This design comes from an exercise in tuning for a short achievable clock period and few clock cycles on the open sky130 flow, not from production work. The RTL was checked by simulation tests, not by an equivalence proof against the original design. Not every run is shown, and edits may drop behaviour that the tests do not exercise.

==> flow/design.v <==
module ks_inv (input a, output y);
  assign y = ~a;
endmodule
module ks_nand2 (input a, input b, output y);
  assign y = ~(a & b);
endmodule
module ks_nor2 (input a, input b, output y);
  assign y = ~(a | b);
endmodule
module ks_xor2 (input a, input b, output y);
  assign y = a ^ b;
endmodule
module ks_xnor2 (input a, input b, output y);
  assign y = ~(a ^ b);
endmodule
module ks_aoi21 (input a, input b, input c, output y);
  assign y = ~(a | (b & c));
endmodule
module ks_oai21 (input a, input b, input c, output y);
  assign y = ~(a & (b | c));
endmodule
module ks_majn (input a, input b, input c, output y);
  assign y = ~((a & b) | ((a | b) & c));
endmodule
module ks_prefix #(parameter N = 32) (
    input  [N-1:0] gn,    
    input  [N-1:0] tn,    
    output [N-1:0] c      
);
  localparam L = (N <= 2) ? 1 : (N <= 4) ? 2 : (N <= 8) ? 3 : (N <= 16) ? 4 : 5;
  wire [N-1:0] G[0:L];
  wire [N-1:0] T[0:L];
  assign G[0] = gn;
  assign T[0] = tn;
  genvar l, i;
  generate
    for (l = 1; l <= L; l = l + 1) begin : LV
      for (i = 0; i < N; i = i + 1) begin : C
        if (i >= (1 << (l - 1))) begin : CMB
          if (l % 2 == 1) begin : LH
            ks_oai21 ug (.a(G[l-1][i]), .b(T[l-1][i]), .c(G[l-1][i-(1<<(l-1))]), .y(G[l][i]));
            if (i >= (1 << l)) begin : BT
              ks_nor2 ut (.a(T[l-1][i]), .b(T[l-1][i-(1<<(l-1))]), .y(T[l][i]));
            end else begin : NT
              assign T[l][i] = 1'b0;
            end
          end else begin : HL
            ks_aoi21 ug (.a(G[l-1][i]), .b(T[l-1][i]), .c(G[l-1][i-(1<<(l-1))]), .y(G[l][i]));
            if (i >= (1 << l)) begin : BT
              ks_nand2 ut (.a(T[l-1][i]), .b(T[l-1][i-(1<<(l-1))]), .y(T[l][i]));
            end else begin : NT
              assign T[l][i] = 1'b0;
            end
          end
        end else begin : PASS
          ks_inv ug (.a(G[l-1][i]), .y(G[l][i]));
          assign T[l][i] = 1'b0;
        end
      end
    end
    if (L % 2 == 1) begin : OH
      assign c = G[L];
    end else begin : OL
      for (i = 0; i < N; i = i + 1) begin : CI
        ks_inv u (.a(G[L][i]), .y(c[i]));
      end
    end
  endgenerate
endmodule
module ks_add #(parameter N = 32) (
    input  [N-1:0] a,
    input  [N-1:0] b,
    input          cin,
    output [N-1:0] s
);
  wire [N-1:0] x, gn, tn, c;
  genvar i;
  generate
    for (i = 0; i < N; i = i + 1) begin : B
      ks_xor2 ux (.a(a[i]), .b(b[i]), .y(x[i]));
      if (i == 0) begin : B0
        ks_majn ug (.a(a[0]), .b(b[0]), .c(cin), .y(gn[0]));
        assign tn[0] = 1'b1;
        ks_xor2 us (.a(x[0]), .b(cin), .y(s[0]));
      end else begin : BI
        ks_nand2 ug (.a(a[i]), .b(b[i]), .y(gn[i]));
        ks_nor2  ut (.a(a[i]), .b(b[i]), .y(tn[i]));
        ks_xor2  us (.a(x[i]), .b(c[i-1]), .y(s[i]));
      end
    end
  endgenerate
  ks_prefix #(.N(N)) up (.gn(gn), .tn(tn), .c(c));
endmodule
module ks_inc #(parameter N = 30) (
    input  [N-1:0] a,
    output [N-1:0] s
);
  wire [N-1:0] gn, tn, c;
  genvar i;
  generate
    for (i = 0; i < N; i = i + 1) begin : B
      if (i == 0) begin : B0
        ks_inv ug (.a(a[0]), .y(gn[0]));
        assign tn[0] = 1'b1;
        ks_inv us (.a(a[0]), .y(s[0]));
      end else begin : BI
        assign gn[i] = 1'b1;
        ks_inv ut (.a(a[i]), .y(tn[i]));
        ks_xor2 us (.a(a[i]), .b(c[i-1]), .y(s[i]));
      end
    end
  endgenerate
  ks_prefix #(.N(N)) up (.gn(gn), .tn(tn), .c(c));
endmodule
module ks_lt #(parameter N = 32) (
    input  [N-1:0] a,
    input  [N-1:0] b,
    input          sgn,
    output         lt
);
  wire [N-1:0] aa, bn, gn, tn, c;
  assign aa = {a[N-1] ^ sgn, a[N-2:0]};
  assign bn = ~{b[N-1] ^ sgn, b[N-2:0]};
  genvar i;
  generate
    for (i = 0; i < N; i = i + 1) begin : B
      if (i == 0) begin : B0
        ks_nor2 ug (.a(aa[0]), .b(bn[0]), .y(gn[0]));
        assign tn[0] = 1'b1;
      end else begin : BI
        ks_nand2 ug (.a(aa[i]), .b(bn[i]), .y(gn[i]));
        ks_nor2  ut (.a(aa[i]), .b(bn[i]), .y(tn[i]));
      end
    end
  endgenerate
  ks_prefix #(.N(N)) up (.gn(gn), .tn(tn), .c(c));
  assign lt = ~c[N-1];
endmodule
module ks_eq #(parameter N = 32) (
    input  [N-1:0] a,
    input  [N-1:0] b,
    output         eq
);
  wire [N-1:0] e;
  genvar i;
  generate
    for (i = 0; i < N; i = i + 1) begin : B
      ks_xnor2 u (.a(a[i]), .b(b[i]), .y(e[i]));
    end
  endgenerate
  wire [15:0] l1;
  wire [7:0]  l2;
  wire [3:0]  l3;
  wire [1:0]  l4;
  wire        l5;
  generate
    for (i = 0; i < 16; i = i + 1) begin : C1
      ks_nand2 u (.a(e[2*i]), .b(e[2*i+1]), .y(l1[i]));
    end
    for (i = 0; i < 8; i = i + 1) begin : C2
      ks_nor2 u (.a(l1[2*i]), .b(l1[2*i+1]), .y(l2[i]));
    end
    for (i = 0; i < 4; i = i + 1) begin : C3
      ks_nand2 u (.a(l2[2*i]), .b(l2[2*i+1]), .y(l3[i]));
    end
    for (i = 0; i < 2; i = i + 1) begin : C4
      ks_nor2 u (.a(l3[2*i]), .b(l3[2*i+1]), .y(l4[i]));
    end
  endgenerate
  ks_nand2 u5 (.a(l4[0]), .b(l4[1]), .y(l5));
  ks_inv u6 (.a(l5), .y(eq));
endmodule
`timescale 1ns / 1ps
module myCPU (
    input wire cpu_rst,
    input wire cpu_clk,
    output wire [13:0] inst_addr,
    input  wire [31:0] inst,
    output wire [31:0] Bus_addr,
    input  wire [31:0] Bus_rdata,
    output wire        Bus_wen,
    output wire [31:0] Bus_wdata
    , 
    output wire        debug_wb_have_inst,
    output wire [31:0] debug_wb_pc,
    output             debug_wb_ena,
    output wire [ 4:0] debug_wb_reg,
    output wire [31:0] debug_wb_value
);
  localparam NB = 8;             
  localparam NL = 4;             
  wire clk = cpu_clk;
  wire rst = cpu_rst;
  reg  [31:0] pc_f;
  reg  [13:0] pc_o;              
  reg  [13:0] pc_b;              
  reg         d_valid;
  reg  [31:0] d_inst;
  reg  [31:0] d_pc;
  reg  [31:0] d_pc4;
  reg         d_hit;
  reg         d_ptaken;
  reg         d_is_lui, d_is_auipc, d_is_jal, d_is_jalr, d_is_br, d_is_ld, d_is_st, d_is_alu;
  reg         d_use1, d_use2;
  reg         p_1E, p_2E, p_1M, p_2M, p_1W, p_2W;    
  reg         p_1X, p_2X;
  reg  [31:0] d_rv1, d_rv2;      
  reg         x_we;              
  reg  [ 4:0] x_rd;
  reg  [31:0] x_val;
  reg         d_bpos, d_bneg;    
  reg  [31:0] d_tq;              
  reg         d_fz;              
  reg         d_zeq, d_zgt, d_zinv;    
  reg         e_dec;             
  reg         e_zeq1, e_zgt1, e_zlt1;    
  reg         p_dec;             
  reg         e_valid;
  reg  [31:0] e_pc;
  reg  [31:0] e_pc4;
  reg  [31:0] e_pnpc;
  reg  [31:0] e_a;
  reg  [31:0] e_b;
  reg  [31:0] e_sd;
  reg  [31:0] e_timm;
  reg  [31:0] m_fa, m_fb, m_fs, m_fxa;
  reg  [ 4:0] m_fxb;
  reg         e_t1, e_t0, e_m1, e_m0, e_uselt;
  reg         e_m1a, e_m0a;      
  reg         q_fr;              
  reg         e_er, e_ed;        
  reg  [31:0] e_tq;
  reg         e_r_add, e_r_slt, e_r_sltu, e_r_and, e_r_or, e_r_xor, e_r_sll, e_r_sr, e_r_pre;
  reg         e_sub, e_sra, e_sgn;
  reg  [ 4:0] e_rd;
  reg         e_rfwe;
  reg         e_ld;
  reg         e_sw;
  reg         e_sbsh;
  reg  [ 2:0] e_f3;
  reg         e_br;
  reg         e_jal;
  reg         e_jalr;
  reg         e_ret;
  reg         e_call;
  reg         m_valid;
  reg  [31:0] m_pc;
  reg  [31:0] m_sum;
  reg  [31:0] m_oth;
  reg         m_add;
  reg  [ 4:0] m_rd;
  reg         m_rfwe;
  reg         m_ld;
  reg  [ 2:0] m_f3;
  reg  [31:0] m_addr;
  reg         m_sbsh;
  reg         e_rdy;             
  reg  [ 1:0] e_ralo;
  reg  [31:0] m_sd;
  reg         w_we;
  reg  [ 4:0] w_rd;
  reg  [31:0] w_val;
  reg  [31:1] w_sel;
  reg         o_have;
  reg  [31:0] o_pc;
  reg         o_ena;
  reg  [ 4:0] o_rd;
  reg  [31:0] o_val;
  reg  [31:0] bus_addr_r;
  reg         bus_wen_r;
  reg  [31:0] bus_wdata_r;
  reg         r_redir;
  reg         r_sj, r_st;
  reg  [31:0] r_jt;
  reg  [31:0] r_tgt;
  reg  [31:0] r_pc4;
  reg         u_valid;
  reg  [13:0] u_tag;
  reg  [13:0] u_tgt;
  reg         u_taken;
  reg         u_br;
  reg         u_ret;
  reg         u_call;
  reg  [31:0] ras;
  reg  [NL-1:0] lv;
  reg  [13:0] ltag  [0:NL-1];
  reg  [ 6:0] llast [0:NL-1];
  reg  [ 6:0] lcur  [0:NL-1];
  reg  [ 6:0] lccur [0:NL-1];
  wire [NL-1:0] lex;             
  genvar gl;
  generate
    for (gl = 0; gl < NL; gl = gl + 1) begin : LEX
      assign lex[gl] = (llast[gl] != 7'd0) && (lcur[gl] + 7'd1 == llast[gl]);
    end
  endgenerate
  reg  [ 1:0] lptr;
  reg         d_lhit, d_lx;
  reg  [NL-1:0] d_lsel;
  reg         e_lback, e_lx;
  reg  [NL-1:0] e_lsel;
  reg  [ 6:0] e_lcnt;
  reg         u_lv, u_lx;
  reg  [NL-1:0] u_lsel;
  reg  [ 6:0] u_lcnt;
  reg  [NL-1:0] u_lok;
  reg         btb_v   [0:NB-1];
  reg  [13:0] btb_tag [0:NB-1];
  reg  [ 2:0] btb_ptr;
  reg  [13:0] btb_tgt [0:NB-1];
  reg  [ 1:0] btb_ctr [0:NB-1];
  reg         btb_ret [0:NB-1];
  reg         btb_call[0:NB-1];
  reg  [31:0] rf      [1:31];
  reg  [31:1] rf_ok;             
  reg  [NB-1:0] f_m;
  reg           f_hit, f_ret;
  reg  [ 1:0]   f_ctr;
  reg  [13:0]   f_tgt;
  integer k;
  always @(*) begin
    f_hit = 1'b0; f_ret = 1'b0; f_ctr = 2'b00; f_tgt = 14'd0;
    for (k = 0; k < NB; k = k + 1) begin
      f_m[k] = btb_v[k] && (btb_tag[k] == pc_b);
      f_hit  = f_hit | f_m[k];
      f_ret  = f_ret | (f_m[k] & btb_ret[k]);
      f_ctr  = f_ctr | ({2{f_m[k]}} & btb_ctr[k]);
      f_tgt  = f_tgt | ({14{f_m[k]}} & btb_tgt[k]);
    end
  end
  reg  [NL-1:0] f_lm;
  integer kk;
  always @(*) begin
    for (kk = 0; kk < NL; kk = kk + 1) f_lm[kk] = lv[kk] && (ltag[kk] == pc_b);
  end
  wire          f_lhit = |f_lm;
  wire          f_lx = |(f_lm & lex & ~({NL{d_valid && d_lhit}} & d_lsel));
  wire          f_ptaken = f_hit && f_ctr[1] && !f_lx;
  wire [31:0]   f_pc4;
  assign f_pc4[1:0] = pc_f[1:0];
  ks_inc #(.N(30)) u_finc (.a(pc_f[31:2]), .s(f_pc4[31:2]));
  wire [31:0]   f_btgt = f_ret ? ras : {pc_f[31:16], f_tgt, 2'b00};
  wire [31:0]   f_pnpc = f_ptaken ? f_btgt : f_pc4;
  assign inst_addr = pc_o;
  wire [6:0] f_op = inst[6:0];
  wire f_is_lui   = f_op == 7'b0110111;
  wire f_is_auipc = f_op == 7'b0010111;
  wire f_is_jal   = f_op == 7'b1101111;
  wire f_is_jalr  = f_op == 7'b1100111;
  wire f_is_br    = f_op == 7'b1100011;
  wire f_is_ld    = f_op == 7'b0000011;
  wire f_is_st    = f_op == 7'b0100011;
  wire f_is_opi   = f_op == 7'b0010011;
  wire f_is_op    = f_op == 7'b0110011;
  wire [15:0] f_immB = {{4{inst[31]}}, inst[7], inst[30:25], inst[11:8], 1'b0};
  wire [15:0] f_immJ = {inst[15:12], inst[20], inst[30:21], 1'b0};
  wire [15:0] f_tqB, f_tqJ;
  ks_add #(.N(16)) u_ftqb (.a(pc_f[15:0]), .b(f_immB), .cin(1'b0), .s(f_tqB));
  ks_add #(.N(16)) u_ftqj (.a(pc_f[15:0]), .b(f_immJ), .cin(1'b0), .s(f_tqJ));
  wire [31:0] f_tq   = {pc_f[31:16], f_is_jal ? f_tqJ : f_tqB};
  wire f_rdt_n = f_is_jal || (f_is_br && inst[31] && !f_lx);
  wire f_rdr_n = f_is_jalr && inst[11:7] == 5'd0 && inst[31:20] == 12'd0;
  wire f_rd_t = (f_is_jal && !f_ptaken) || (f_is_br && inst[31] && !f_hit && !f_lx);
  wire f_rd_r = f_rdr_n && !f_ptaken;
  wire [31:0] f_nohit = f_rdt_n ? f_tq : f_rdr_n ? ras : f_pc4;
  reg  [13:0] f_tsel;
  reg         f_anyt, f_anyr, f_any4;
  integer kt;
  always @(*) begin
    f_tsel = 14'd0; f_anyt = 1'b0; f_anyr = 1'b0; f_any4 = 1'b0;
    for (kt = 0; kt < NB; kt = kt + 1) begin
      f_tsel = f_tsel | ({14{f_m[kt] & btb_ctr[kt][1] & !btb_ret[kt] & !f_lx}} & btb_tgt[kt]);
      f_anyt = f_anyt | (f_m[kt] & btb_ctr[kt][1] & !btb_ret[kt] & !f_lx);
      f_anyr = f_anyr | (f_m[kt] & btb_ctr[kt][1] & btb_ret[kt] & !f_lx);
      f_any4 = f_any4 | (f_m[kt] & (!btb_ctr[kt][1] | f_lx));
    end
  end
  wire [31:0] f_pnpc2 = {({16{f_anyt}} & pc_f[31:16]), f_tsel, 2'b00}
                      | ({32{f_anyr}} & ras)
                      | ({32{f_any4}} & f_pc4)
                      | ({32{!f_hit}} & f_nohit);
  wire [ 4:0] d_rd  = d_inst[11:7];
  wire [ 2:0] d_f3  = d_inst[14:12];
  wire [ 4:0] d_rs1 = d_inst[19:15];
  wire [ 4:0] d_rs2 = d_inst[24:20];
  wire        d_f7b = d_inst[30];
  wire        d_is_ctl = d_is_jal | d_is_jalr | d_is_br;
  wire        d_is_mem = d_is_ld | d_is_st;
  wire        d_rfwe = ~(d_is_br | d_is_st);
  wire        d_sub = d_is_alu && d_inst[5] && d_f7b && d_f3 == 3'b000;
  wire        d_call = (d_is_jal || d_is_jalr) && d_rd != 5'd0;
  wire [31:0] d_immI = {{20{d_inst[31]}}, d_inst[31:20]};
  wire [31:0] d_immS = {{20{d_inst[31]}}, d_inst[31:25], d_inst[11:7]};
  wire [31:0] d_immB = {{20{d_inst[31]}}, d_inst[7], d_inst[30:25], d_inst[11:8], 1'b0};
  wire [31:0] d_immJ = {{12{d_inst[31]}}, d_inst[19:12], d_inst[20], d_inst[30:21], 1'b0};
  wire [31:0] d_immU = {d_inst[31:12], 12'd0};
  wire [31:0] d_timm = d_is_jal ? d_immJ : d_immB;
  function automatic addeq(input [31:0] a, input [31:0] b, input [31:0] x);
    reg [31:0] k, co;
    begin
      k  = a ^ b ^ x;
      co = (a & b) | ((a ^ b) & k);
      addeq = !k[0] && (k[31:1] == co[30:0]);
    end
  endfunction
  wire [1:0]  m_alo = m_addr[1:0];
  wire [31:0] m_rsh = Bus_rdata >> {m_alo, 3'b000};
  wire [31:0] m_ldv = m_f3[1] ? Bus_rdata :
                      m_f3[0] ? {{16{~m_f3[2] & m_rsh[15]}}, m_rsh[15:0]} :
                                {{24{~m_f3[2] & m_rsh[7]}}, m_rsh[7:0]};
  wire [31:0] m_val = m_ld ? m_ldv : m_add ? m_sum : m_oth;
  wire e_wr = e_valid && e_rfwe && (e_rd != 5'd0);
  wire m_wr = m_valid && m_rfwe && (m_rd != 5'd0);
  wire d_1E = p_1E;
  wire d_2E = p_2E;
  wire d_1M = p_1M;
  wire d_2M = p_2M;
  wire d_1W = p_1W;
  wire d_2W = p_2W;
  wire [31:0] d_u1 = ({32{p_1W}} & w_val) | ({32{p_1X}} & x_val) | d_rv1;
  wire [31:0] d_u2 = ({32{p_2W}} & w_val) | ({32{p_2X}} & x_val) | d_rv2;
  wire [31:0] d_v1 = ({32{d_1M}} & m_val) | d_u1;
  wire [31:0] d_v2 = ({32{d_2M}} & m_val) | d_u2;
  wire d_bsel = d_use2 && !d_is_st;    
  wire d_lduse = e_ld && ((d_use1 && d_1E) || (d_use2 && d_2E));
  wire d_subfw = d_bneg && d_2E;
  wire d_memrmw = e_valid && e_sbsh && !e_rdy && d_is_mem;
  wire stall_d = d_valid && (d_lduse || d_subfw || d_memrmw);
  wire e_live = e_valid && !r_redir;
  wire       d_wr   = d_valid && d_rfwe && (d_rd != 5'd0);
  wire       e_wrl  = e_live && e_rfwe && (e_rd != 5'd0);
  wire [4:0] i_rs1 = inst[19:15];
  wire [4:0] i_rs2 = inst[24:20];
  wire n_1E = !stall_d && d_wr && (d_rd == i_rs1);
  wire n_2E = !stall_d && d_wr && (d_rd == i_rs2);
  wire f_1M = e_wrl && (e_rd == i_rs1);
  wire f_2M = e_wrl && (e_rd == i_rs2);
  wire f_1W = m_wr && (m_rd == i_rs1) && !f_1M;
  wire f_2W = m_wr && (m_rd == i_rs2) && !f_2M;
  wire s_1M = e_wrl && (e_rd == d_rs1);
  wire s_2M = e_wrl && (e_rd == d_rs2);
  wire s_1W = m_wr && (m_rd == d_rs1) && !s_1M;
  wire s_2W = m_wr && (m_rd == d_rs2) && !s_2M;
  wire f_1X = w_we && (w_rd == i_rs1) && !f_1M && !f_1W;
  wire f_2X = w_we && (w_rd == i_rs2) && !f_2M && !f_2W;
  wire s_1X = w_we && (w_rd == d_rs1) && !s_1M && !s_1W;
  wire s_2X = w_we && (w_rd == d_rs2) && !s_2M && !s_2W;
  wire n_1X = stall_d ? s_1X : f_1X;
  wire n_2X = stall_d ? s_2X : f_2X;
  wire n_1M = stall_d ? s_1M : f_1M;
  wire n_2M = stall_d ? s_2M : f_2M;
  wire n_1W = stall_d ? s_1W : f_1W;
  wire n_2W = stall_d ? s_2W : f_2W;
  reg  [31:0] f_rv1, f_rv2;
  integer q;
  always @(*) begin
    f_rv1 = 32'd0; f_rv2 = 32'd0;
    for (q = 1; q < 32; q = q + 1) begin
      f_rv1 = f_rv1 | ({32{i_rs1 == q && rf_ok[q]}} & rf[q]);
      f_rv2 = f_rv2 | ({32{i_rs2 == q && rf_ok[q]}} & rf[q]);
    end
  end
  wire [31:0] s_rv1 = p_1X ? x_val : d_rv1;
  wire [31:0] s_rv2 = p_2X ? x_val : d_rv2;
  wire [31:0] n_rv1 = stall_d ? ({32{!(s_1M || s_1W || s_1X)}} & s_rv1) : ({32{!(f_1M || f_1W || f_1X)}} & f_rv1);
  wire [31:0] n_rv2 = stall_d ? ({32{!(s_2M || s_2W || s_2X)}} & s_rv2) : ({32{!(f_2M || f_2W || f_2X)}} & f_rv2);
  wire d_back = d_inst[31];
  wire d_rd_seq = !d_is_ctl && d_ptaken;
  wire [31:0] ea;
  wire d_isdec = d_is_alu && !d_inst[5] && d_f3 == 3'b000 && d_rd == d_rs1 && d_rd != 5'd0 && d_inst[31:20] == 12'hfff;
  wire d_imin = d_u1[31] && (d_u1[30:0] == 31'd0);
  wire d_xeq1 = (d_u1 == 32'd1);
  wire d_xgt1 = (!d_u1[31] && (d_u1[30:1] != 30'd0)) || d_imin;
  wire d_xlt1 = (d_u1[31] && !d_imin) || (d_u1 == 32'd0);
  wire d_edec = (d_zeq ? e_zeq1 : d_zgt ? e_zgt1 : e_zlt1) ^ d_zinv;
  wire d_efar = d_is_br && !p_1E && !p_2E && !p_1M && !p_2M;
  wire d_feq;
  ks_eq #(.N(32)) u_deq (.a(d_u1), .b(d_u2), .eq(d_feq));
  wire d_flt;
  ks_lt #(.N(32)) u_dlt (.a(d_u1), .b(d_u2), .sgn(!d_f3[1]), .lt(d_flt));
  wire d_fet = (d_f3[2] ? d_flt : d_feq) ^ d_f3[0];
  wire kd = r_redir || q_fr;    
  wire d_early = p_dec && e_live && e_dec;
  wire d_et = d_edec;
  wire d_emis = d_early && (d_et != d_ptaken);
  wire redir_d = d_valid && !stall_d && !kd && (d_rd_seq || d_emis);
  wire d_fmis = d_valid && !stall_d && !kd && d_efar && (d_fet != d_ptaken);
  wire d_rdt = d_emis && d_et;
  wire [31:0] d_rdpc = d_rdt ? d_tq : d_pc4;
  wire [31:0] d_pnpc = pc_f;
  wire d_tok_p = addeq(d_pc, d_timm, d_pnpc);
  wire d_tok_q = addeq(d_pc, d_timm, d_tq);
  wire d_tok = !d_rd_seq && d_tok_p;
  wire d_nok = d_rd_seq || d_pnpc == d_pc4;
  wire d_t1 = d_is_jal || (d_is_br && !d_f3[0]);
  wire d_t0 = d_is_jal || (d_is_br && d_f3[0]);
  wire d_m1 = d_t1 ? !d_tok : !d_nok;
  wire d_m0 = d_t0 ? !d_tok : !d_nok;
  wire d_shift = d_is_alu && d_f3[1:0] == 2'b01;
  wire d_r_add  = (d_is_alu && d_f3 == 3'b000) || d_is_mem || d_is_lui || d_is_auipc;
  wire d_r_sll  = d_is_alu && d_f3 == 3'b001;
  wire d_r_slt  = d_is_alu && d_f3 == 3'b010;
  wire d_r_sltu = d_is_alu && d_f3 == 3'b011;
  wire d_r_xor  = d_is_alu && d_f3 == 3'b100;
  wire d_r_sr   = d_is_alu && d_f3 == 3'b101;
  wire d_r_or   = d_is_alu && d_f3 == 3'b110;
  wire d_r_and  = d_is_alu && d_f3 == 3'b111;
  wire d_r_pre  = d_is_jal || d_is_jalr;
  assign ea = e_a | m_fa;
  wire [31:0] eb = e_b  | m_fb;
  wire [31:0] es = e_sd | m_fs;
  wire [31:0] xa = e_a  | m_fxa;
  wire [ 4:0] xb = e_b[4:0] | m_fxb;
  wire [31:0] e_sum;
  ks_add #(.N(32)) u_eadd (.a(ea), .b(eb), .cin(e_sub), .s(e_sum));
  wire        e_eq;
  ks_eq #(.N(32)) u_eeq (.a(ea), .b(eb), .eq(e_eq));
  wire        e_lt;              
  ks_lt #(.N(32)) u_elt (.a(ea), .b(eb), .sgn(e_sgn), .lt(e_lt));
  wire [31:0] e_tgt;
  ks_add #(.N(32)) u_etgt (.a(e_pc), .b(e_timm), .cin(1'b0), .s(e_tgt));
  wire [31:0] e_sll = xa << xb;
  wire signed [32:0] e_srx = {e_sra & xa[31], xa};
  wire [32:0] e_srs = e_srx >>> xb;
  wire [31:0] e_sr  = e_srs[31:0];
  wire [31:0] e_oth = ({32{e_r_slt | e_r_sltu}} & {31'd0, e_lt})
                    | ({32{e_r_and}} & (ea & eb))
                    | ({32{e_r_or}} & (ea | eb))
                    | ({32{e_r_xor}} & (ea ^ eb))
                    | ({32{e_r_sll}} & e_sll)
                    | ({32{e_r_sr}} & e_sr)
                    | ({32{e_r_pre}} & e_pc4);
  wire [31:0] e_jk = ea ^ eb ^ e_pnpc;
  wire [31:0] e_jg = ea & eb;
  wire [31:0] e_jco = e_jg | ((ea ^ eb) & e_jk);
  wire        e_jok = (e_jk[1] == e_jg[0]) && (e_jk[31:2] == e_jco[30:1]);
  wire e_raw = e_uselt ? e_lt : e_eq;
  wire e_taken = e_raw ? e_t1 : e_t0;
  wire [31:0] e_jt = {e_sum[31:1], 1'b0};
  wire e_m1x = e_er ? (e_ed ? e_m1a : e_t1) : e_m1;
  wire e_m0x = e_er ? (e_ed ? e_m0a : e_t0) : e_m0;
  wire e_mis = e_jalr ? !e_jok : (e_raw ? e_m1x : e_m0x);
  wire [31:0] r_rpc = r_sj ? r_jt : r_st ? r_tgt : r_pc4;
  function automatic [31:0] merge(input [31:0] w, input [31:0] sd, input [1:0] a, input h);
    begin
      merge[7:0]   = (h ? !a[1] : a == 2'd0) ? sd[7:0] : w[7:0];
      merge[15:8]  = h ? (!a[1] ? sd[15:8] : w[15:8]) : (a == 2'd1 ? sd[7:0] : w[15:8]);
      merge[23:16] = (h ? a[1] : a == 2'd2) ? sd[7:0] : w[23:16];
      merge[31:24] = h ? (a[1] ? sd[15:8] : w[31:24]) : (a == 2'd3 ? sd[7:0] : w[31:24]);
    end
  endfunction
  wire [31:0] m_merge = merge(Bus_rdata, m_sd, m_alo, m_f3[0]);
  wire [31:0] e_merge = merge(Bus_rdata, es, e_ralo, e_f3[0]);
  assign Bus_addr  = bus_addr_r;
  assign Bus_wen   = bus_wen_r;
  assign Bus_wdata = bus_wdata_r;
  wire [31:0] d_saddr;
  ks_add #(.N(32)) u_dsa (.a(d_u1), .b(d_immS), .cin(1'b0), .s(d_saddr));
  wire d_er = d_valid && !stall_d && !kd && d_is_st && !d_f3[1] && !p_1E && !p_1M &&
              !m_sbsh && !(e_live && (e_ld || e_sw || e_sbsh));
  integer i;
  wire [31:0] pc_next = r_redir ? r_rpc : q_fr ? (e_ed ? e_tq : e_pc4) : redir_d ? d_rdpc : f_pnpc2;
  wire pc_upd = r_redir || q_fr || redir_d || !stall_d;
  always @(posedge clk or posedge rst) begin
    if (rst) begin
      pc_f <= 32'd0;
    end else if (pc_upd) begin
      pc_f <= pc_next;
    end
  end
  always @(posedge clk) begin
    pc_b <= pc_upd ? pc_next[15:2] : pc_o;
  end
  always @(posedge clk or posedge rst) begin
    if (rst) begin
      pc_o <= 14'd0;
    end else begin
      pc_o <= pc_upd ? pc_next[15:2] : pc_f[15:2];
    end
  end
  always @(posedge clk or posedge rst) begin
    if (rst) begin
      d_valid <= 1'b0;
    end else if (kd || redir_d) begin
      d_valid <= 1'b0;
    end else if (!stall_d) begin
      d_valid <= 1'b1;
    end
  end
  always @(posedge clk) begin
    if (!stall_d) begin
      d_inst     <= inst;
      d_pc       <= pc_f;
      d_pc4      <= f_pc4;
      d_hit      <= f_hit;
      d_ptaken   <= f_ptaken || f_rd_t || f_rd_r;
      d_lhit     <= f_lhit;
      d_lsel     <= f_lm;
      d_lx       <= f_lx;
      d_is_lui   <= f_is_lui;
      d_is_auipc <= f_is_auipc;
      d_is_jal   <= f_is_jal;
      d_is_jalr  <= f_is_jalr;
      d_is_br    <= f_is_br;
      d_is_ld    <= f_is_ld;
      d_is_st    <= f_is_st;
      d_is_alu   <= f_is_op || f_is_opi;
      d_use1     <= !(f_is_lui || f_is_auipc || f_is_jal);
      d_use2     <= f_is_op || f_is_br || f_is_st;
      d_bpos     <= f_is_br || (f_is_op && !(inst[30] && inst[14:12] == 3'b000));
      d_bneg     <= f_is_op && inst[30] && inst[14:12] == 3'b000;
      d_tq       <= f_tq;
      d_fz       <= f_is_br && ((inst[19:15] == 5'd0) != (inst[24:20] == 5'd0)) && inst[13] == 1'b0;
      d_zeq      <= !inst[14];
      d_zgt      <= inst[14] && inst[19:15] == 5'd0;
      d_zinv     <= inst[12];
    end
  end
  always @(posedge clk) begin
    p_1E <= n_1E;
    p_2E <= n_2E;
    p_1M <= n_1M;
    p_2M <= n_2M;
    p_1W <= n_1W;
    p_2W <= n_2W;
    p_1X <= n_1X;
    p_dec <= !stall_d && d_valid && d_isdec && f_is_br && inst[13] == 1'b0 &&
             ((inst[19:15] == 5'd0) != (inst[24:20] == 5'd0)) &&
             (d_rd == ((inst[19:15] == 5'd0) ? inst[24:20] : inst[19:15]));
    p_2X <= n_2X;
    d_rv1 <= n_rv1;
    d_rv2 <= n_rv2;
    x_rd  <= w_rd;
    x_val <= w_val;
  end
  always @(posedge clk or posedge rst) begin
    if (rst) begin
      e_valid <= 1'b0;
    end else begin
      e_valid <= d_valid && !stall_d && !kd;
    end
  end
  always @(posedge clk) begin
    e_pc    <= d_pc;
    e_pc4   <= d_pc4;
    e_timm  <= d_timm;
    e_pnpc  <= d_pnpc;    
    e_a     <= ({32{d_is_auipc}} & d_pc) | ({32{d_use1 && !d_1E}} & d_v1);
    e_b     <= ({32{!d_bsel}} & (d_is_st ? d_immS : (d_is_lui || d_is_auipc) ? d_immU : d_immI))
             | ({32{d_bpos && !d_2E}} & d_v2) | ({32{d_bneg}} & ~d_v2);
    e_sd    <= {32{!d_2E}} & d_v2;
    m_fa    <= ({32{d_use1 && d_1E && e_r_add}} & e_sum) | ({32{d_use1 && d_1E && !e_r_add}} & e_oth);
    m_fb    <= ({32{d_bsel && d_2E && e_r_add}} & e_sum) | ({32{d_bsel && d_2E && !e_r_add}} & e_oth);
    m_fs    <= ({32{d_2E && e_r_add}} & e_sum) | ({32{d_2E && !e_r_add}} & e_oth);
    m_fxa   <= ({32{d_shift && d_1E && e_r_add}} & e_sum) | ({32{d_shift && d_1E && !e_r_add}} & e_oth);
    m_fxb   <= ({5{d_shift && d_bsel && d_2E && e_r_add}} & e_sum[4:0]) | ({5{d_shift && d_bsel && d_2E && !e_r_add}} & e_oth[4:0]);
    e_t1    <= d_t1;
    e_t0    <= d_t0;
    e_m1    <= d_m1;
    e_m0    <= d_m0;
    e_m1a   <= d_t1 ? !d_tok_q : 1'b1;
    e_m0a   <= d_t0 ? !d_tok_q : 1'b1;
    e_er    <= d_emis || (d_efar && (d_fet != d_ptaken));
    e_ed    <= d_efar ? d_fet : d_et;
    e_tq    <= d_tq;
    e_uselt <= d_f3[2];
    e_r_add <= d_r_add;
    e_r_slt <= d_r_slt;
    e_r_sltu <= d_r_sltu;
    e_r_and <= d_r_and;
    e_r_or  <= d_r_or;
    e_r_xor <= d_r_xor;
    e_r_sll <= d_r_sll;
    e_r_sr  <= d_r_sr;
    e_r_pre <= d_r_pre;
    e_sub   <= d_sub;
    e_sra   <= d_f7b;
    e_sgn   <= d_is_br ? !d_f3[1] : !d_f3[0];
    e_rd    <= d_rd;
    e_rfwe  <= d_rfwe;
    e_ld    <= d_is_ld;
    e_sw    <= d_is_st && d_f3[1];
    e_sbsh  <= d_is_st && !d_f3[1];
    e_rdy   <= d_er;
    e_ralo  <= d_saddr[1:0];
    e_f3    <= d_f3;
    e_br    <= d_is_br;
    e_jal   <= d_is_jal;
    e_jalr  <= d_is_jalr;
    e_ret   <= d_is_jalr && d_rd == 5'd0 && d_inst[31:20] == 12'd0;
    e_call  <= d_call;
    e_lback <= d_is_br && d_back;
    e_lx    <= d_lx;
    e_dec   <= d_isdec && !p_1E && !p_1M;
    e_zeq1  <= d_xeq1;
    e_zgt1  <= d_xgt1;
    e_zlt1  <= d_xlt1;
    e_lsel  <= d_lhit ? d_lsel : l_new;
    e_lcnt  <= d_lhit ? d_lcur : 7'd0;
  end
  always @(posedge clk or posedge rst) begin
    if (rst) begin
      m_valid <= 1'b0;
      m_sbsh  <= 1'b0;
      bus_wen_r <= 1'b0;
      r_redir <= 1'b0;
      q_fr    <= 1'b0;
      u_valid <= 1'b0;
      u_lv    <= 1'b0;
    end else begin
      m_valid <= e_live;
      m_sbsh  <= e_live && e_sbsh && !e_rdy;
      bus_wen_r <= (e_live && (e_sw || (e_sbsh && e_rdy))) || m_sbsh;
      r_redir <= e_live && e_mis;
      q_fr    <= d_fmis;
      u_valid <= e_live && (e_jal || e_jalr || e_br);
      u_lv    <= e_live && e_lback;
    end
  end
  always @(posedge clk) begin
    m_pc   <= e_pc;
    m_sum  <= e_sum;
    m_oth  <= e_oth;
    m_add  <= e_r_add;
    m_rd   <= e_rd;
    m_rfwe <= e_rfwe;
    m_ld   <= e_ld;
    m_f3   <= e_f3;
    m_addr <= e_sum;
    m_sd   <= es;
    bus_addr_r <= m_sbsh ? m_addr : (e_live && (e_ld || e_sw || e_sbsh)) ? e_sum : d_saddr;
    bus_wdata_r <= m_sbsh ? m_merge : e_rdy ? e_merge : es;
    r_sj   <= e_jalr;
    r_st   <= e_taken;
    r_jt   <= e_jt;
    r_tgt  <= e_tgt;
    r_pc4  <= e_pc4;
    u_tag  <= e_pc[15:2];
    u_tgt  <= e_jalr ? e_jt[15:2] : e_tgt[15:2];
    u_taken <= e_taken || e_jalr;
    u_lx    <= e_lx;
    u_lsel  <= e_lsel;
    u_lcnt  <= e_lcnt;
    for (i = 0; i < NL; i = i + 1) u_lok[i] <= e_lsel[i] && ltag[i] == e_pc[15:2];
    u_br   <= e_br;
    u_ret  <= e_ret;
    u_call <= e_call;
  end
  always @(posedge clk or posedge rst) begin
    if (rst) begin
      w_we  <= 1'b0;
      x_we  <= 1'b0;
      w_sel <= 31'd0;
    end else begin
      w_we  <= m_wr;
      x_we  <= w_we;
      for (i = 1; i < 32; i = i + 1) w_sel[i] <= m_wr && m_rd == i;
    end
  end
  always @(posedge clk) begin
    if (m_wr) begin
      w_rd  <= m_rd;
      w_val <= m_val;
    end
  end
  always @(posedge clk or posedge rst) begin
    if (rst) begin
      o_have <= 1'b0;
    end else begin
      o_have <= m_valid;
    end
  end
  always @(posedge clk) begin
    o_pc  <= m_pc;
    o_ena <= m_rfwe;
    o_rd  <= m_rd;
    o_val <= m_val;
  end
  always @(posedge clk) begin
    for (i = 1; i < 32; i = i + 1) begin
      if (w_sel[i]) rf[i] <= w_val;
    end
  end
  always @(posedge clk or posedge rst) begin
    if (rst) begin
      rf_ok <= 31'd0;
    end else begin
      rf_ok <= rf_ok | w_sel;
    end
  end
  always @(posedge clk or posedge rst) begin
    if (rst) begin
      ras <= 32'd0;
    end else if (d_valid && !stall_d && !kd && d_call) begin
      ras <= d_pc4;
    end
  end
  reg  [ 6:0] d_lcur;
  reg  [NL-1:0] l_new;
  integer kl;
  always @(*) begin
    d_lcur = 7'd0;
    for (kl = 0; kl < NL; kl = kl + 1) begin
      d_lcur   = d_lcur | ({7{d_lsel[kl]}} & lcur[kl]);
      l_new[kl] = (lptr == kl);
    end
  end
  wire       l_dgo = d_valid && !stall_d && !kd && d_is_br && d_back;
  wire [6:0] u_lcnt1 = (u_lcnt == 7'h7f) ? 7'h7f : u_lcnt + 7'd1;
  reg  [6:0] l_cur_n  [0:NL-1];
  reg  [6:0] l_last_n [0:NL-1];
  reg  [6:0] l_ccur_n [0:NL-1];
  always @(*) begin
    for (kl = 0; kl < NL; kl = kl + 1) begin
      l_last_n[kl] = llast[kl];
      l_ccur_n[kl] = lccur[kl];
      l_cur_n[kl]  = lcur[kl];
      if (u_lv && u_lok[kl]) begin
        if (u_taken) begin
          l_ccur_n[kl] = u_lcnt1;
          if (u_lx) l_last_n[kl] = 7'd0;
        end else begin
          l_ccur_n[kl] = 7'd0;
          l_last_n[kl] = (u_lcnt == 7'h7f) ? 7'd0 : u_lcnt1;
          l_cur_n[kl]  = 7'd0;
        end
      end
      if (r_redir) begin
        l_cur_n[kl] = l_ccur_n[kl];
      end else if (l_dgo && d_lhit && d_lsel[kl]) begin
        l_cur_n[kl] = d_lx ? 7'd0 : (l_cur_n[kl] == 7'h7f) ? 7'h7f : l_cur_n[kl] + 7'd1;
      end else if (l_dgo && !d_lhit && l_new[kl]) begin
        l_cur_n[kl]  = 7'd1;
        l_last_n[kl] = 7'd0;
        l_ccur_n[kl] = 7'd0;
      end
    end
  end
  always @(posedge clk or posedge rst) begin
    if (rst) begin
      lv   <= {NL{1'b0}};
      lptr <= 2'd0;
    end else begin
      if (l_dgo && !d_lhit) begin
        lv   <= lv | l_new;
        lptr <= lptr + 2'd1;
      end
    end
  end
  always @(posedge clk) begin
    for (i = 0; i < NL; i = i + 1) begin
      lcur[i]  <= l_cur_n[i];
      llast[i] <= l_last_n[i];
      lccur[i] <= l_ccur_n[i];
      if (l_dgo && !d_lhit && l_new[i]) ltag[i] <= d_pc[15:2];
    end
  end
  reg  [NB-1:0] u_m;
  integer j;
  reg           u_hit;
  reg  [ 1:0]   u_ctr;
  always @(*) begin
    u_hit = 1'b0; u_ctr = 2'b00;
    for (j = 0; j < NB; j = j + 1) begin
      u_m[j] = btb_v[j] && (btb_tag[j] == u_tag);
      u_hit  = u_hit | u_m[j];
      u_ctr  = u_ctr | ({2{u_m[j]}} & btb_ctr[j]);
    end
  end
  wire [1:0] u_ctr_inc = (u_ctr == 2'b11) ? 2'b11 : u_ctr + 2'b01;
  wire [1:0] u_ctr_dec = (u_ctr == 2'b00) ? 2'b00 : u_ctr - 2'b01;
  wire       u_alloc = u_valid && !u_hit && u_taken;
  wire [1:0] u_ctr_new = !u_br ? 2'b11 : !u_hit ? 2'b10 : u_taken ? u_ctr_inc : u_ctr_dec;
  always @(posedge clk or posedge rst) begin
    if (rst) begin
      btb_ptr <= 3'd0;
      for (i = 0; i < NB; i = i + 1) begin
        btb_v[i]   <= 1'b0;
        btb_ctr[i] <= 2'b00;
      end
    end else begin
      if (u_alloc) btb_ptr <= btb_ptr + 3'd1;
      for (i = 0; i < NB; i = i + 1) begin
        if (u_valid && (u_hit ? u_m[i] : (u_taken && btb_ptr == i))) begin
          btb_v[i]   <= 1'b1;
          btb_ctr[i] <= u_ctr_new;
        end
      end
    end
  end
  always @(posedge clk) begin
    for (i = 0; i < NB; i = i + 1) begin
      if (u_valid && (u_hit ? u_m[i] : (u_taken && btb_ptr == i))) begin
        btb_tag[i]  <= u_tag;
        btb_ret[i]  <= u_ret;
        btb_call[i] <= u_call;
        if (u_taken) btb_tgt[i] <= u_tgt;
      end
    end
  end
  assign debug_wb_have_inst = o_have;
  assign debug_wb_pc        = o_pc;
  assign debug_wb_ena       = o_ena;
  assign debug_wb_reg       = o_rd;
  assign debug_wb_value     = o_val;
endmodule
==> flow/run.sh <==
#!/bin/bash
# synth_recipe.tcl (not shown) runs the flow's synth.tcl, then flattens the netlist and writes it again
# the make line also repeats each setting of config.mk as NAME=value (left out here)
make -C /OpenROAD-flow-scripts/flow DESIGN_CONFIG=/design/flow/config.mk WORK_HOME=/design/flow/orfs CLKGATE_MAP_FILE= SYNTH_SCRIPT=/design/flow/synth_recipe.tcl finish
==> flow/config.mk <==
export PLATFORM = sky130hd
export DESIGN_NAME = myCPU
export DESIGN_NICKNAME = myCPU
export VERILOG_FILES = /design/flow/design.v
export SDC_FILE = /design/flow/constraint.sdc
export NUM_CORES = 8
export LEC_CHECK = 0
export CAP_MARGIN = 20
export CORE_MARGIN = 2
export CORE_UTILIZATION = 45
export SETUP_SLACK_MARGIN = 5
export SLEW_MARGIN = 20
export SYNTH_HIERARCHICAL = 1
==> flow/constraint.sdc <==
create_clock -name core_clock -period 8.0 [get_ports {cpu_clk}]
set_input_delay 1.6000 -clock core_clock [delete_from_list [all_inputs] [get_ports {cpu_clk}]]
set_output_delay 1.6000 -clock core_clock [all_outputs]
set_load 0.01 [all_outputs]
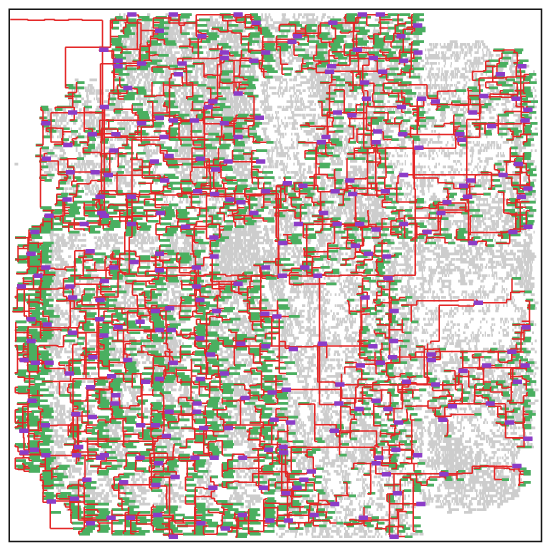
**Above:** run 1 (clock distribution).
(1 px per um)
[purple] clock-net drivers | count: 288
[green] flip-flops | count: 2592
[red] clock wires | length: 34.0 mm
routed clock nets: 289
Final Skew: 0.101 ns
worst skew pair latency: 1.00 ns

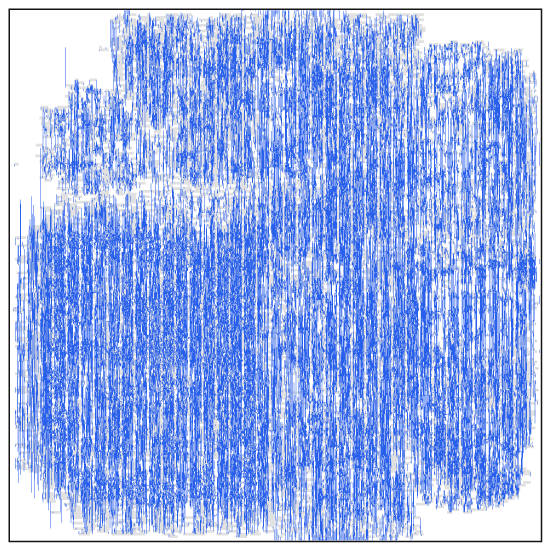
**Above:** run 1 (M2 wires).
(1 px per um)
share of all routed wire: 40%
longest straight run: 172 um
wire length on this layer: 261 mm
total vias in the final route: 115231
Final Routed Wirelength: 655000 um
M2 GR Usage: 61.7%

==> impl_metrics.env, run 1 <==
export IMPL_syn_avg_cell_area_sq_um=10.9
export IMPL_grt_pass1_wl_um=867000
export IMPL_multi_input_area_share_pct=39.3
export IMPL_relSlewSlack_pct=9.74
export IMPL_inverters=520
export IMPL_fmax_mhz=290
export IMPL_fin_crit_ns=3.45
export IMPL_antenna_found_initial=71
export IMPL_die_height_um=531
export IMPL_hold_viol=0
export IMPL_use_met1_pct=54.0
export IMPL_endpoint="pc_f[20]"
export IMPL_signal_buffers=1228
export IMPL_seq_cell_share_pct=42.7
export IMPL_area_growth_pct=26.7
export IMPL_slew_viol_final=0
export IMPL_cts_resized=1743
export IMPL_seq_area_sq_um=67600
export IMPL_final_clk_cell_share_pct=6.00
export IMPL_start_util_pct=45.2
export IMPL_drc=0
export IMPL_final_cell_mix="1442 x edfxtp_1, 898 x nand2_1, 837 x dfxtp_1, 828 x nor2_1, 731 x buf_4"
export IMPL_io_pins=216
export IMPL_outcome="timing/DRC/antenna clean"
export IMPL_hpwl_um=390000
export IMPL_clk_pin_slew_ns=0.06
export IMPL_nMultiInputCombCells=7813
export IMPL_fin_nets=12699
export IMPL_n_clock_buffer=395
export IMPL_grt_max_degree=129
export IMPL_critPathLaunchType="input pin"
export IMPL_critical_path_depth=11
export IMPL_drt_iter0_drc=22385
export IMPL_r2r_end="pc_f[20]"
export IMPL_cp_startpoint="inst[1]"
export IMPL_met3_usage_pct=18.5
export IMPL_worstPathMaxFanout=11
export IMPL_multi_input_area_sq_um=62100
export IMPL_critPathKind="input pin to flip-flop"
export IMPL_antenna_left=0
export IMPL_port_buffers=215
export IMPL_cts_sinks=2592
export IMPL_grtUsageTotal_pct=44.5
export IMPL_path_cells="clkdlybuf4s50_1 > nand2_4 > nand4b_1 > nor2_4 > and2_1 > and3_4 > nand2_8 > a31o_4 > clkbuf_16 > a221oi_2 > nor2_1"
Testbench counts for the RTL of run 1, summed over its fixed seeds: cycles 80,275.
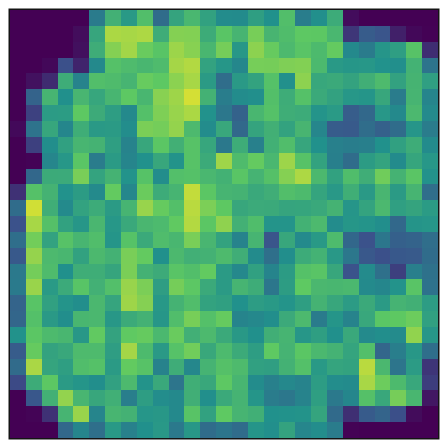
**Above:** run 1 (cell area per tile).
The die is cut into 27 by 27 equal tiles; dark purple is low, yellow is high, 0 to 100% covered.
emptiest ninth of the die: north-west
mean over tiles: 55%
tiles over 75% full: 12%
nearly empty tiles: 5.6%
fullest tile: 94%
core area: 276000 sq um
Final Core Density: 57.3%

-- run 1: state kept, by name, indices dropped and copies added (netlist names), 56 cells and up --
signal	flops
btb_tag	112
btb_tgt	112
ltag	56
rf	992
-- run 1: through the flow --
step	util [%]	instance area (sq um)	worst slack [ns]	hold slack, ns
after floorplan	-	129000	3.35	0.310
final	57.3	158000	4.55	0.325
after CTS	55.5	153000	4.69	0.325
after detailed placement	48.8	135000	2.27	0.312
after global routing	57.2	158000	4.50	0.328
after global placement	48.7	135000	2.16	0.311
-- run 1: worst min-delay path by stage --
stage / end / slack, ns / cells past startpoint
after floorplan: m_f3[1] / 0.31 / 0
after global placement: m_f3[1] / 0.31 / 0
after detailed placement: o_pc[18] / 0.31 / 0
after CTS: o_pc[18] / 0.33 / 0
after global routing: o_pc[27] / 0.33 / 0
final: o_pc[23] / 0.32 / 0
-- run 1: per-layer routing --
metal,share of wire [%],vias up
met5,0.31,-
met4,10,65
met3,15,3588
met2,40,11044
met1,35,55899
li1,-,44635
**Run 1: routing congestion map**

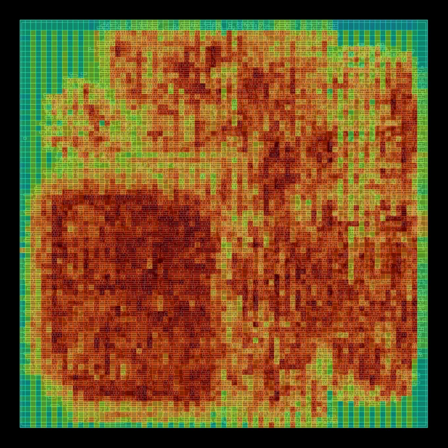

## Run 2: what changed since run 1
--- a/flow/config.mk
+++ b/flow/config.mk
@@ -7,3 +7,3 @@
 export LEC_CHECK = 0
-export CAP_MARGIN = 20
+export CAP_MARGIN = 60
 export CORE_MARGIN = 2
@@ -11,3 +11,3 @@
 export SETUP_SLACK_MARGIN = 5
-export SLEW_MARGIN = 20
+export SLEW_MARGIN = 60
 export SYNTH_HIERARCHICAL = 1
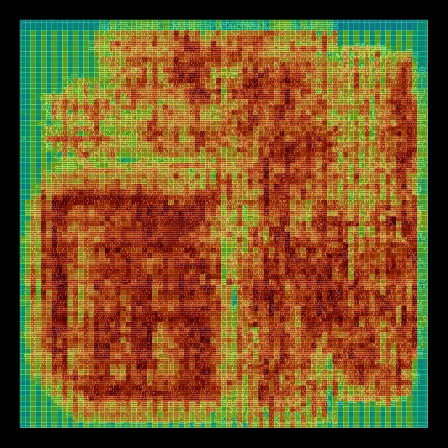
**Above:** run 2 (routing congestion map).
Final Core Density: 58.1%
average routed wire per standard cell: 38.0 um
M2 GR Usage: 60.9%
met1 Usage GRT: 52.7%
GRT met3 Usage: 14.6%

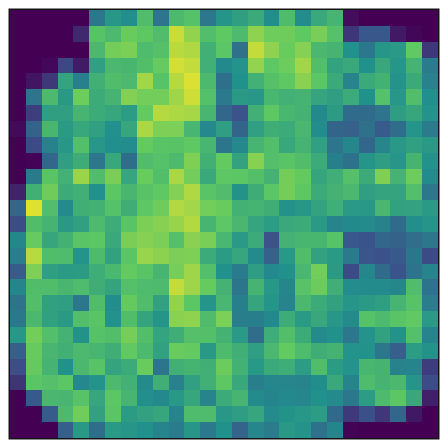
**Above:** run 2 (cell area per tile).
The die is cut into 27 by 27 equal tiles; dark purple is low, yellow is high, 0 to 100% covered.
nearly empty tiles: 5.9%
emptiest ninth of the die: north-west
tiles over 75% full: 14%
fullest tile: 95%

==> impl_metrics.env, run 2 <==
export IMPL_fin_nets=12754
export IMPL_fin_crit_ns=3.31
export IMPL_cap_violations=0
export IMPL_drc=0
export IMPL_dr_max_layer_used="met5"
export IMPL_yosys_warnings=24
export IMPL_met3_length_um=87400
export IMPL_final_cell_mix="1442 x edfxtp_1, 905 x nand2_1, 850 x nor2_1, 847 x dfxtp_1, 673 x buf_4"
export IMPL_syn_avg_cell_area_sq_um=10.9
export IMPL_antenna_left=0
export IMPL_slew_viol_final=0
export IMPL_grt_pass1_vias=104136
export IMPL_crit_path_end_kind="flip-flop"
export IMPL_largest_reg_flops=992
export IMPL_hold_class="flip-flop to flip-flop"
export IMPL_path_cells="buf_12 > buf_4 > xnor2_2 > nand4_1 > nor4_4 > nand4_1 > buf_6 > and2b_4 > buf_6 > buf_6 > buf_6 > nand3_2 > o21ai_2 > a211oi_2 > nor3_2"
export IMPL_fin_area_sq_um=160000
export IMPL_rrSetupSlack_ns=4.69
export IMPL_tritoncts="built"
export IMPL_die_height_um=531
export IMPL_r2r_end="pc_f[6]"
export IMPL_fp_row_count=193
export IMPL_cp_startpoint="pc_b[3]"
export IMPL_dieArea_sq_um=282000
export IMPL_cts_root_buf="clkbuf_16"
export IMPL_viasPerCell=6.83
export IMPL_crit_slowest_cell="nor4_4"
export IMPL_skew_ns=0.111
export IMPL_tightest_slew_ns=0.798
export IMPL_clk_latency_ns=1.02
export IMPL_top_regs="rf x992, btb_tag x112, btb_tgt x112"
export IMPL_endpoint="pc_f[6]"
export IMPL_setup_viol=0
export IMPL_dpl_cell_area_sq_um=139000
export IMPL_synthCells=11484
export IMPL_grt_max_degree=69
export IMPL_die_w_um=531
export IMPL_hold_viol=0
export IMPL_path_common_cell="buf_6"
export IMPL_outcome="timing/DRC/antenna clean"
export IMPL_clk_pin_slew_ns=0.06
export IMPL_drt_iter0_drc=20743
export IMPL_start_util_pct=45.2
export IMPL_port_buffers=215
export IMPL_min_path_cells=0
export IMPL_setup_tns_final_ns=0
export IMPL_met2_wirelength_um=258000
export IMPL_syn_area_sq_um=125000
export IMPL_whs_endpoint="o_pc[17]"
export IMPL_cts_sinks=2592
export IMPL_io_pins=216
export IMPL_wl_met1_um=222000
export IMPL_fmax_mhz=302
export IMPL_final_common_cell="edfxtp_1"
export IMPL_drt_pass1_iter_count=12
export IMPL_grt_setup_unrepaired="yes"
export IMPL_grt_pass1_wl_um=835000
export IMPL_hpwl_um=416000
export IMPL_area_growth_pct=28.5
export IMPL_reg2reg_depth=15
export IMPL_regMostFlops="rf"
export IMPL_relSlewSlack_pct=46.8
export IMPL_antenna_found_initial=51
export IMPL_grtUsageTotal_pct=42.4
export IMPL_drive_gt1_share_pct=29.0
export IMPL_critPathKind="flip-flop to flip-flop"
export IMPL_core_area_sq_um=276000
export IMPL_cp_top_family="simple AND/OR/NAND/NOR gates"
export IMPL_worstPathMaxFanout=7
export IMPL_critPathLaunchType="flip-flop"
export IMPL_critical_path_depth=15
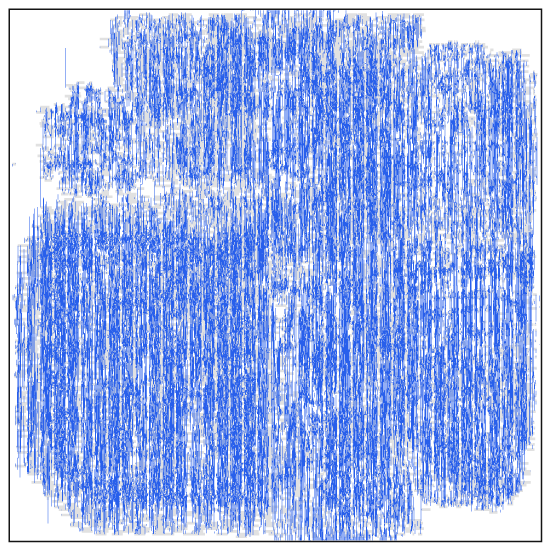
**Above:** run 2 (M2 wires).
(1 px per um)
longest straight run: 158 um
main direction: vertical
wire length on this layer: 258 mm
Final Routed Wirelength: 626000 um
total vias in the final route: 112520

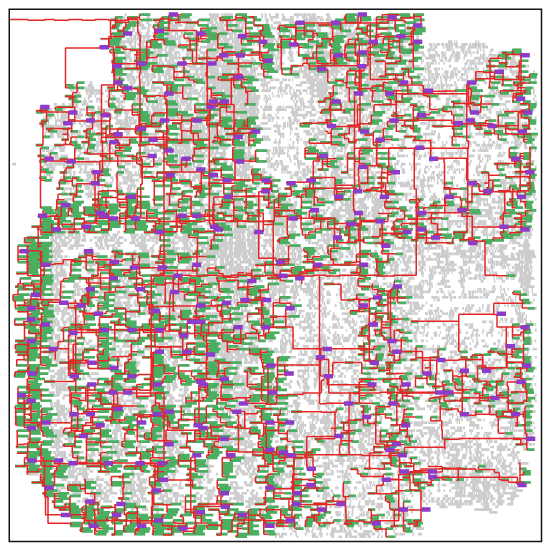
**Above:** run 2 (clock distribution).
(1 px per um)
[green] flip-flops | count: 2592
[purple] clock-net drivers | count: 286
[red] clock wires | length: 33.6 mm
flops lie: spread over the die

-- run 2: through the flow --
step / setup slack, ns / instances / hold slack [ns]
after floorplan: 3.35 / 11555 / 0.310
after global placement: 2.16 / 15078 / 0.311
after detailed placement: 2.68 / 15282 / 0.312
after CTS: 4.68 / 16174 / 0.324
after global routing: 4.61 / 16445 / 0.329
final: 4.69 / 16471 / 0.322
-- run 2: area by class of cell --
type                    count  area, sq um
diodes                     33         82.6
clock buffers             382         8080
clock inverters           141         1830
fillers                 22484       116000
inverters                 518         1980
multi-input cells        7787        61900
flip-flops and latches   2592        67600
well taps                3705         4640
repair buffers           1312        14400
repair inverters            1         5.00
-- run 2: what timing repair did --
action	4_1_cts	5_1_grt
buffers inserted	345	236
hold buffers	0	0
endpoints found under the setup margin	929	562
resized for setup	1459	503
cloned	24	14
pin swaps	168	230
## Run 3: what changed since run 2
--- a/flow/design.v
+++ b/flow/design.v
@@ -259,2 +259,5 @@
   reg  [31:0] m_sd;
+  reg  [ 3:0] l_b0, l_s7;
+  reg  [ 1:0] l_b1;
+  reg         l_b2, l_b3, l_sx1, l_sx23, l_sum, l_oth;
   reg         w_we;
@@ -406,7 +409,13 @@
   wire [1:0]  m_alo = m_addr[1:0];
-  wire [31:0] m_rsh = Bus_rdata >> {m_alo, 3'b000};
-  wire [31:0] m_ldv = m_f3[1] ? Bus_rdata :
-                      m_f3[0] ? {{16{~m_f3[2] & m_rsh[15]}}, m_rsh[15:0]} :
-                                {{24{~m_f3[2] & m_rsh[7]}}, m_rsh[7:0]};
-  wire [31:0] m_val = m_ld ? m_ldv : m_add ? m_sum : m_oth;
+  wire [31:0] r = Bus_rdata;
+  wire        l_sgn = (l_s7[0] & r[7]) | (l_s7[1] & r[15]) | (l_s7[2] & r[23]) | (l_s7[3] & r[31]);
+  wire [31:0] m_val;
+  assign m_val[7:0]   = ({8{l_b0[0]}} & r[7:0]) | ({8{l_b0[1]}} & r[15:8]) | ({8{l_b0[2]}} & r[23:16])
+                      | ({8{l_b0[3]}} & r[31:24]) | ({8{l_sum}} & m_sum[7:0]) | ({8{l_oth}} & m_oth[7:0]);
+  assign m_val[15:8]  = ({8{l_b1[0]}} & r[15:8]) | ({8{l_b1[1]}} & r[31:24]) | {8{l_sx1 & l_sgn}}
+                      | ({8{l_sum}} & m_sum[15:8]) | ({8{l_oth}} & m_oth[15:8]);
+  assign m_val[23:16] = ({8{l_b2}} & r[23:16]) | {8{l_sx23 & l_sgn}}
+                      | ({8{l_sum}} & m_sum[23:16]) | ({8{l_oth}} & m_oth[23:16]);
+  assign m_val[31:24] = ({8{l_b3}} & r[31:24]) | {8{l_sx23 & l_sgn}}
+                      | ({8{l_sum}} & m_sum[31:24]) | ({8{l_oth}} & m_oth[31:24]);
   wire e_wr = e_valid && e_rfwe && (e_rd != 5'd0);
@@ -728,2 +737,14 @@
     m_f3   <= e_f3;
+    l_b0   <= {4{e_ld}} & (e_f3[1] ? 4'b0001 :
+                           e_f3[0] ? (e_sum[1] ? 4'b0100 : 4'b0001) :
+                                     (4'b0001 << e_sum[1:0]));
+    l_b1   <= {2{e_ld}} & (e_f3[1] ? 2'b01 : e_f3[0] ? (e_sum[1] ? 2'b10 : 2'b01) : 2'b00);
+    l_b2   <= e_ld && e_f3[1];
+    l_b3   <= e_ld && e_f3[1];
+    l_sx1  <= e_ld && !e_f3[1] && !e_f3[0];
+    l_sx23 <= e_ld && !e_f3[1];
+    l_s7   <= {4{e_ld && !e_f3[2] && !e_f3[1]}} &
+              (e_f3[0] ? (e_sum[1] ? 4'b1000 : 4'b0010) : (4'b0001 << e_sum[1:0]));
+    l_sum  <= !e_ld && e_r_add;
+    l_oth  <= !e_ld && !e_r_add;
     m_addr <= e_sum;
@@ -857,2 +878,3 @@
   end
+  reg  [NB-1:0] e_bm;
   reg  [NB-1:0] u_m;
@@ -864,3 +886,3 @@
     for (j = 0; j < NB; j = j + 1) begin
-      u_m[j] = btb_v[j] && (btb_tag[j] == u_tag);
+      e_bm[j] = btb_v[j] && (btb_tag[j] == e_pc[15:2]);
       u_hit  = u_hit | u_m[j];
@@ -869,2 +891,3 @@
   end
+  always @(posedge clk) u_m <= e_bm;
   wire [1:0] u_ctr_inc = (u_ctr == 2'b11) ? 2'b11 : u_ctr + 2'b01;
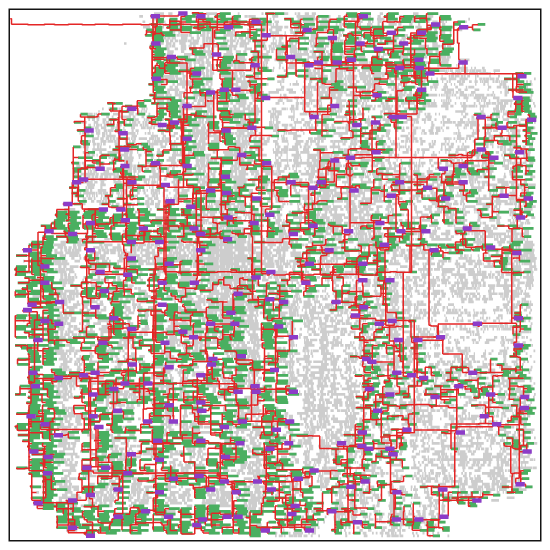
**Above:** run 3 (clock distribution).
(1 px per um)
[purple] clock-net drivers | count: 287
[red] clock wires | length: 32.6 mm
[green] flip-flops | count: 2611
flops lie: spread over the die

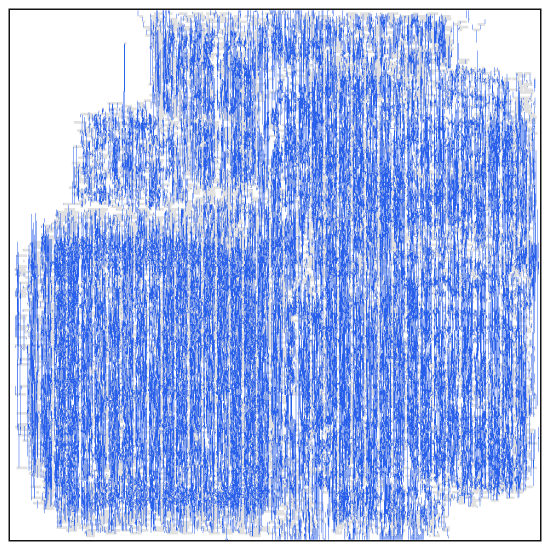
**Above:** run 3 (M2 wires).
(1 px per um)
longest straight run: 197 um
wire length on this layer: 252 mm
share of all routed wire: 40%

==> impl_metrics.env, run 3 <==
export IMPL_grt_pass1_wl_um=839000
export IMPL_regMostFlops="rf"
export IMPL_grt_max_degree=71
export IMPL_endpoint="pc_o[4]"
export IMPL_crit_path_end_kind="flip-flop"
export IMPL_io_pins=216
export IMPL_hpwl_um=415000
export IMPL_skew_ns=0.112
export IMPL_grt_setup_unrepaired="yes"
export IMPL_area_growth_pct=27.3
export IMPL_grt_pass1_vias=105274
export IMPL_syn_avg_cell_area_sq_um=10.9
export IMPL_critPathKind="flip-flop to flip-flop"
export IMPL_slew_viol_final=0
export IMPL_timing_final_ws_setup_ns=4.63
export IMPL_cts_resized=1499
export IMPL_outcome="timing/DRC/antenna clean"
export IMPL_drive_gt1_share_pct=28.0
export IMPL_grtUsageTotal_pct=42.6
export IMPL_antenna_left=0
export IMPL_hold_class="flip-flop to flip-flop"
export IMPL_top_regs="rf x992, btb_tag x112, btb_tgt x112"
export IMPL_cp_top_family="buffers and inverters"
export IMPL_drt_iter0_drc=21676
export IMPL_r2r_end="pc_o[4]"
export IMPL_cp_startpoint="pc_b[11]"
export IMPL_cts_hold_buf=0
export IMPL_final_common_cell="edfxtp_1"
export IMPL_fin_nets=12589
export IMPL_drc=0
export IMPL_setup_tns_final_ns=0
export IMPL_whs_endpoint="o_pc[29]"
export IMPL_fin_area_sq_um=158000
export IMPL_drt_wl_total_um=623000
export IMPL_min_path_cells=0
export IMPL_synthCells=11437
export IMPL_place_inst=15260
export IMPL_fmax_mhz=297
export IMPL_drt_pass1_iter_count=22
export IMPL_pre_cts_ws_ns=2.72
export IMPL_die_w_um=530
export IMPL_dpl_cell_area_sq_um=138000
export IMPL_dieArea_sq_um=281000
export IMPL_largest_reg_flops=992
export IMPL_final_cell_mix="1442 x edfxtp_1, 923 x nand2_1, 882 x dfxtp_1, 863 x nor2_1, 553 x buf_4"
export IMPL_fp_row_count=193
export IMPL_critPathLaunchType="flip-flop"
export IMPL_clk_latency_ns=1.01
export IMPL_cts_sinks=2611
export IMPL_stdcell_count=16301
export IMPL_antenna_found_initial=43
export IMPL_die_height_um=530
export IMPL_cap_violations=0
export IMPL_relSlewSlack_pct=52.8
export IMPL_critical_path_depth=17
export IMPL_rrSetupSlack_ns=4.63
export IMPL_worstPathMaxFanout=5
export IMPL_yosys_warnings=24
Testbench counts for the RTL of run 3, summed over its fixed seeds: cycles 80,270.
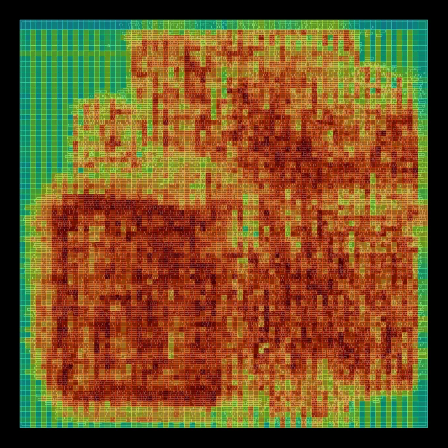
**Above:** run 3 (routing congestion map).
Top Usage Layer GRT: met2
Final Core Density: 57.5%
GRT met3 Usage: 16.3%
average routed wire per standard cell: 38.2 um

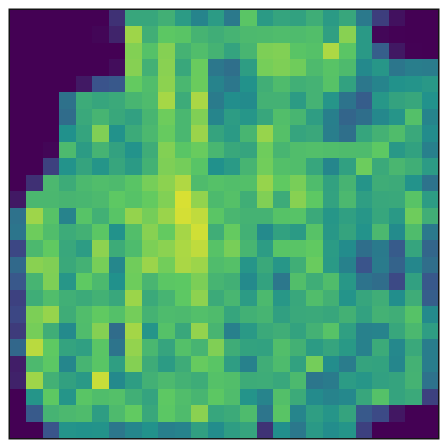
**Above:** run 3 (cell area per tile).
The die is cut into 26 by 26 equal tiles; dark purple is low, yellow is high, 0 to 100% covered.
fullest tile: 94%
tiles over 75% full: 14%
mean over tiles: 55%
nearly empty tiles: 9.2%
Initial Utilization: 45.1%
core area: 276000 sq um

-- run 3: layer usage --
layer | share of wire [%] | track usage [%] | vias to the layer above
met1 | 35 | 51.7 | 54664
met3 | 15 | 16.3 | 3309
met5 | 0.11 | 1.32 | -
li1 | - | - | 44263
met2 | 40 | 60.5 | 10372
met4 | 10 | 33.6 | 45
-- run 3: area by class of cell --
class | instances | area [sq um]
timing repair buffer | 1184 | 13100
multi-input combinational | 7692 | 61000
fill | 22523 | 117000
clock buffer | 375 | 7950
sequential | 2611 | 67900
clock inverter | 150 | 1690
antenna | 27 | 67.6
tap | 3705 | 4640
inverter | 557 | 2150
-- run 3: stage by stage --
stage | hold WS (ns)
floorplan | 0.310
global placement | 0.311
detailed placement | 0.312
CTS | 0.314
global route | 0.328
finish | 0.305
## Run 4: what changed since run 3
--- a/flow/design.v
+++ b/flow/design.v
@@ -380,6 +380,7 @@
   end
-  wire [31:0] f_pnpc2 = {({16{f_anyt}} & pc_f[31:16]), f_tsel, 2'b00}
-                      | ({32{f_anyr}} & ras)
-                      | ({32{f_any4}} & f_pc4)
-                      | ({32{!f_hit}} & f_nohit);
+  wire [15:0] f_plo = {f_tsel, 2'b00}
+                    | ({16{f_anyr}} & ras[15:0])
+                    | ({16{f_any4}} & f_pc4[15:0])
+                    | ({16{!f_hit}} & f_nohit[15:0]);
+  wire [31:0] f_pnpc2 = {f_pc4[31:16], f_plo};
   wire [ 4:0] d_rd  = d_inst[11:7];
@@ -570,4 +571,10 @@
   integer i;
-  wire [31:0] pc_next = r_redir ? r_rpc : q_fr ? (e_ed ? e_tq : e_pc4) : redir_d ? d_rdpc : f_pnpc2;
-  wire pc_upd = r_redir || q_fr || redir_d || !stall_d;
+  wire pc_sr = r_redir;
+  wire pc_sq = !r_redir && q_fr;
+  wire pc_sd = !r_redir && !q_fr && redir_d;
+  wire pc_sf = !r_redir && !q_fr && !redir_d && !stall_d;
+  wire pc_sh = !r_redir && !q_fr && !redir_d && stall_d;
+  wire [31:0] pc_next = ({32{pc_sr}} & r_rpc) | ({32{pc_sq}} & (e_ed ? e_tq : e_pc4))
+                      | ({32{pc_sd}} & d_rdpc) | ({32{pc_sf}} & f_pnpc2);
+  wire pc_upd = !pc_sh;
   always @(posedge clk or posedge rst) begin
@@ -580,3 +587,3 @@
   always @(posedge clk) begin
-    pc_b <= pc_upd ? pc_next[15:2] : pc_o;
+    pc_b <= pc_next[15:2] | ({14{pc_sh}} & pc_o);
   end
@@ -586,3 +593,3 @@
     end else begin
-      pc_o <= pc_upd ? pc_next[15:2] : pc_f[15:2];
+      pc_o <= pc_next[15:2] | ({14{pc_sh}} & pc_f[15:2]);
     end
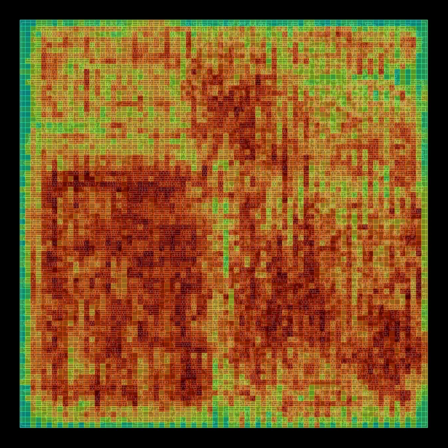
**Above:** run 4 (routing congestion map).
M2 GR Usage: 63.9%
average routed wire per standard cell: 41.0 um
total track usage: 44.7%
GRT met3 Usage: 14.5%
Final Core Density: 56.3%

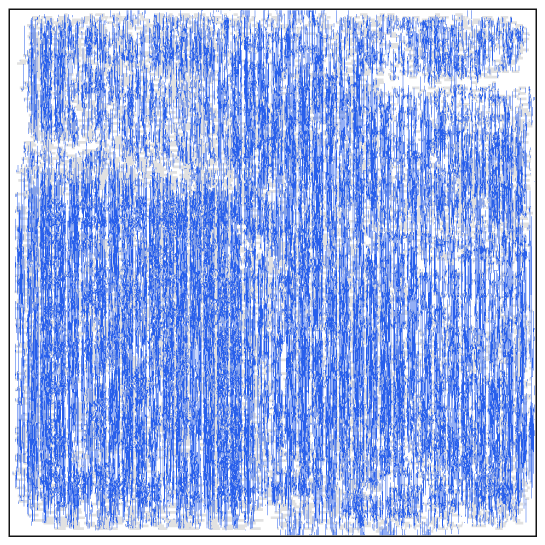
**Above:** run 4 (M2 wires).
(1 px per um)
share of all routed wire: 41%
main direction: vertical
wire length on this layer: 265 mm

==> impl_metrics.env, run 4 <==
export IMPL_clk_pin_slew_ns=0.06
export IMPL_grt_setup_unrepaired="yes"
export IMPL_min_path_cells=0
export IMPL_cap_violations=0
export IMPL_synthCells=11072
export IMPL_drt_pass1_iter_count=13
export IMPL_cts_sinks=2595
export IMPL_cp_slowest_stage_delay_ns=0.55
export IMPL_seq_area_sq_um=67500
export IMPL_critical_path_depth=14
export IMPL_cts_hold_buf=0
export IMPL_setup_tns_final_ns=0
export IMPL_cts_buffer_depth=4
export IMPL_antenna_left=0
export IMPL_worstPathMaxFanout=6
export IMPL_grt_pass1_vias=100056
export IMPL_largest_reg_flops=992
export IMPL_die_height_um=525
export IMPL_dieArea_sq_um=276000
export IMPL_hold_start="m_pc[23]"
export IMPL_wl_met1_um=234000
export IMPL_top_regs="rf x992, btb_tag x112, btb_tgt x112"
export IMPL_tightest_slew_ns=0.681
export IMPL_cp_startpoint="pc_b[12]"
export IMPL_crit_slowest_cell="or4b_4"
export IMPL_area_growth_pct=24.5
export IMPL_reg2reg_depth=14
export IMPL_final_cell_mix="1442 x edfxtp_1, 882 x dfxtp_1, 858 x nor2_1, 803 x nand2_1, 551 x inv_1"
export IMPL_die_w_um=525
export IMPL_viasPerCell=6.88
export IMPL_required_ns=8.80
export IMPL_yosys_warnings=24
export IMPL_cts_root_buf="clkbuf_16"
export IMPL_multi_input_area_sq_um=56500
export IMPL_rrSetupSlack_ns=4.43
export IMPL_fmax_mhz=280
export IMPL_grt_overflow_total=0
export IMPL_period_share_pct=44.6
export IMPL_grt_max_degree=64
export IMPL_relSlewSlack_pct=53.7
export IMPL_crit_path_end_kind="flip-flop"
export IMPL_cts_htree_levels=5
export IMPL_setup_viol=0
export IMPL_whs_endpoint="o_pc[23]"
export IMPL_numCtsBuffers=285
export IMPL_busiest_layer="met2"
export IMPL_clk_latency_ns=0.95
export IMPL_cp_top_family="simple AND/OR/NAND/NOR gates"
export IMPL_place_congestion=1.04
export IMPL_tritoncts="built"
export IMPL_critPathLaunchType="flip-flop"
export IMPL_critPathKind="flip-flop to flip-flop"
export IMPL_hold_class="flip-flop to flip-flop"
export IMPL_antenna_found_initial=62
export IMPL_path_cells="buf_12 > xnor2_2 > nand4_1 > nor4_4 > buf_4 > buf_6 > or4b_4 > o21a_4 > a21oi_4 > buf_12 > buf_12 > mux2_4 > a221oi_4 > o21ai_1"
export IMPL_slew_viol_final=0
export IMPL_fp_row_count=191
export IMPL_use_met1_pct=56.5
export IMPL_drt_wl_total_um=645000
export IMPL_met2_wirelength_um=265000
export IMPL_num_vias=108393
export IMPL_syn_area_sq_um=122000
export IMPL_drive_gt1_share_pct=25.1
export IMPL_port_buffers=215
export IMPL_outcome="timing/DRC/antenna clean"
export IMPL_fin_crit_ns=3.57
export IMPL_grt_pass1_wl_um=853000
export IMPL_r2r_end="pc_f[3]"
export IMPL_io_pins=216
export IMPL_hpwl_um=445000
export IMPL_syn_avg_cell_area_sq_um=11.0
export IMPL_final_common_cell="edfxtp_1"
export IMPL_skew_ns=0.0475
export IMPL_fin_nets=12169
export IMPL_endpoint="pc_f[3]"
export IMPL_dr_max_layer_used="met5"
export IMPL_regMostFlops="rf"
export IMPL_path_common_cell="buf_12"
export IMPL_hold_viol=0
export IMPL_n_fill_cell=22769
export IMPL_crit_arrival_ns=4.37
export IMPL_drt_iter0_drc=20271
export IMPL_met3_length_um=86000
export IMPL_drc=0
Testbench counts for the RTL of run 4, summed over its fixed seeds: cycles 80,270.
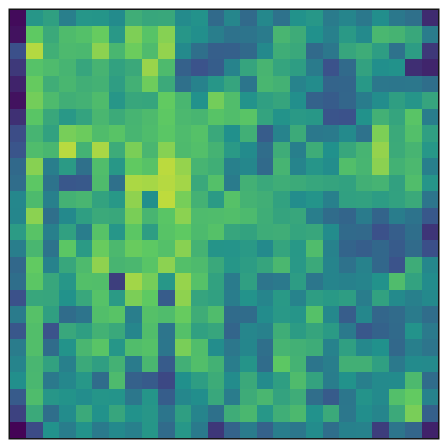
**Above:** run 4 (cell area per tile).
The die is cut into 26 by 26 equal tiles; dark purple is low, yellow is high, 0 to 100% covered.
tiles over 75% full: 7.7%
mean over tiles: 54%
nearly empty tiles: 0.10%
core area: 271000 sq um
Initial Utilization: 45.2%

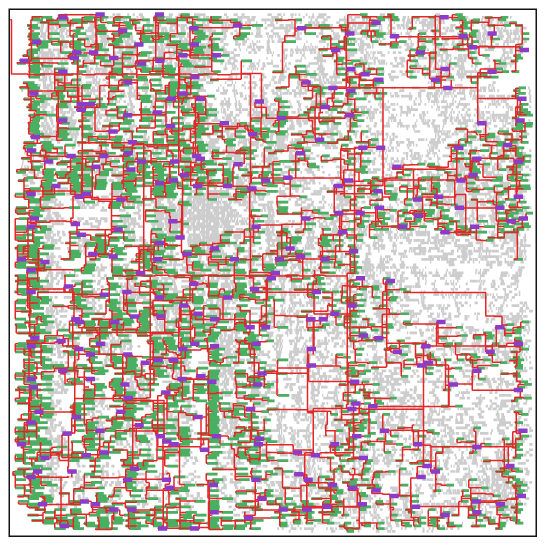
**Above:** run 4 (clock distribution).
(1 px per um)
[red] clock wires | length: 33.4 mm
[green] flip-flops | count: 2595
[purple] clock-net drivers | count: 285
flops lie: spread over the die
routed clock nets: 286

==> run 4: stage by stage <==
step / hold WS, ns / instances / worst slack (ns) / instance area [sq um]
global route: 0.329 / 15727 / 4.38 / 152000
global placement: 0.310 / 14566 / 2.60 / 130000
floorplan: 0.310 / 11143 / 3.59 / 123000
detailed placement: 0.313 / 14822 / 3.09 / 135000
finish: 0.321 / 15751 / 4.43 / 152000
CTS: 0.323 / 15536 / 4.52 / 148000
==> run 4: cell type report <==
cell class | count | share of cell area [%]
clock inverters | 143 | 1.07
clock buffers | 379 | 5.21
multi-input cells | 7372 | 37.1
inverters | 564 | 1.40
diodes | 33 | 0.0542
well taps | 3570 | 2.93
repair buffers | 1095 | 7.96
flip-flops and latches | 2595 | 44.3
==> run 4: repair_timing <==
| action | in CTS | in global routing |
|---|---|---|
| pin swaps | 132 | 186 |
| setup endpoints to repair | 558 | 358 |
| gates cloned | 14 | 11 |
| buffers inserted | 178 | 163 |
| gates resized for setup | 1358 | 414 |
## Run 5: what changed since run 4
--- a/flow/design.v
+++ b/flow/design.v
@@ -339,3 +339,3 @@
   wire          f_lhit = |f_lm;
-  wire          f_lx = |(f_lm & lex & ~({NL{d_valid && d_lhit}} & d_lsel));
+  wire          f_lx = 1'b0;
   wire          f_ptaken = f_hit && f_ctr[1] && !f_lx;
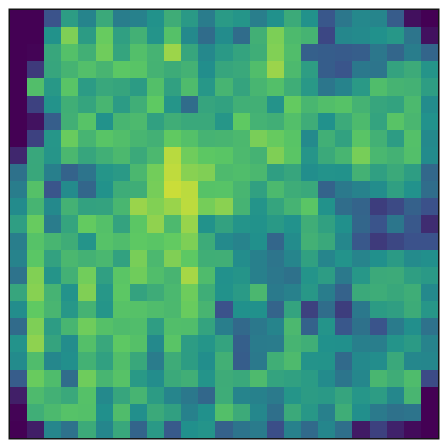
**Above:** run 5 (cell area per tile).
The die is cut into 25 by 25 equal tiles; dark purple is low, yellow is high, 0 to 100% covered.
nearly empty tiles: 2.7%
fullest tile: 92%
tiles over 75% full: 8.3%
mean over tiles: 54%

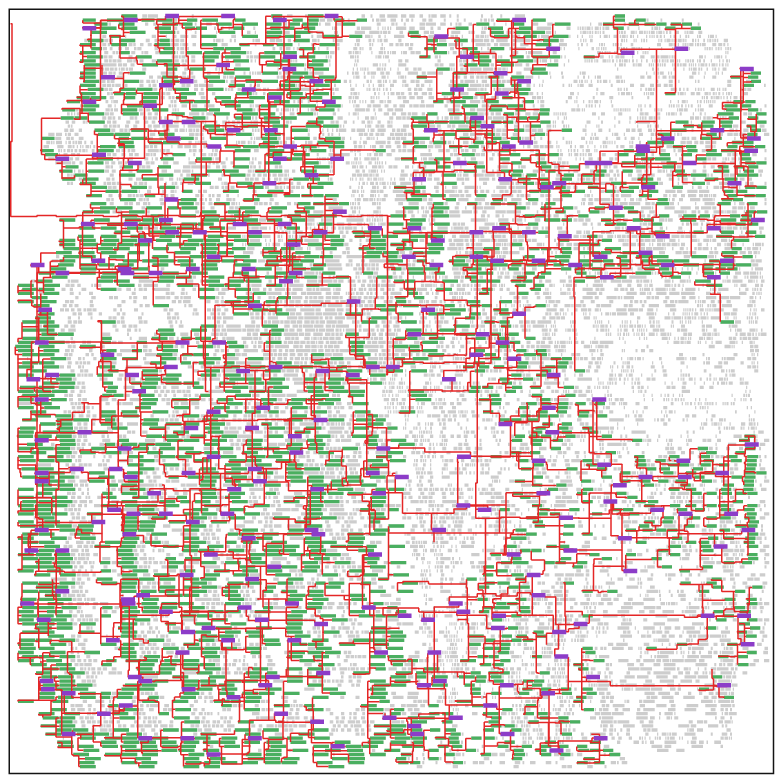
**Above:** run 5 (clock distribution).
(1.5 px per um)
[green] flip-flops | count: 2417
[purple] clock-net drivers | count: 280
[red] clock wires | length: 30.7 mm
routed clock nets: 281
flops lie: spread over the die
Final Skew: 0.0732 ns

==> impl_metrics.env, run 5 <==
export IMPL_outcome="timing/DRC/antenna clean"
export IMPL_drt_pass1_iter_count=11
export IMPL_area_growth_pct=25.1
export IMPL_syn_area_sq_um=115000
export IMPL_pre_cts_ws_ns=2.94
export IMPL_grt_overflow_total=0
export IMPL_period_share_pct=40.0
export IMPL_cts_root_buf="clkbuf_16"
export IMPL_die_w_um=509
export IMPL_largest_reg_flops=992
export IMPL_path_cells="or2_2 > buf_12 > mux4_2 > mux4_2 > a211o_4 > mux2i_4 > buf_12 > nor2_1"
export IMPL_relSlewSlack_pct=52.2
export IMPL_cp_startpoint="e_b[2]"
export IMPL_setup_tns_final_ns=0
export IMPL_cts_sinks=2417
export IMPL_seq_area_sq_um=63300
export IMPL_holdWs_ns=0.325
export IMPL_grt_pass1_wl_um=801000
export IMPL_critPathLaunchType="flip-flop"
export IMPL_tritoncts="built"
export IMPL_antenna_left=0
export IMPL_crit_slowest_cell="dfxtp_1"
export IMPL_port_buffers=215
export IMPL_cts_htree_levels=5
export IMPL_cts_buffer_depth=4
export IMPL_timing_final_ws_setup_ns=4.80
export IMPL_syn_avg_cell_area_sq_um=11.1
export IMPL_final_common_cell="edfxtp_1"
export IMPL_hpwl_um=408000
export IMPL_drive_gt1_share_pct=27.1
export IMPL_cp_slowest_stage_delay_ns=0.58
export IMPL_synthCells=10321
export IMPL_clk_pin_slew_ns=0.06
export IMPL_drt_wl_total_um=602000
export IMPL_regMostFlops="rf"
export IMPL_dpl_cell_area_sq_um=126000
export IMPL_place_inst=13841
export IMPL_fin_area_sq_um=143000
export IMPL_antenna_found_initial=44
export IMPL_wl_per_cell_um=40.9
export IMPL_slew_viol_final=0
export IMPL_hold_class="flip-flop to flip-flop"
Testbench counts for the RTL of run 5, summed over its fixed seeds: cycles 81,177.
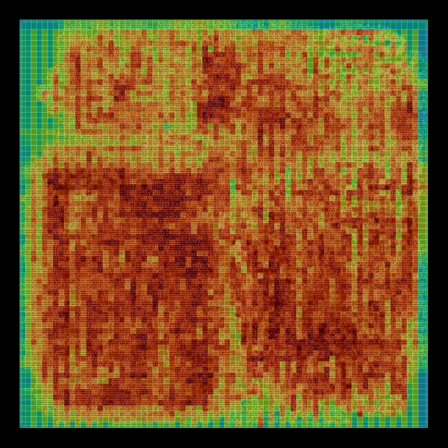
**Above:** run 5 (routing congestion map).
Final Core Density: 56.5%
M2 GR Usage: 64.9%

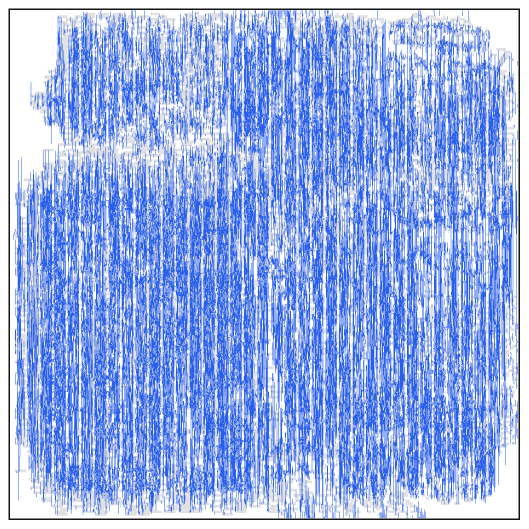
**Above:** run 5 (M2 wires).
(1 px per um)
main direction: vertical
nets with wire on the layer: 9753
wire length on this layer: 248 mm

run 5: routing by layer:
metal	part of all wire (%)	GRT usage [%]	up-vias
met5	0.11	0.426	-
met4	9.7	33.7	28
met3	14	16.3	2864
met2	41	64.9	9392
met1	35	55.1	49911
li1	-	-	40016
run 5: final timing paths:
| check | to | cells past startpoint |
|---|---|---|
| max in group asynchronous | w_sel[3] | 5 |
| min | o_pc[31] | 0 |
| min reg2reg | o_pc[31] | 0 |
| max reg2reg | m_fs[5] | 8 |
| max | m_fs[5] | 8 |
| min in group asynchronous | btb_v[1] | 2 |
run 5: area by class of cell:
class | instances | share of cell area (%)
repair buffers | 1043 | 7.95
inverters | 556 | 1.47
flip-flops and latches | 2417 | 44.1
well taps | 3366 | 2.94
clock inverters | 114 | 0.850
clock buffers | 374 | 5.43
multi-input cells | 6823 | 37.2
diodes | 34 | 0.0593
run 5: repair_timing:
item                       in CTS  in global routing
gates cloned                   16                  7
pin swaps                     143                184
hold buffers                    0                  0
resized for setup            1401                446
setup buffers                 202                125
setup endpoints to repair     560                343
## Run 6: what changed since run 5
--- a/flow/config.mk
+++ b/flow/config.mk
@@ -7,3 +7,3 @@
 export LEC_CHECK = 0
-export CAP_MARGIN = 60
+export CAP_MARGIN = 20
 export CORE_MARGIN = 2
@@ -11,3 +11,3 @@
 export SETUP_SLACK_MARGIN = 5
-export SLEW_MARGIN = 60
+export SLEW_MARGIN = 20
 export SYNTH_HIERARCHICAL = 1
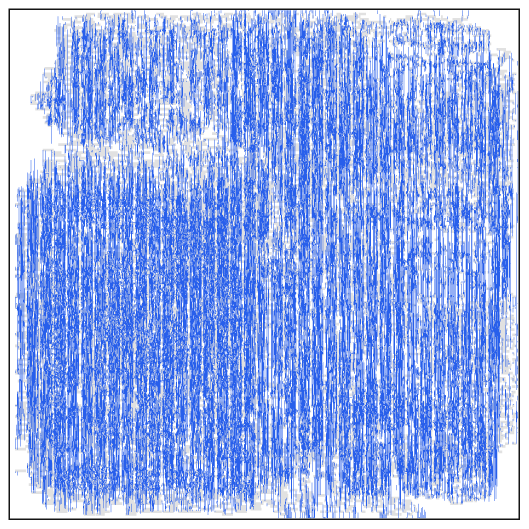
**Above:** run 6 (M2 wires).
(1 px per um)
longest straight run: 197 um
wire length on this layer: 257 mm
nets with wire on the layer: 9793
main direction: vertical
share of all routed wire: 40%
Final Routed Wirelength: 640000 um
M2 GR Usage: 65.9%
total vias in the final route: 106309

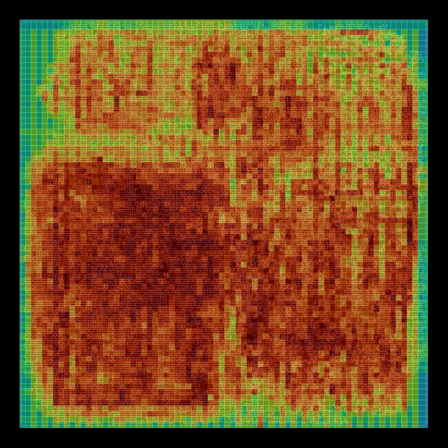
**Above:** run 6 (routing congestion map).
met1 Usage GRT: 56.3%
total track usage: 47.6%
Final Core Density: 56.6%
average routed wire per standard cell: 43.2 um
GRT met3 Usage: 21.8%

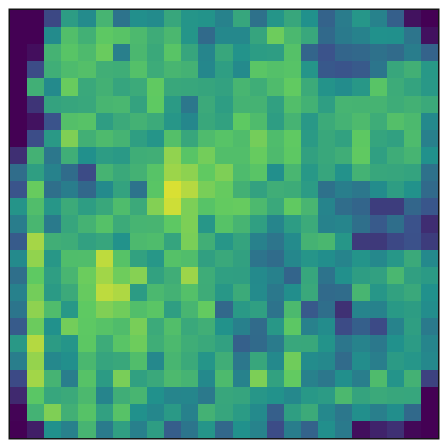
**Above:** run 6 (cell area per tile).
The die is cut into 25 by 25 equal tiles; dark purple is low, yellow is high, 0 to 100% covered.
tiles over 75% full: 9.1%
mean over tiles: 54%
nearly empty tiles: 2.6%
fullest tile: 94%
Initial Utilization: 45.2%
core area: 254000 sq um

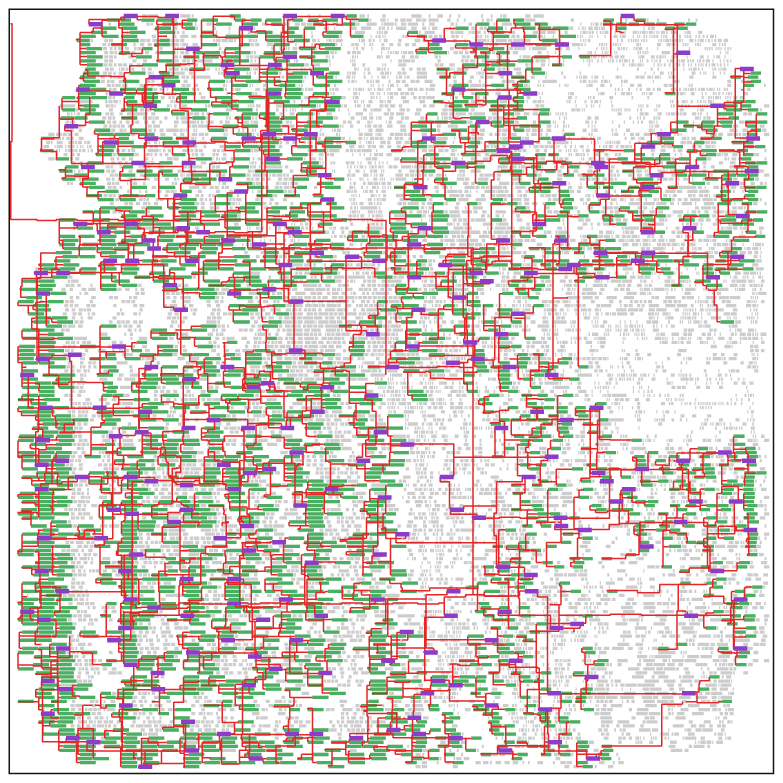
**Above:** run 6 (clock distribution).
(1.5 px per um)
[red] clock wires | length: 30.7 mm
[green] flip-flops | count: 2417
[purple] clock-net drivers | count: 282
routed clock nets: 283

==> impl_metrics.env, run 6 <==
export IMPL_post_cts_buffers=381
export IMPL_grt_pass1_vias=96153
export IMPL_setup_viol=0
export IMPL_largest_reg_flops=992
export IMPL_cts_root_buf="clkbuf_16"
export IMPL_cts_hold_buf=0
export IMPL_regMostFlops="rf"
export IMPL_r2r_end="m_fxa[5]"
export IMPL_drt_pass1_iter_count=17
export IMPL_dr_max_layer_used="met5"
export IMPL_die_w_um=509
export IMPL_tritoncts="built"
export IMPL_fin_crit_ns=3.23
export IMPL_hpwl_um=380000
export IMPL_wl_met1_um=217000
export IMPL_synthCells=10321
export IMPL_antenna_found_initial=79
export IMPL_final_cell_mix="1380 x edfxtp_1, 781 x dfxtp_1, 755 x nand2_1, 705 x nor2_1, 544 x inv_1"
export IMPL_cts_htree_levels=5
export IMPL_place_congestion=1.06
export IMPL_hold_start="m_pc[30]"
export IMPL_viasPerCell=7.17
export IMPL_crit_path_end_kind="flip-flop"
export IMPL_timing_final_ws_setup_ns=4.77
export IMPL_io_pins=216
export IMPL_path_cells="buf_8 > buf_4 > bufbuf_16 > nor2b_2 > and3_2 > a221oi_1 > nand4_1 > nor3_1 > o32ai_2"
export IMPL_grt_setup_unrepaired="yes"
export IMPL_final_common_cell="edfxtp_1"
export IMPL_critPathKind="input pin to flip-flop"
export IMPL_cp_top_family="simple AND/OR/NAND/NOR gates"
export IMPL_clk_latency_ns=0.99
export IMPL_syn_area_sq_um=115000
export IMPL_met2_wirelength_um=257000
export IMPL_critPathLaunchType="input pin"
export IMPL_area_growth_pct=25.4
export IMPL_dpl_cell_area_sq_um=122000
export IMPL_fp_row_count=185
export IMPL_die_height_um=509
export IMPL_grt_max_degree=81
export IMPL_whs_endpoint="o_pc[30]"
export IMPL_numCtsBuffers=282
export IMPL_drt_iter0_drc=22642
export IMPL_hold_class="flip-flop to flip-flop"
export IMPL_crit_arrival_ns=4.12
export IMPL_drive_gt1_share_pct=27.2
export IMPL_slew_viol_final=0
export IMPL_required_ns=8.89
export IMPL_fmax_mhz=310
export IMPL_fin_area_sq_um=144000
export IMPL_dieArea_sq_um=259000
export IMPL_syn_avg_cell_area_sq_um=11.1
export IMPL_rrSetupSlack_ns=4.78
export IMPL_port_buffers=215
export IMPL_grt_overflow_total=0
export IMPL_setup_tns_final_ns=0
export IMPL_hold_viol=0
export IMPL_cap_violations=0
export IMPL_top_regs="rf x992, btb_tag x112, btb_tgt x112"
export IMPL_cts_sinks=2417
export IMPL_cts_buffer_depth=4
export IMPL_crit_slowest_cell="and3_2"
export IMPL_relSlewSlack_pct=7.89
export IMPL_antenna_left=0
export IMPL_period_share_pct=40.3
export IMPL_drc=0
export IMPL_outcome="timing/DRC/antenna clean"
export IMPL_pre_cts_ws_ns=2.70
export IMPL_tightest_slew_ns=1.37
export IMPL_skew_ns=0.0864
export IMPL_yosys_warnings=24
export IMPL_fin_nets=11411
export IMPL_grt_pass1_wl_um=837000
export IMPL_worstPathMaxFanout=10
==> run 6: worst max path at each step <==
stage / start / to / cells after the start
after floorplan: d_inst[31] / e_m0 / 11
after global placement: inst[1] / pc_b[12] / 9
after detailed placement: inst[24] / d_rv2[13] / 9
after CTS: Bus_rdata[21] / e_b[21] / 6
after global routing: e_b[0] / m_fxa[5] / 11
final: inst[23] / d_rv2[20] / 9
==> run 6: final cells by class <==
type,count,area [sq um]
diodes,80,200
clock inverters,129,1390
clock buffers,364,7760
fillers,21099,110000
inverters,556,2100
repair buffers,1060,11300
multi-input cells,6851,53400
flip-flops and latches,2417,63300
well taps,3366,4210
==> run 6: per-stage QoR <==
step                hold slack, ns  instances
floorplan                    0.310      10392
global placement             0.310      13617
detailed placement           0.312      13626
CTS                          0.325      14549
global route                 0.332      14764
finish                       0.325      14823
==> run 6: routing by layer <==
| layer | global-route usage (%) | vias to the layer above |
|---|---|---|
| met5 | 6.11 | - |
| met4 | 38.0 | 68 |
| met3 | 21.8 | 3579 |
| met2 | 65.9 | 10904 |
| met1 | 56.3 | 51535 |
| li1 | - | 40223 |

==> separate check: timing with driven ports <==
The flow's constraints put no driver on any port. The routed layouts listed below were extracted and timed again, unchanged, in two steps.
Step 1, drivers: a clkbuf_16 drives cpu_clk and a buf_2 each remaining input, both assumed.
Step 2, shift: input delay + t, output delay - t, t = (earliest + latest rising clock arrival at the registers) / 2. This alone moves slack from input paths to output paths.
a / b / c = ideal ports / drivers / drivers and shift; a / b = the first two.
run | t, ns | slack for setup (ns) | pins driven straight from the clock port
run 1 | 1.059 | 4.547 / 4.503 / 3.444 | 1
run 2 | 1.054 | 4.689 / 4.678 / 3.624 | 1
run 3 | 1.056 | 4.634 / 4.634 / 3.759 | 1
run 4 | 1.035 | 4.429 / 4.429 / 3.679 | 1
run 5 | 1.039 | 4.800 / 4.714 / 3.692 | 1
run 6 | 1.052 | 4.772 / 4.688 / 3.637 | 1
After both steps every run listed still meets setup and hold. For run 6, which loses most, drivers alone change the setup slack by -0.084 ns; drivers and shift together by -1.135 ns.
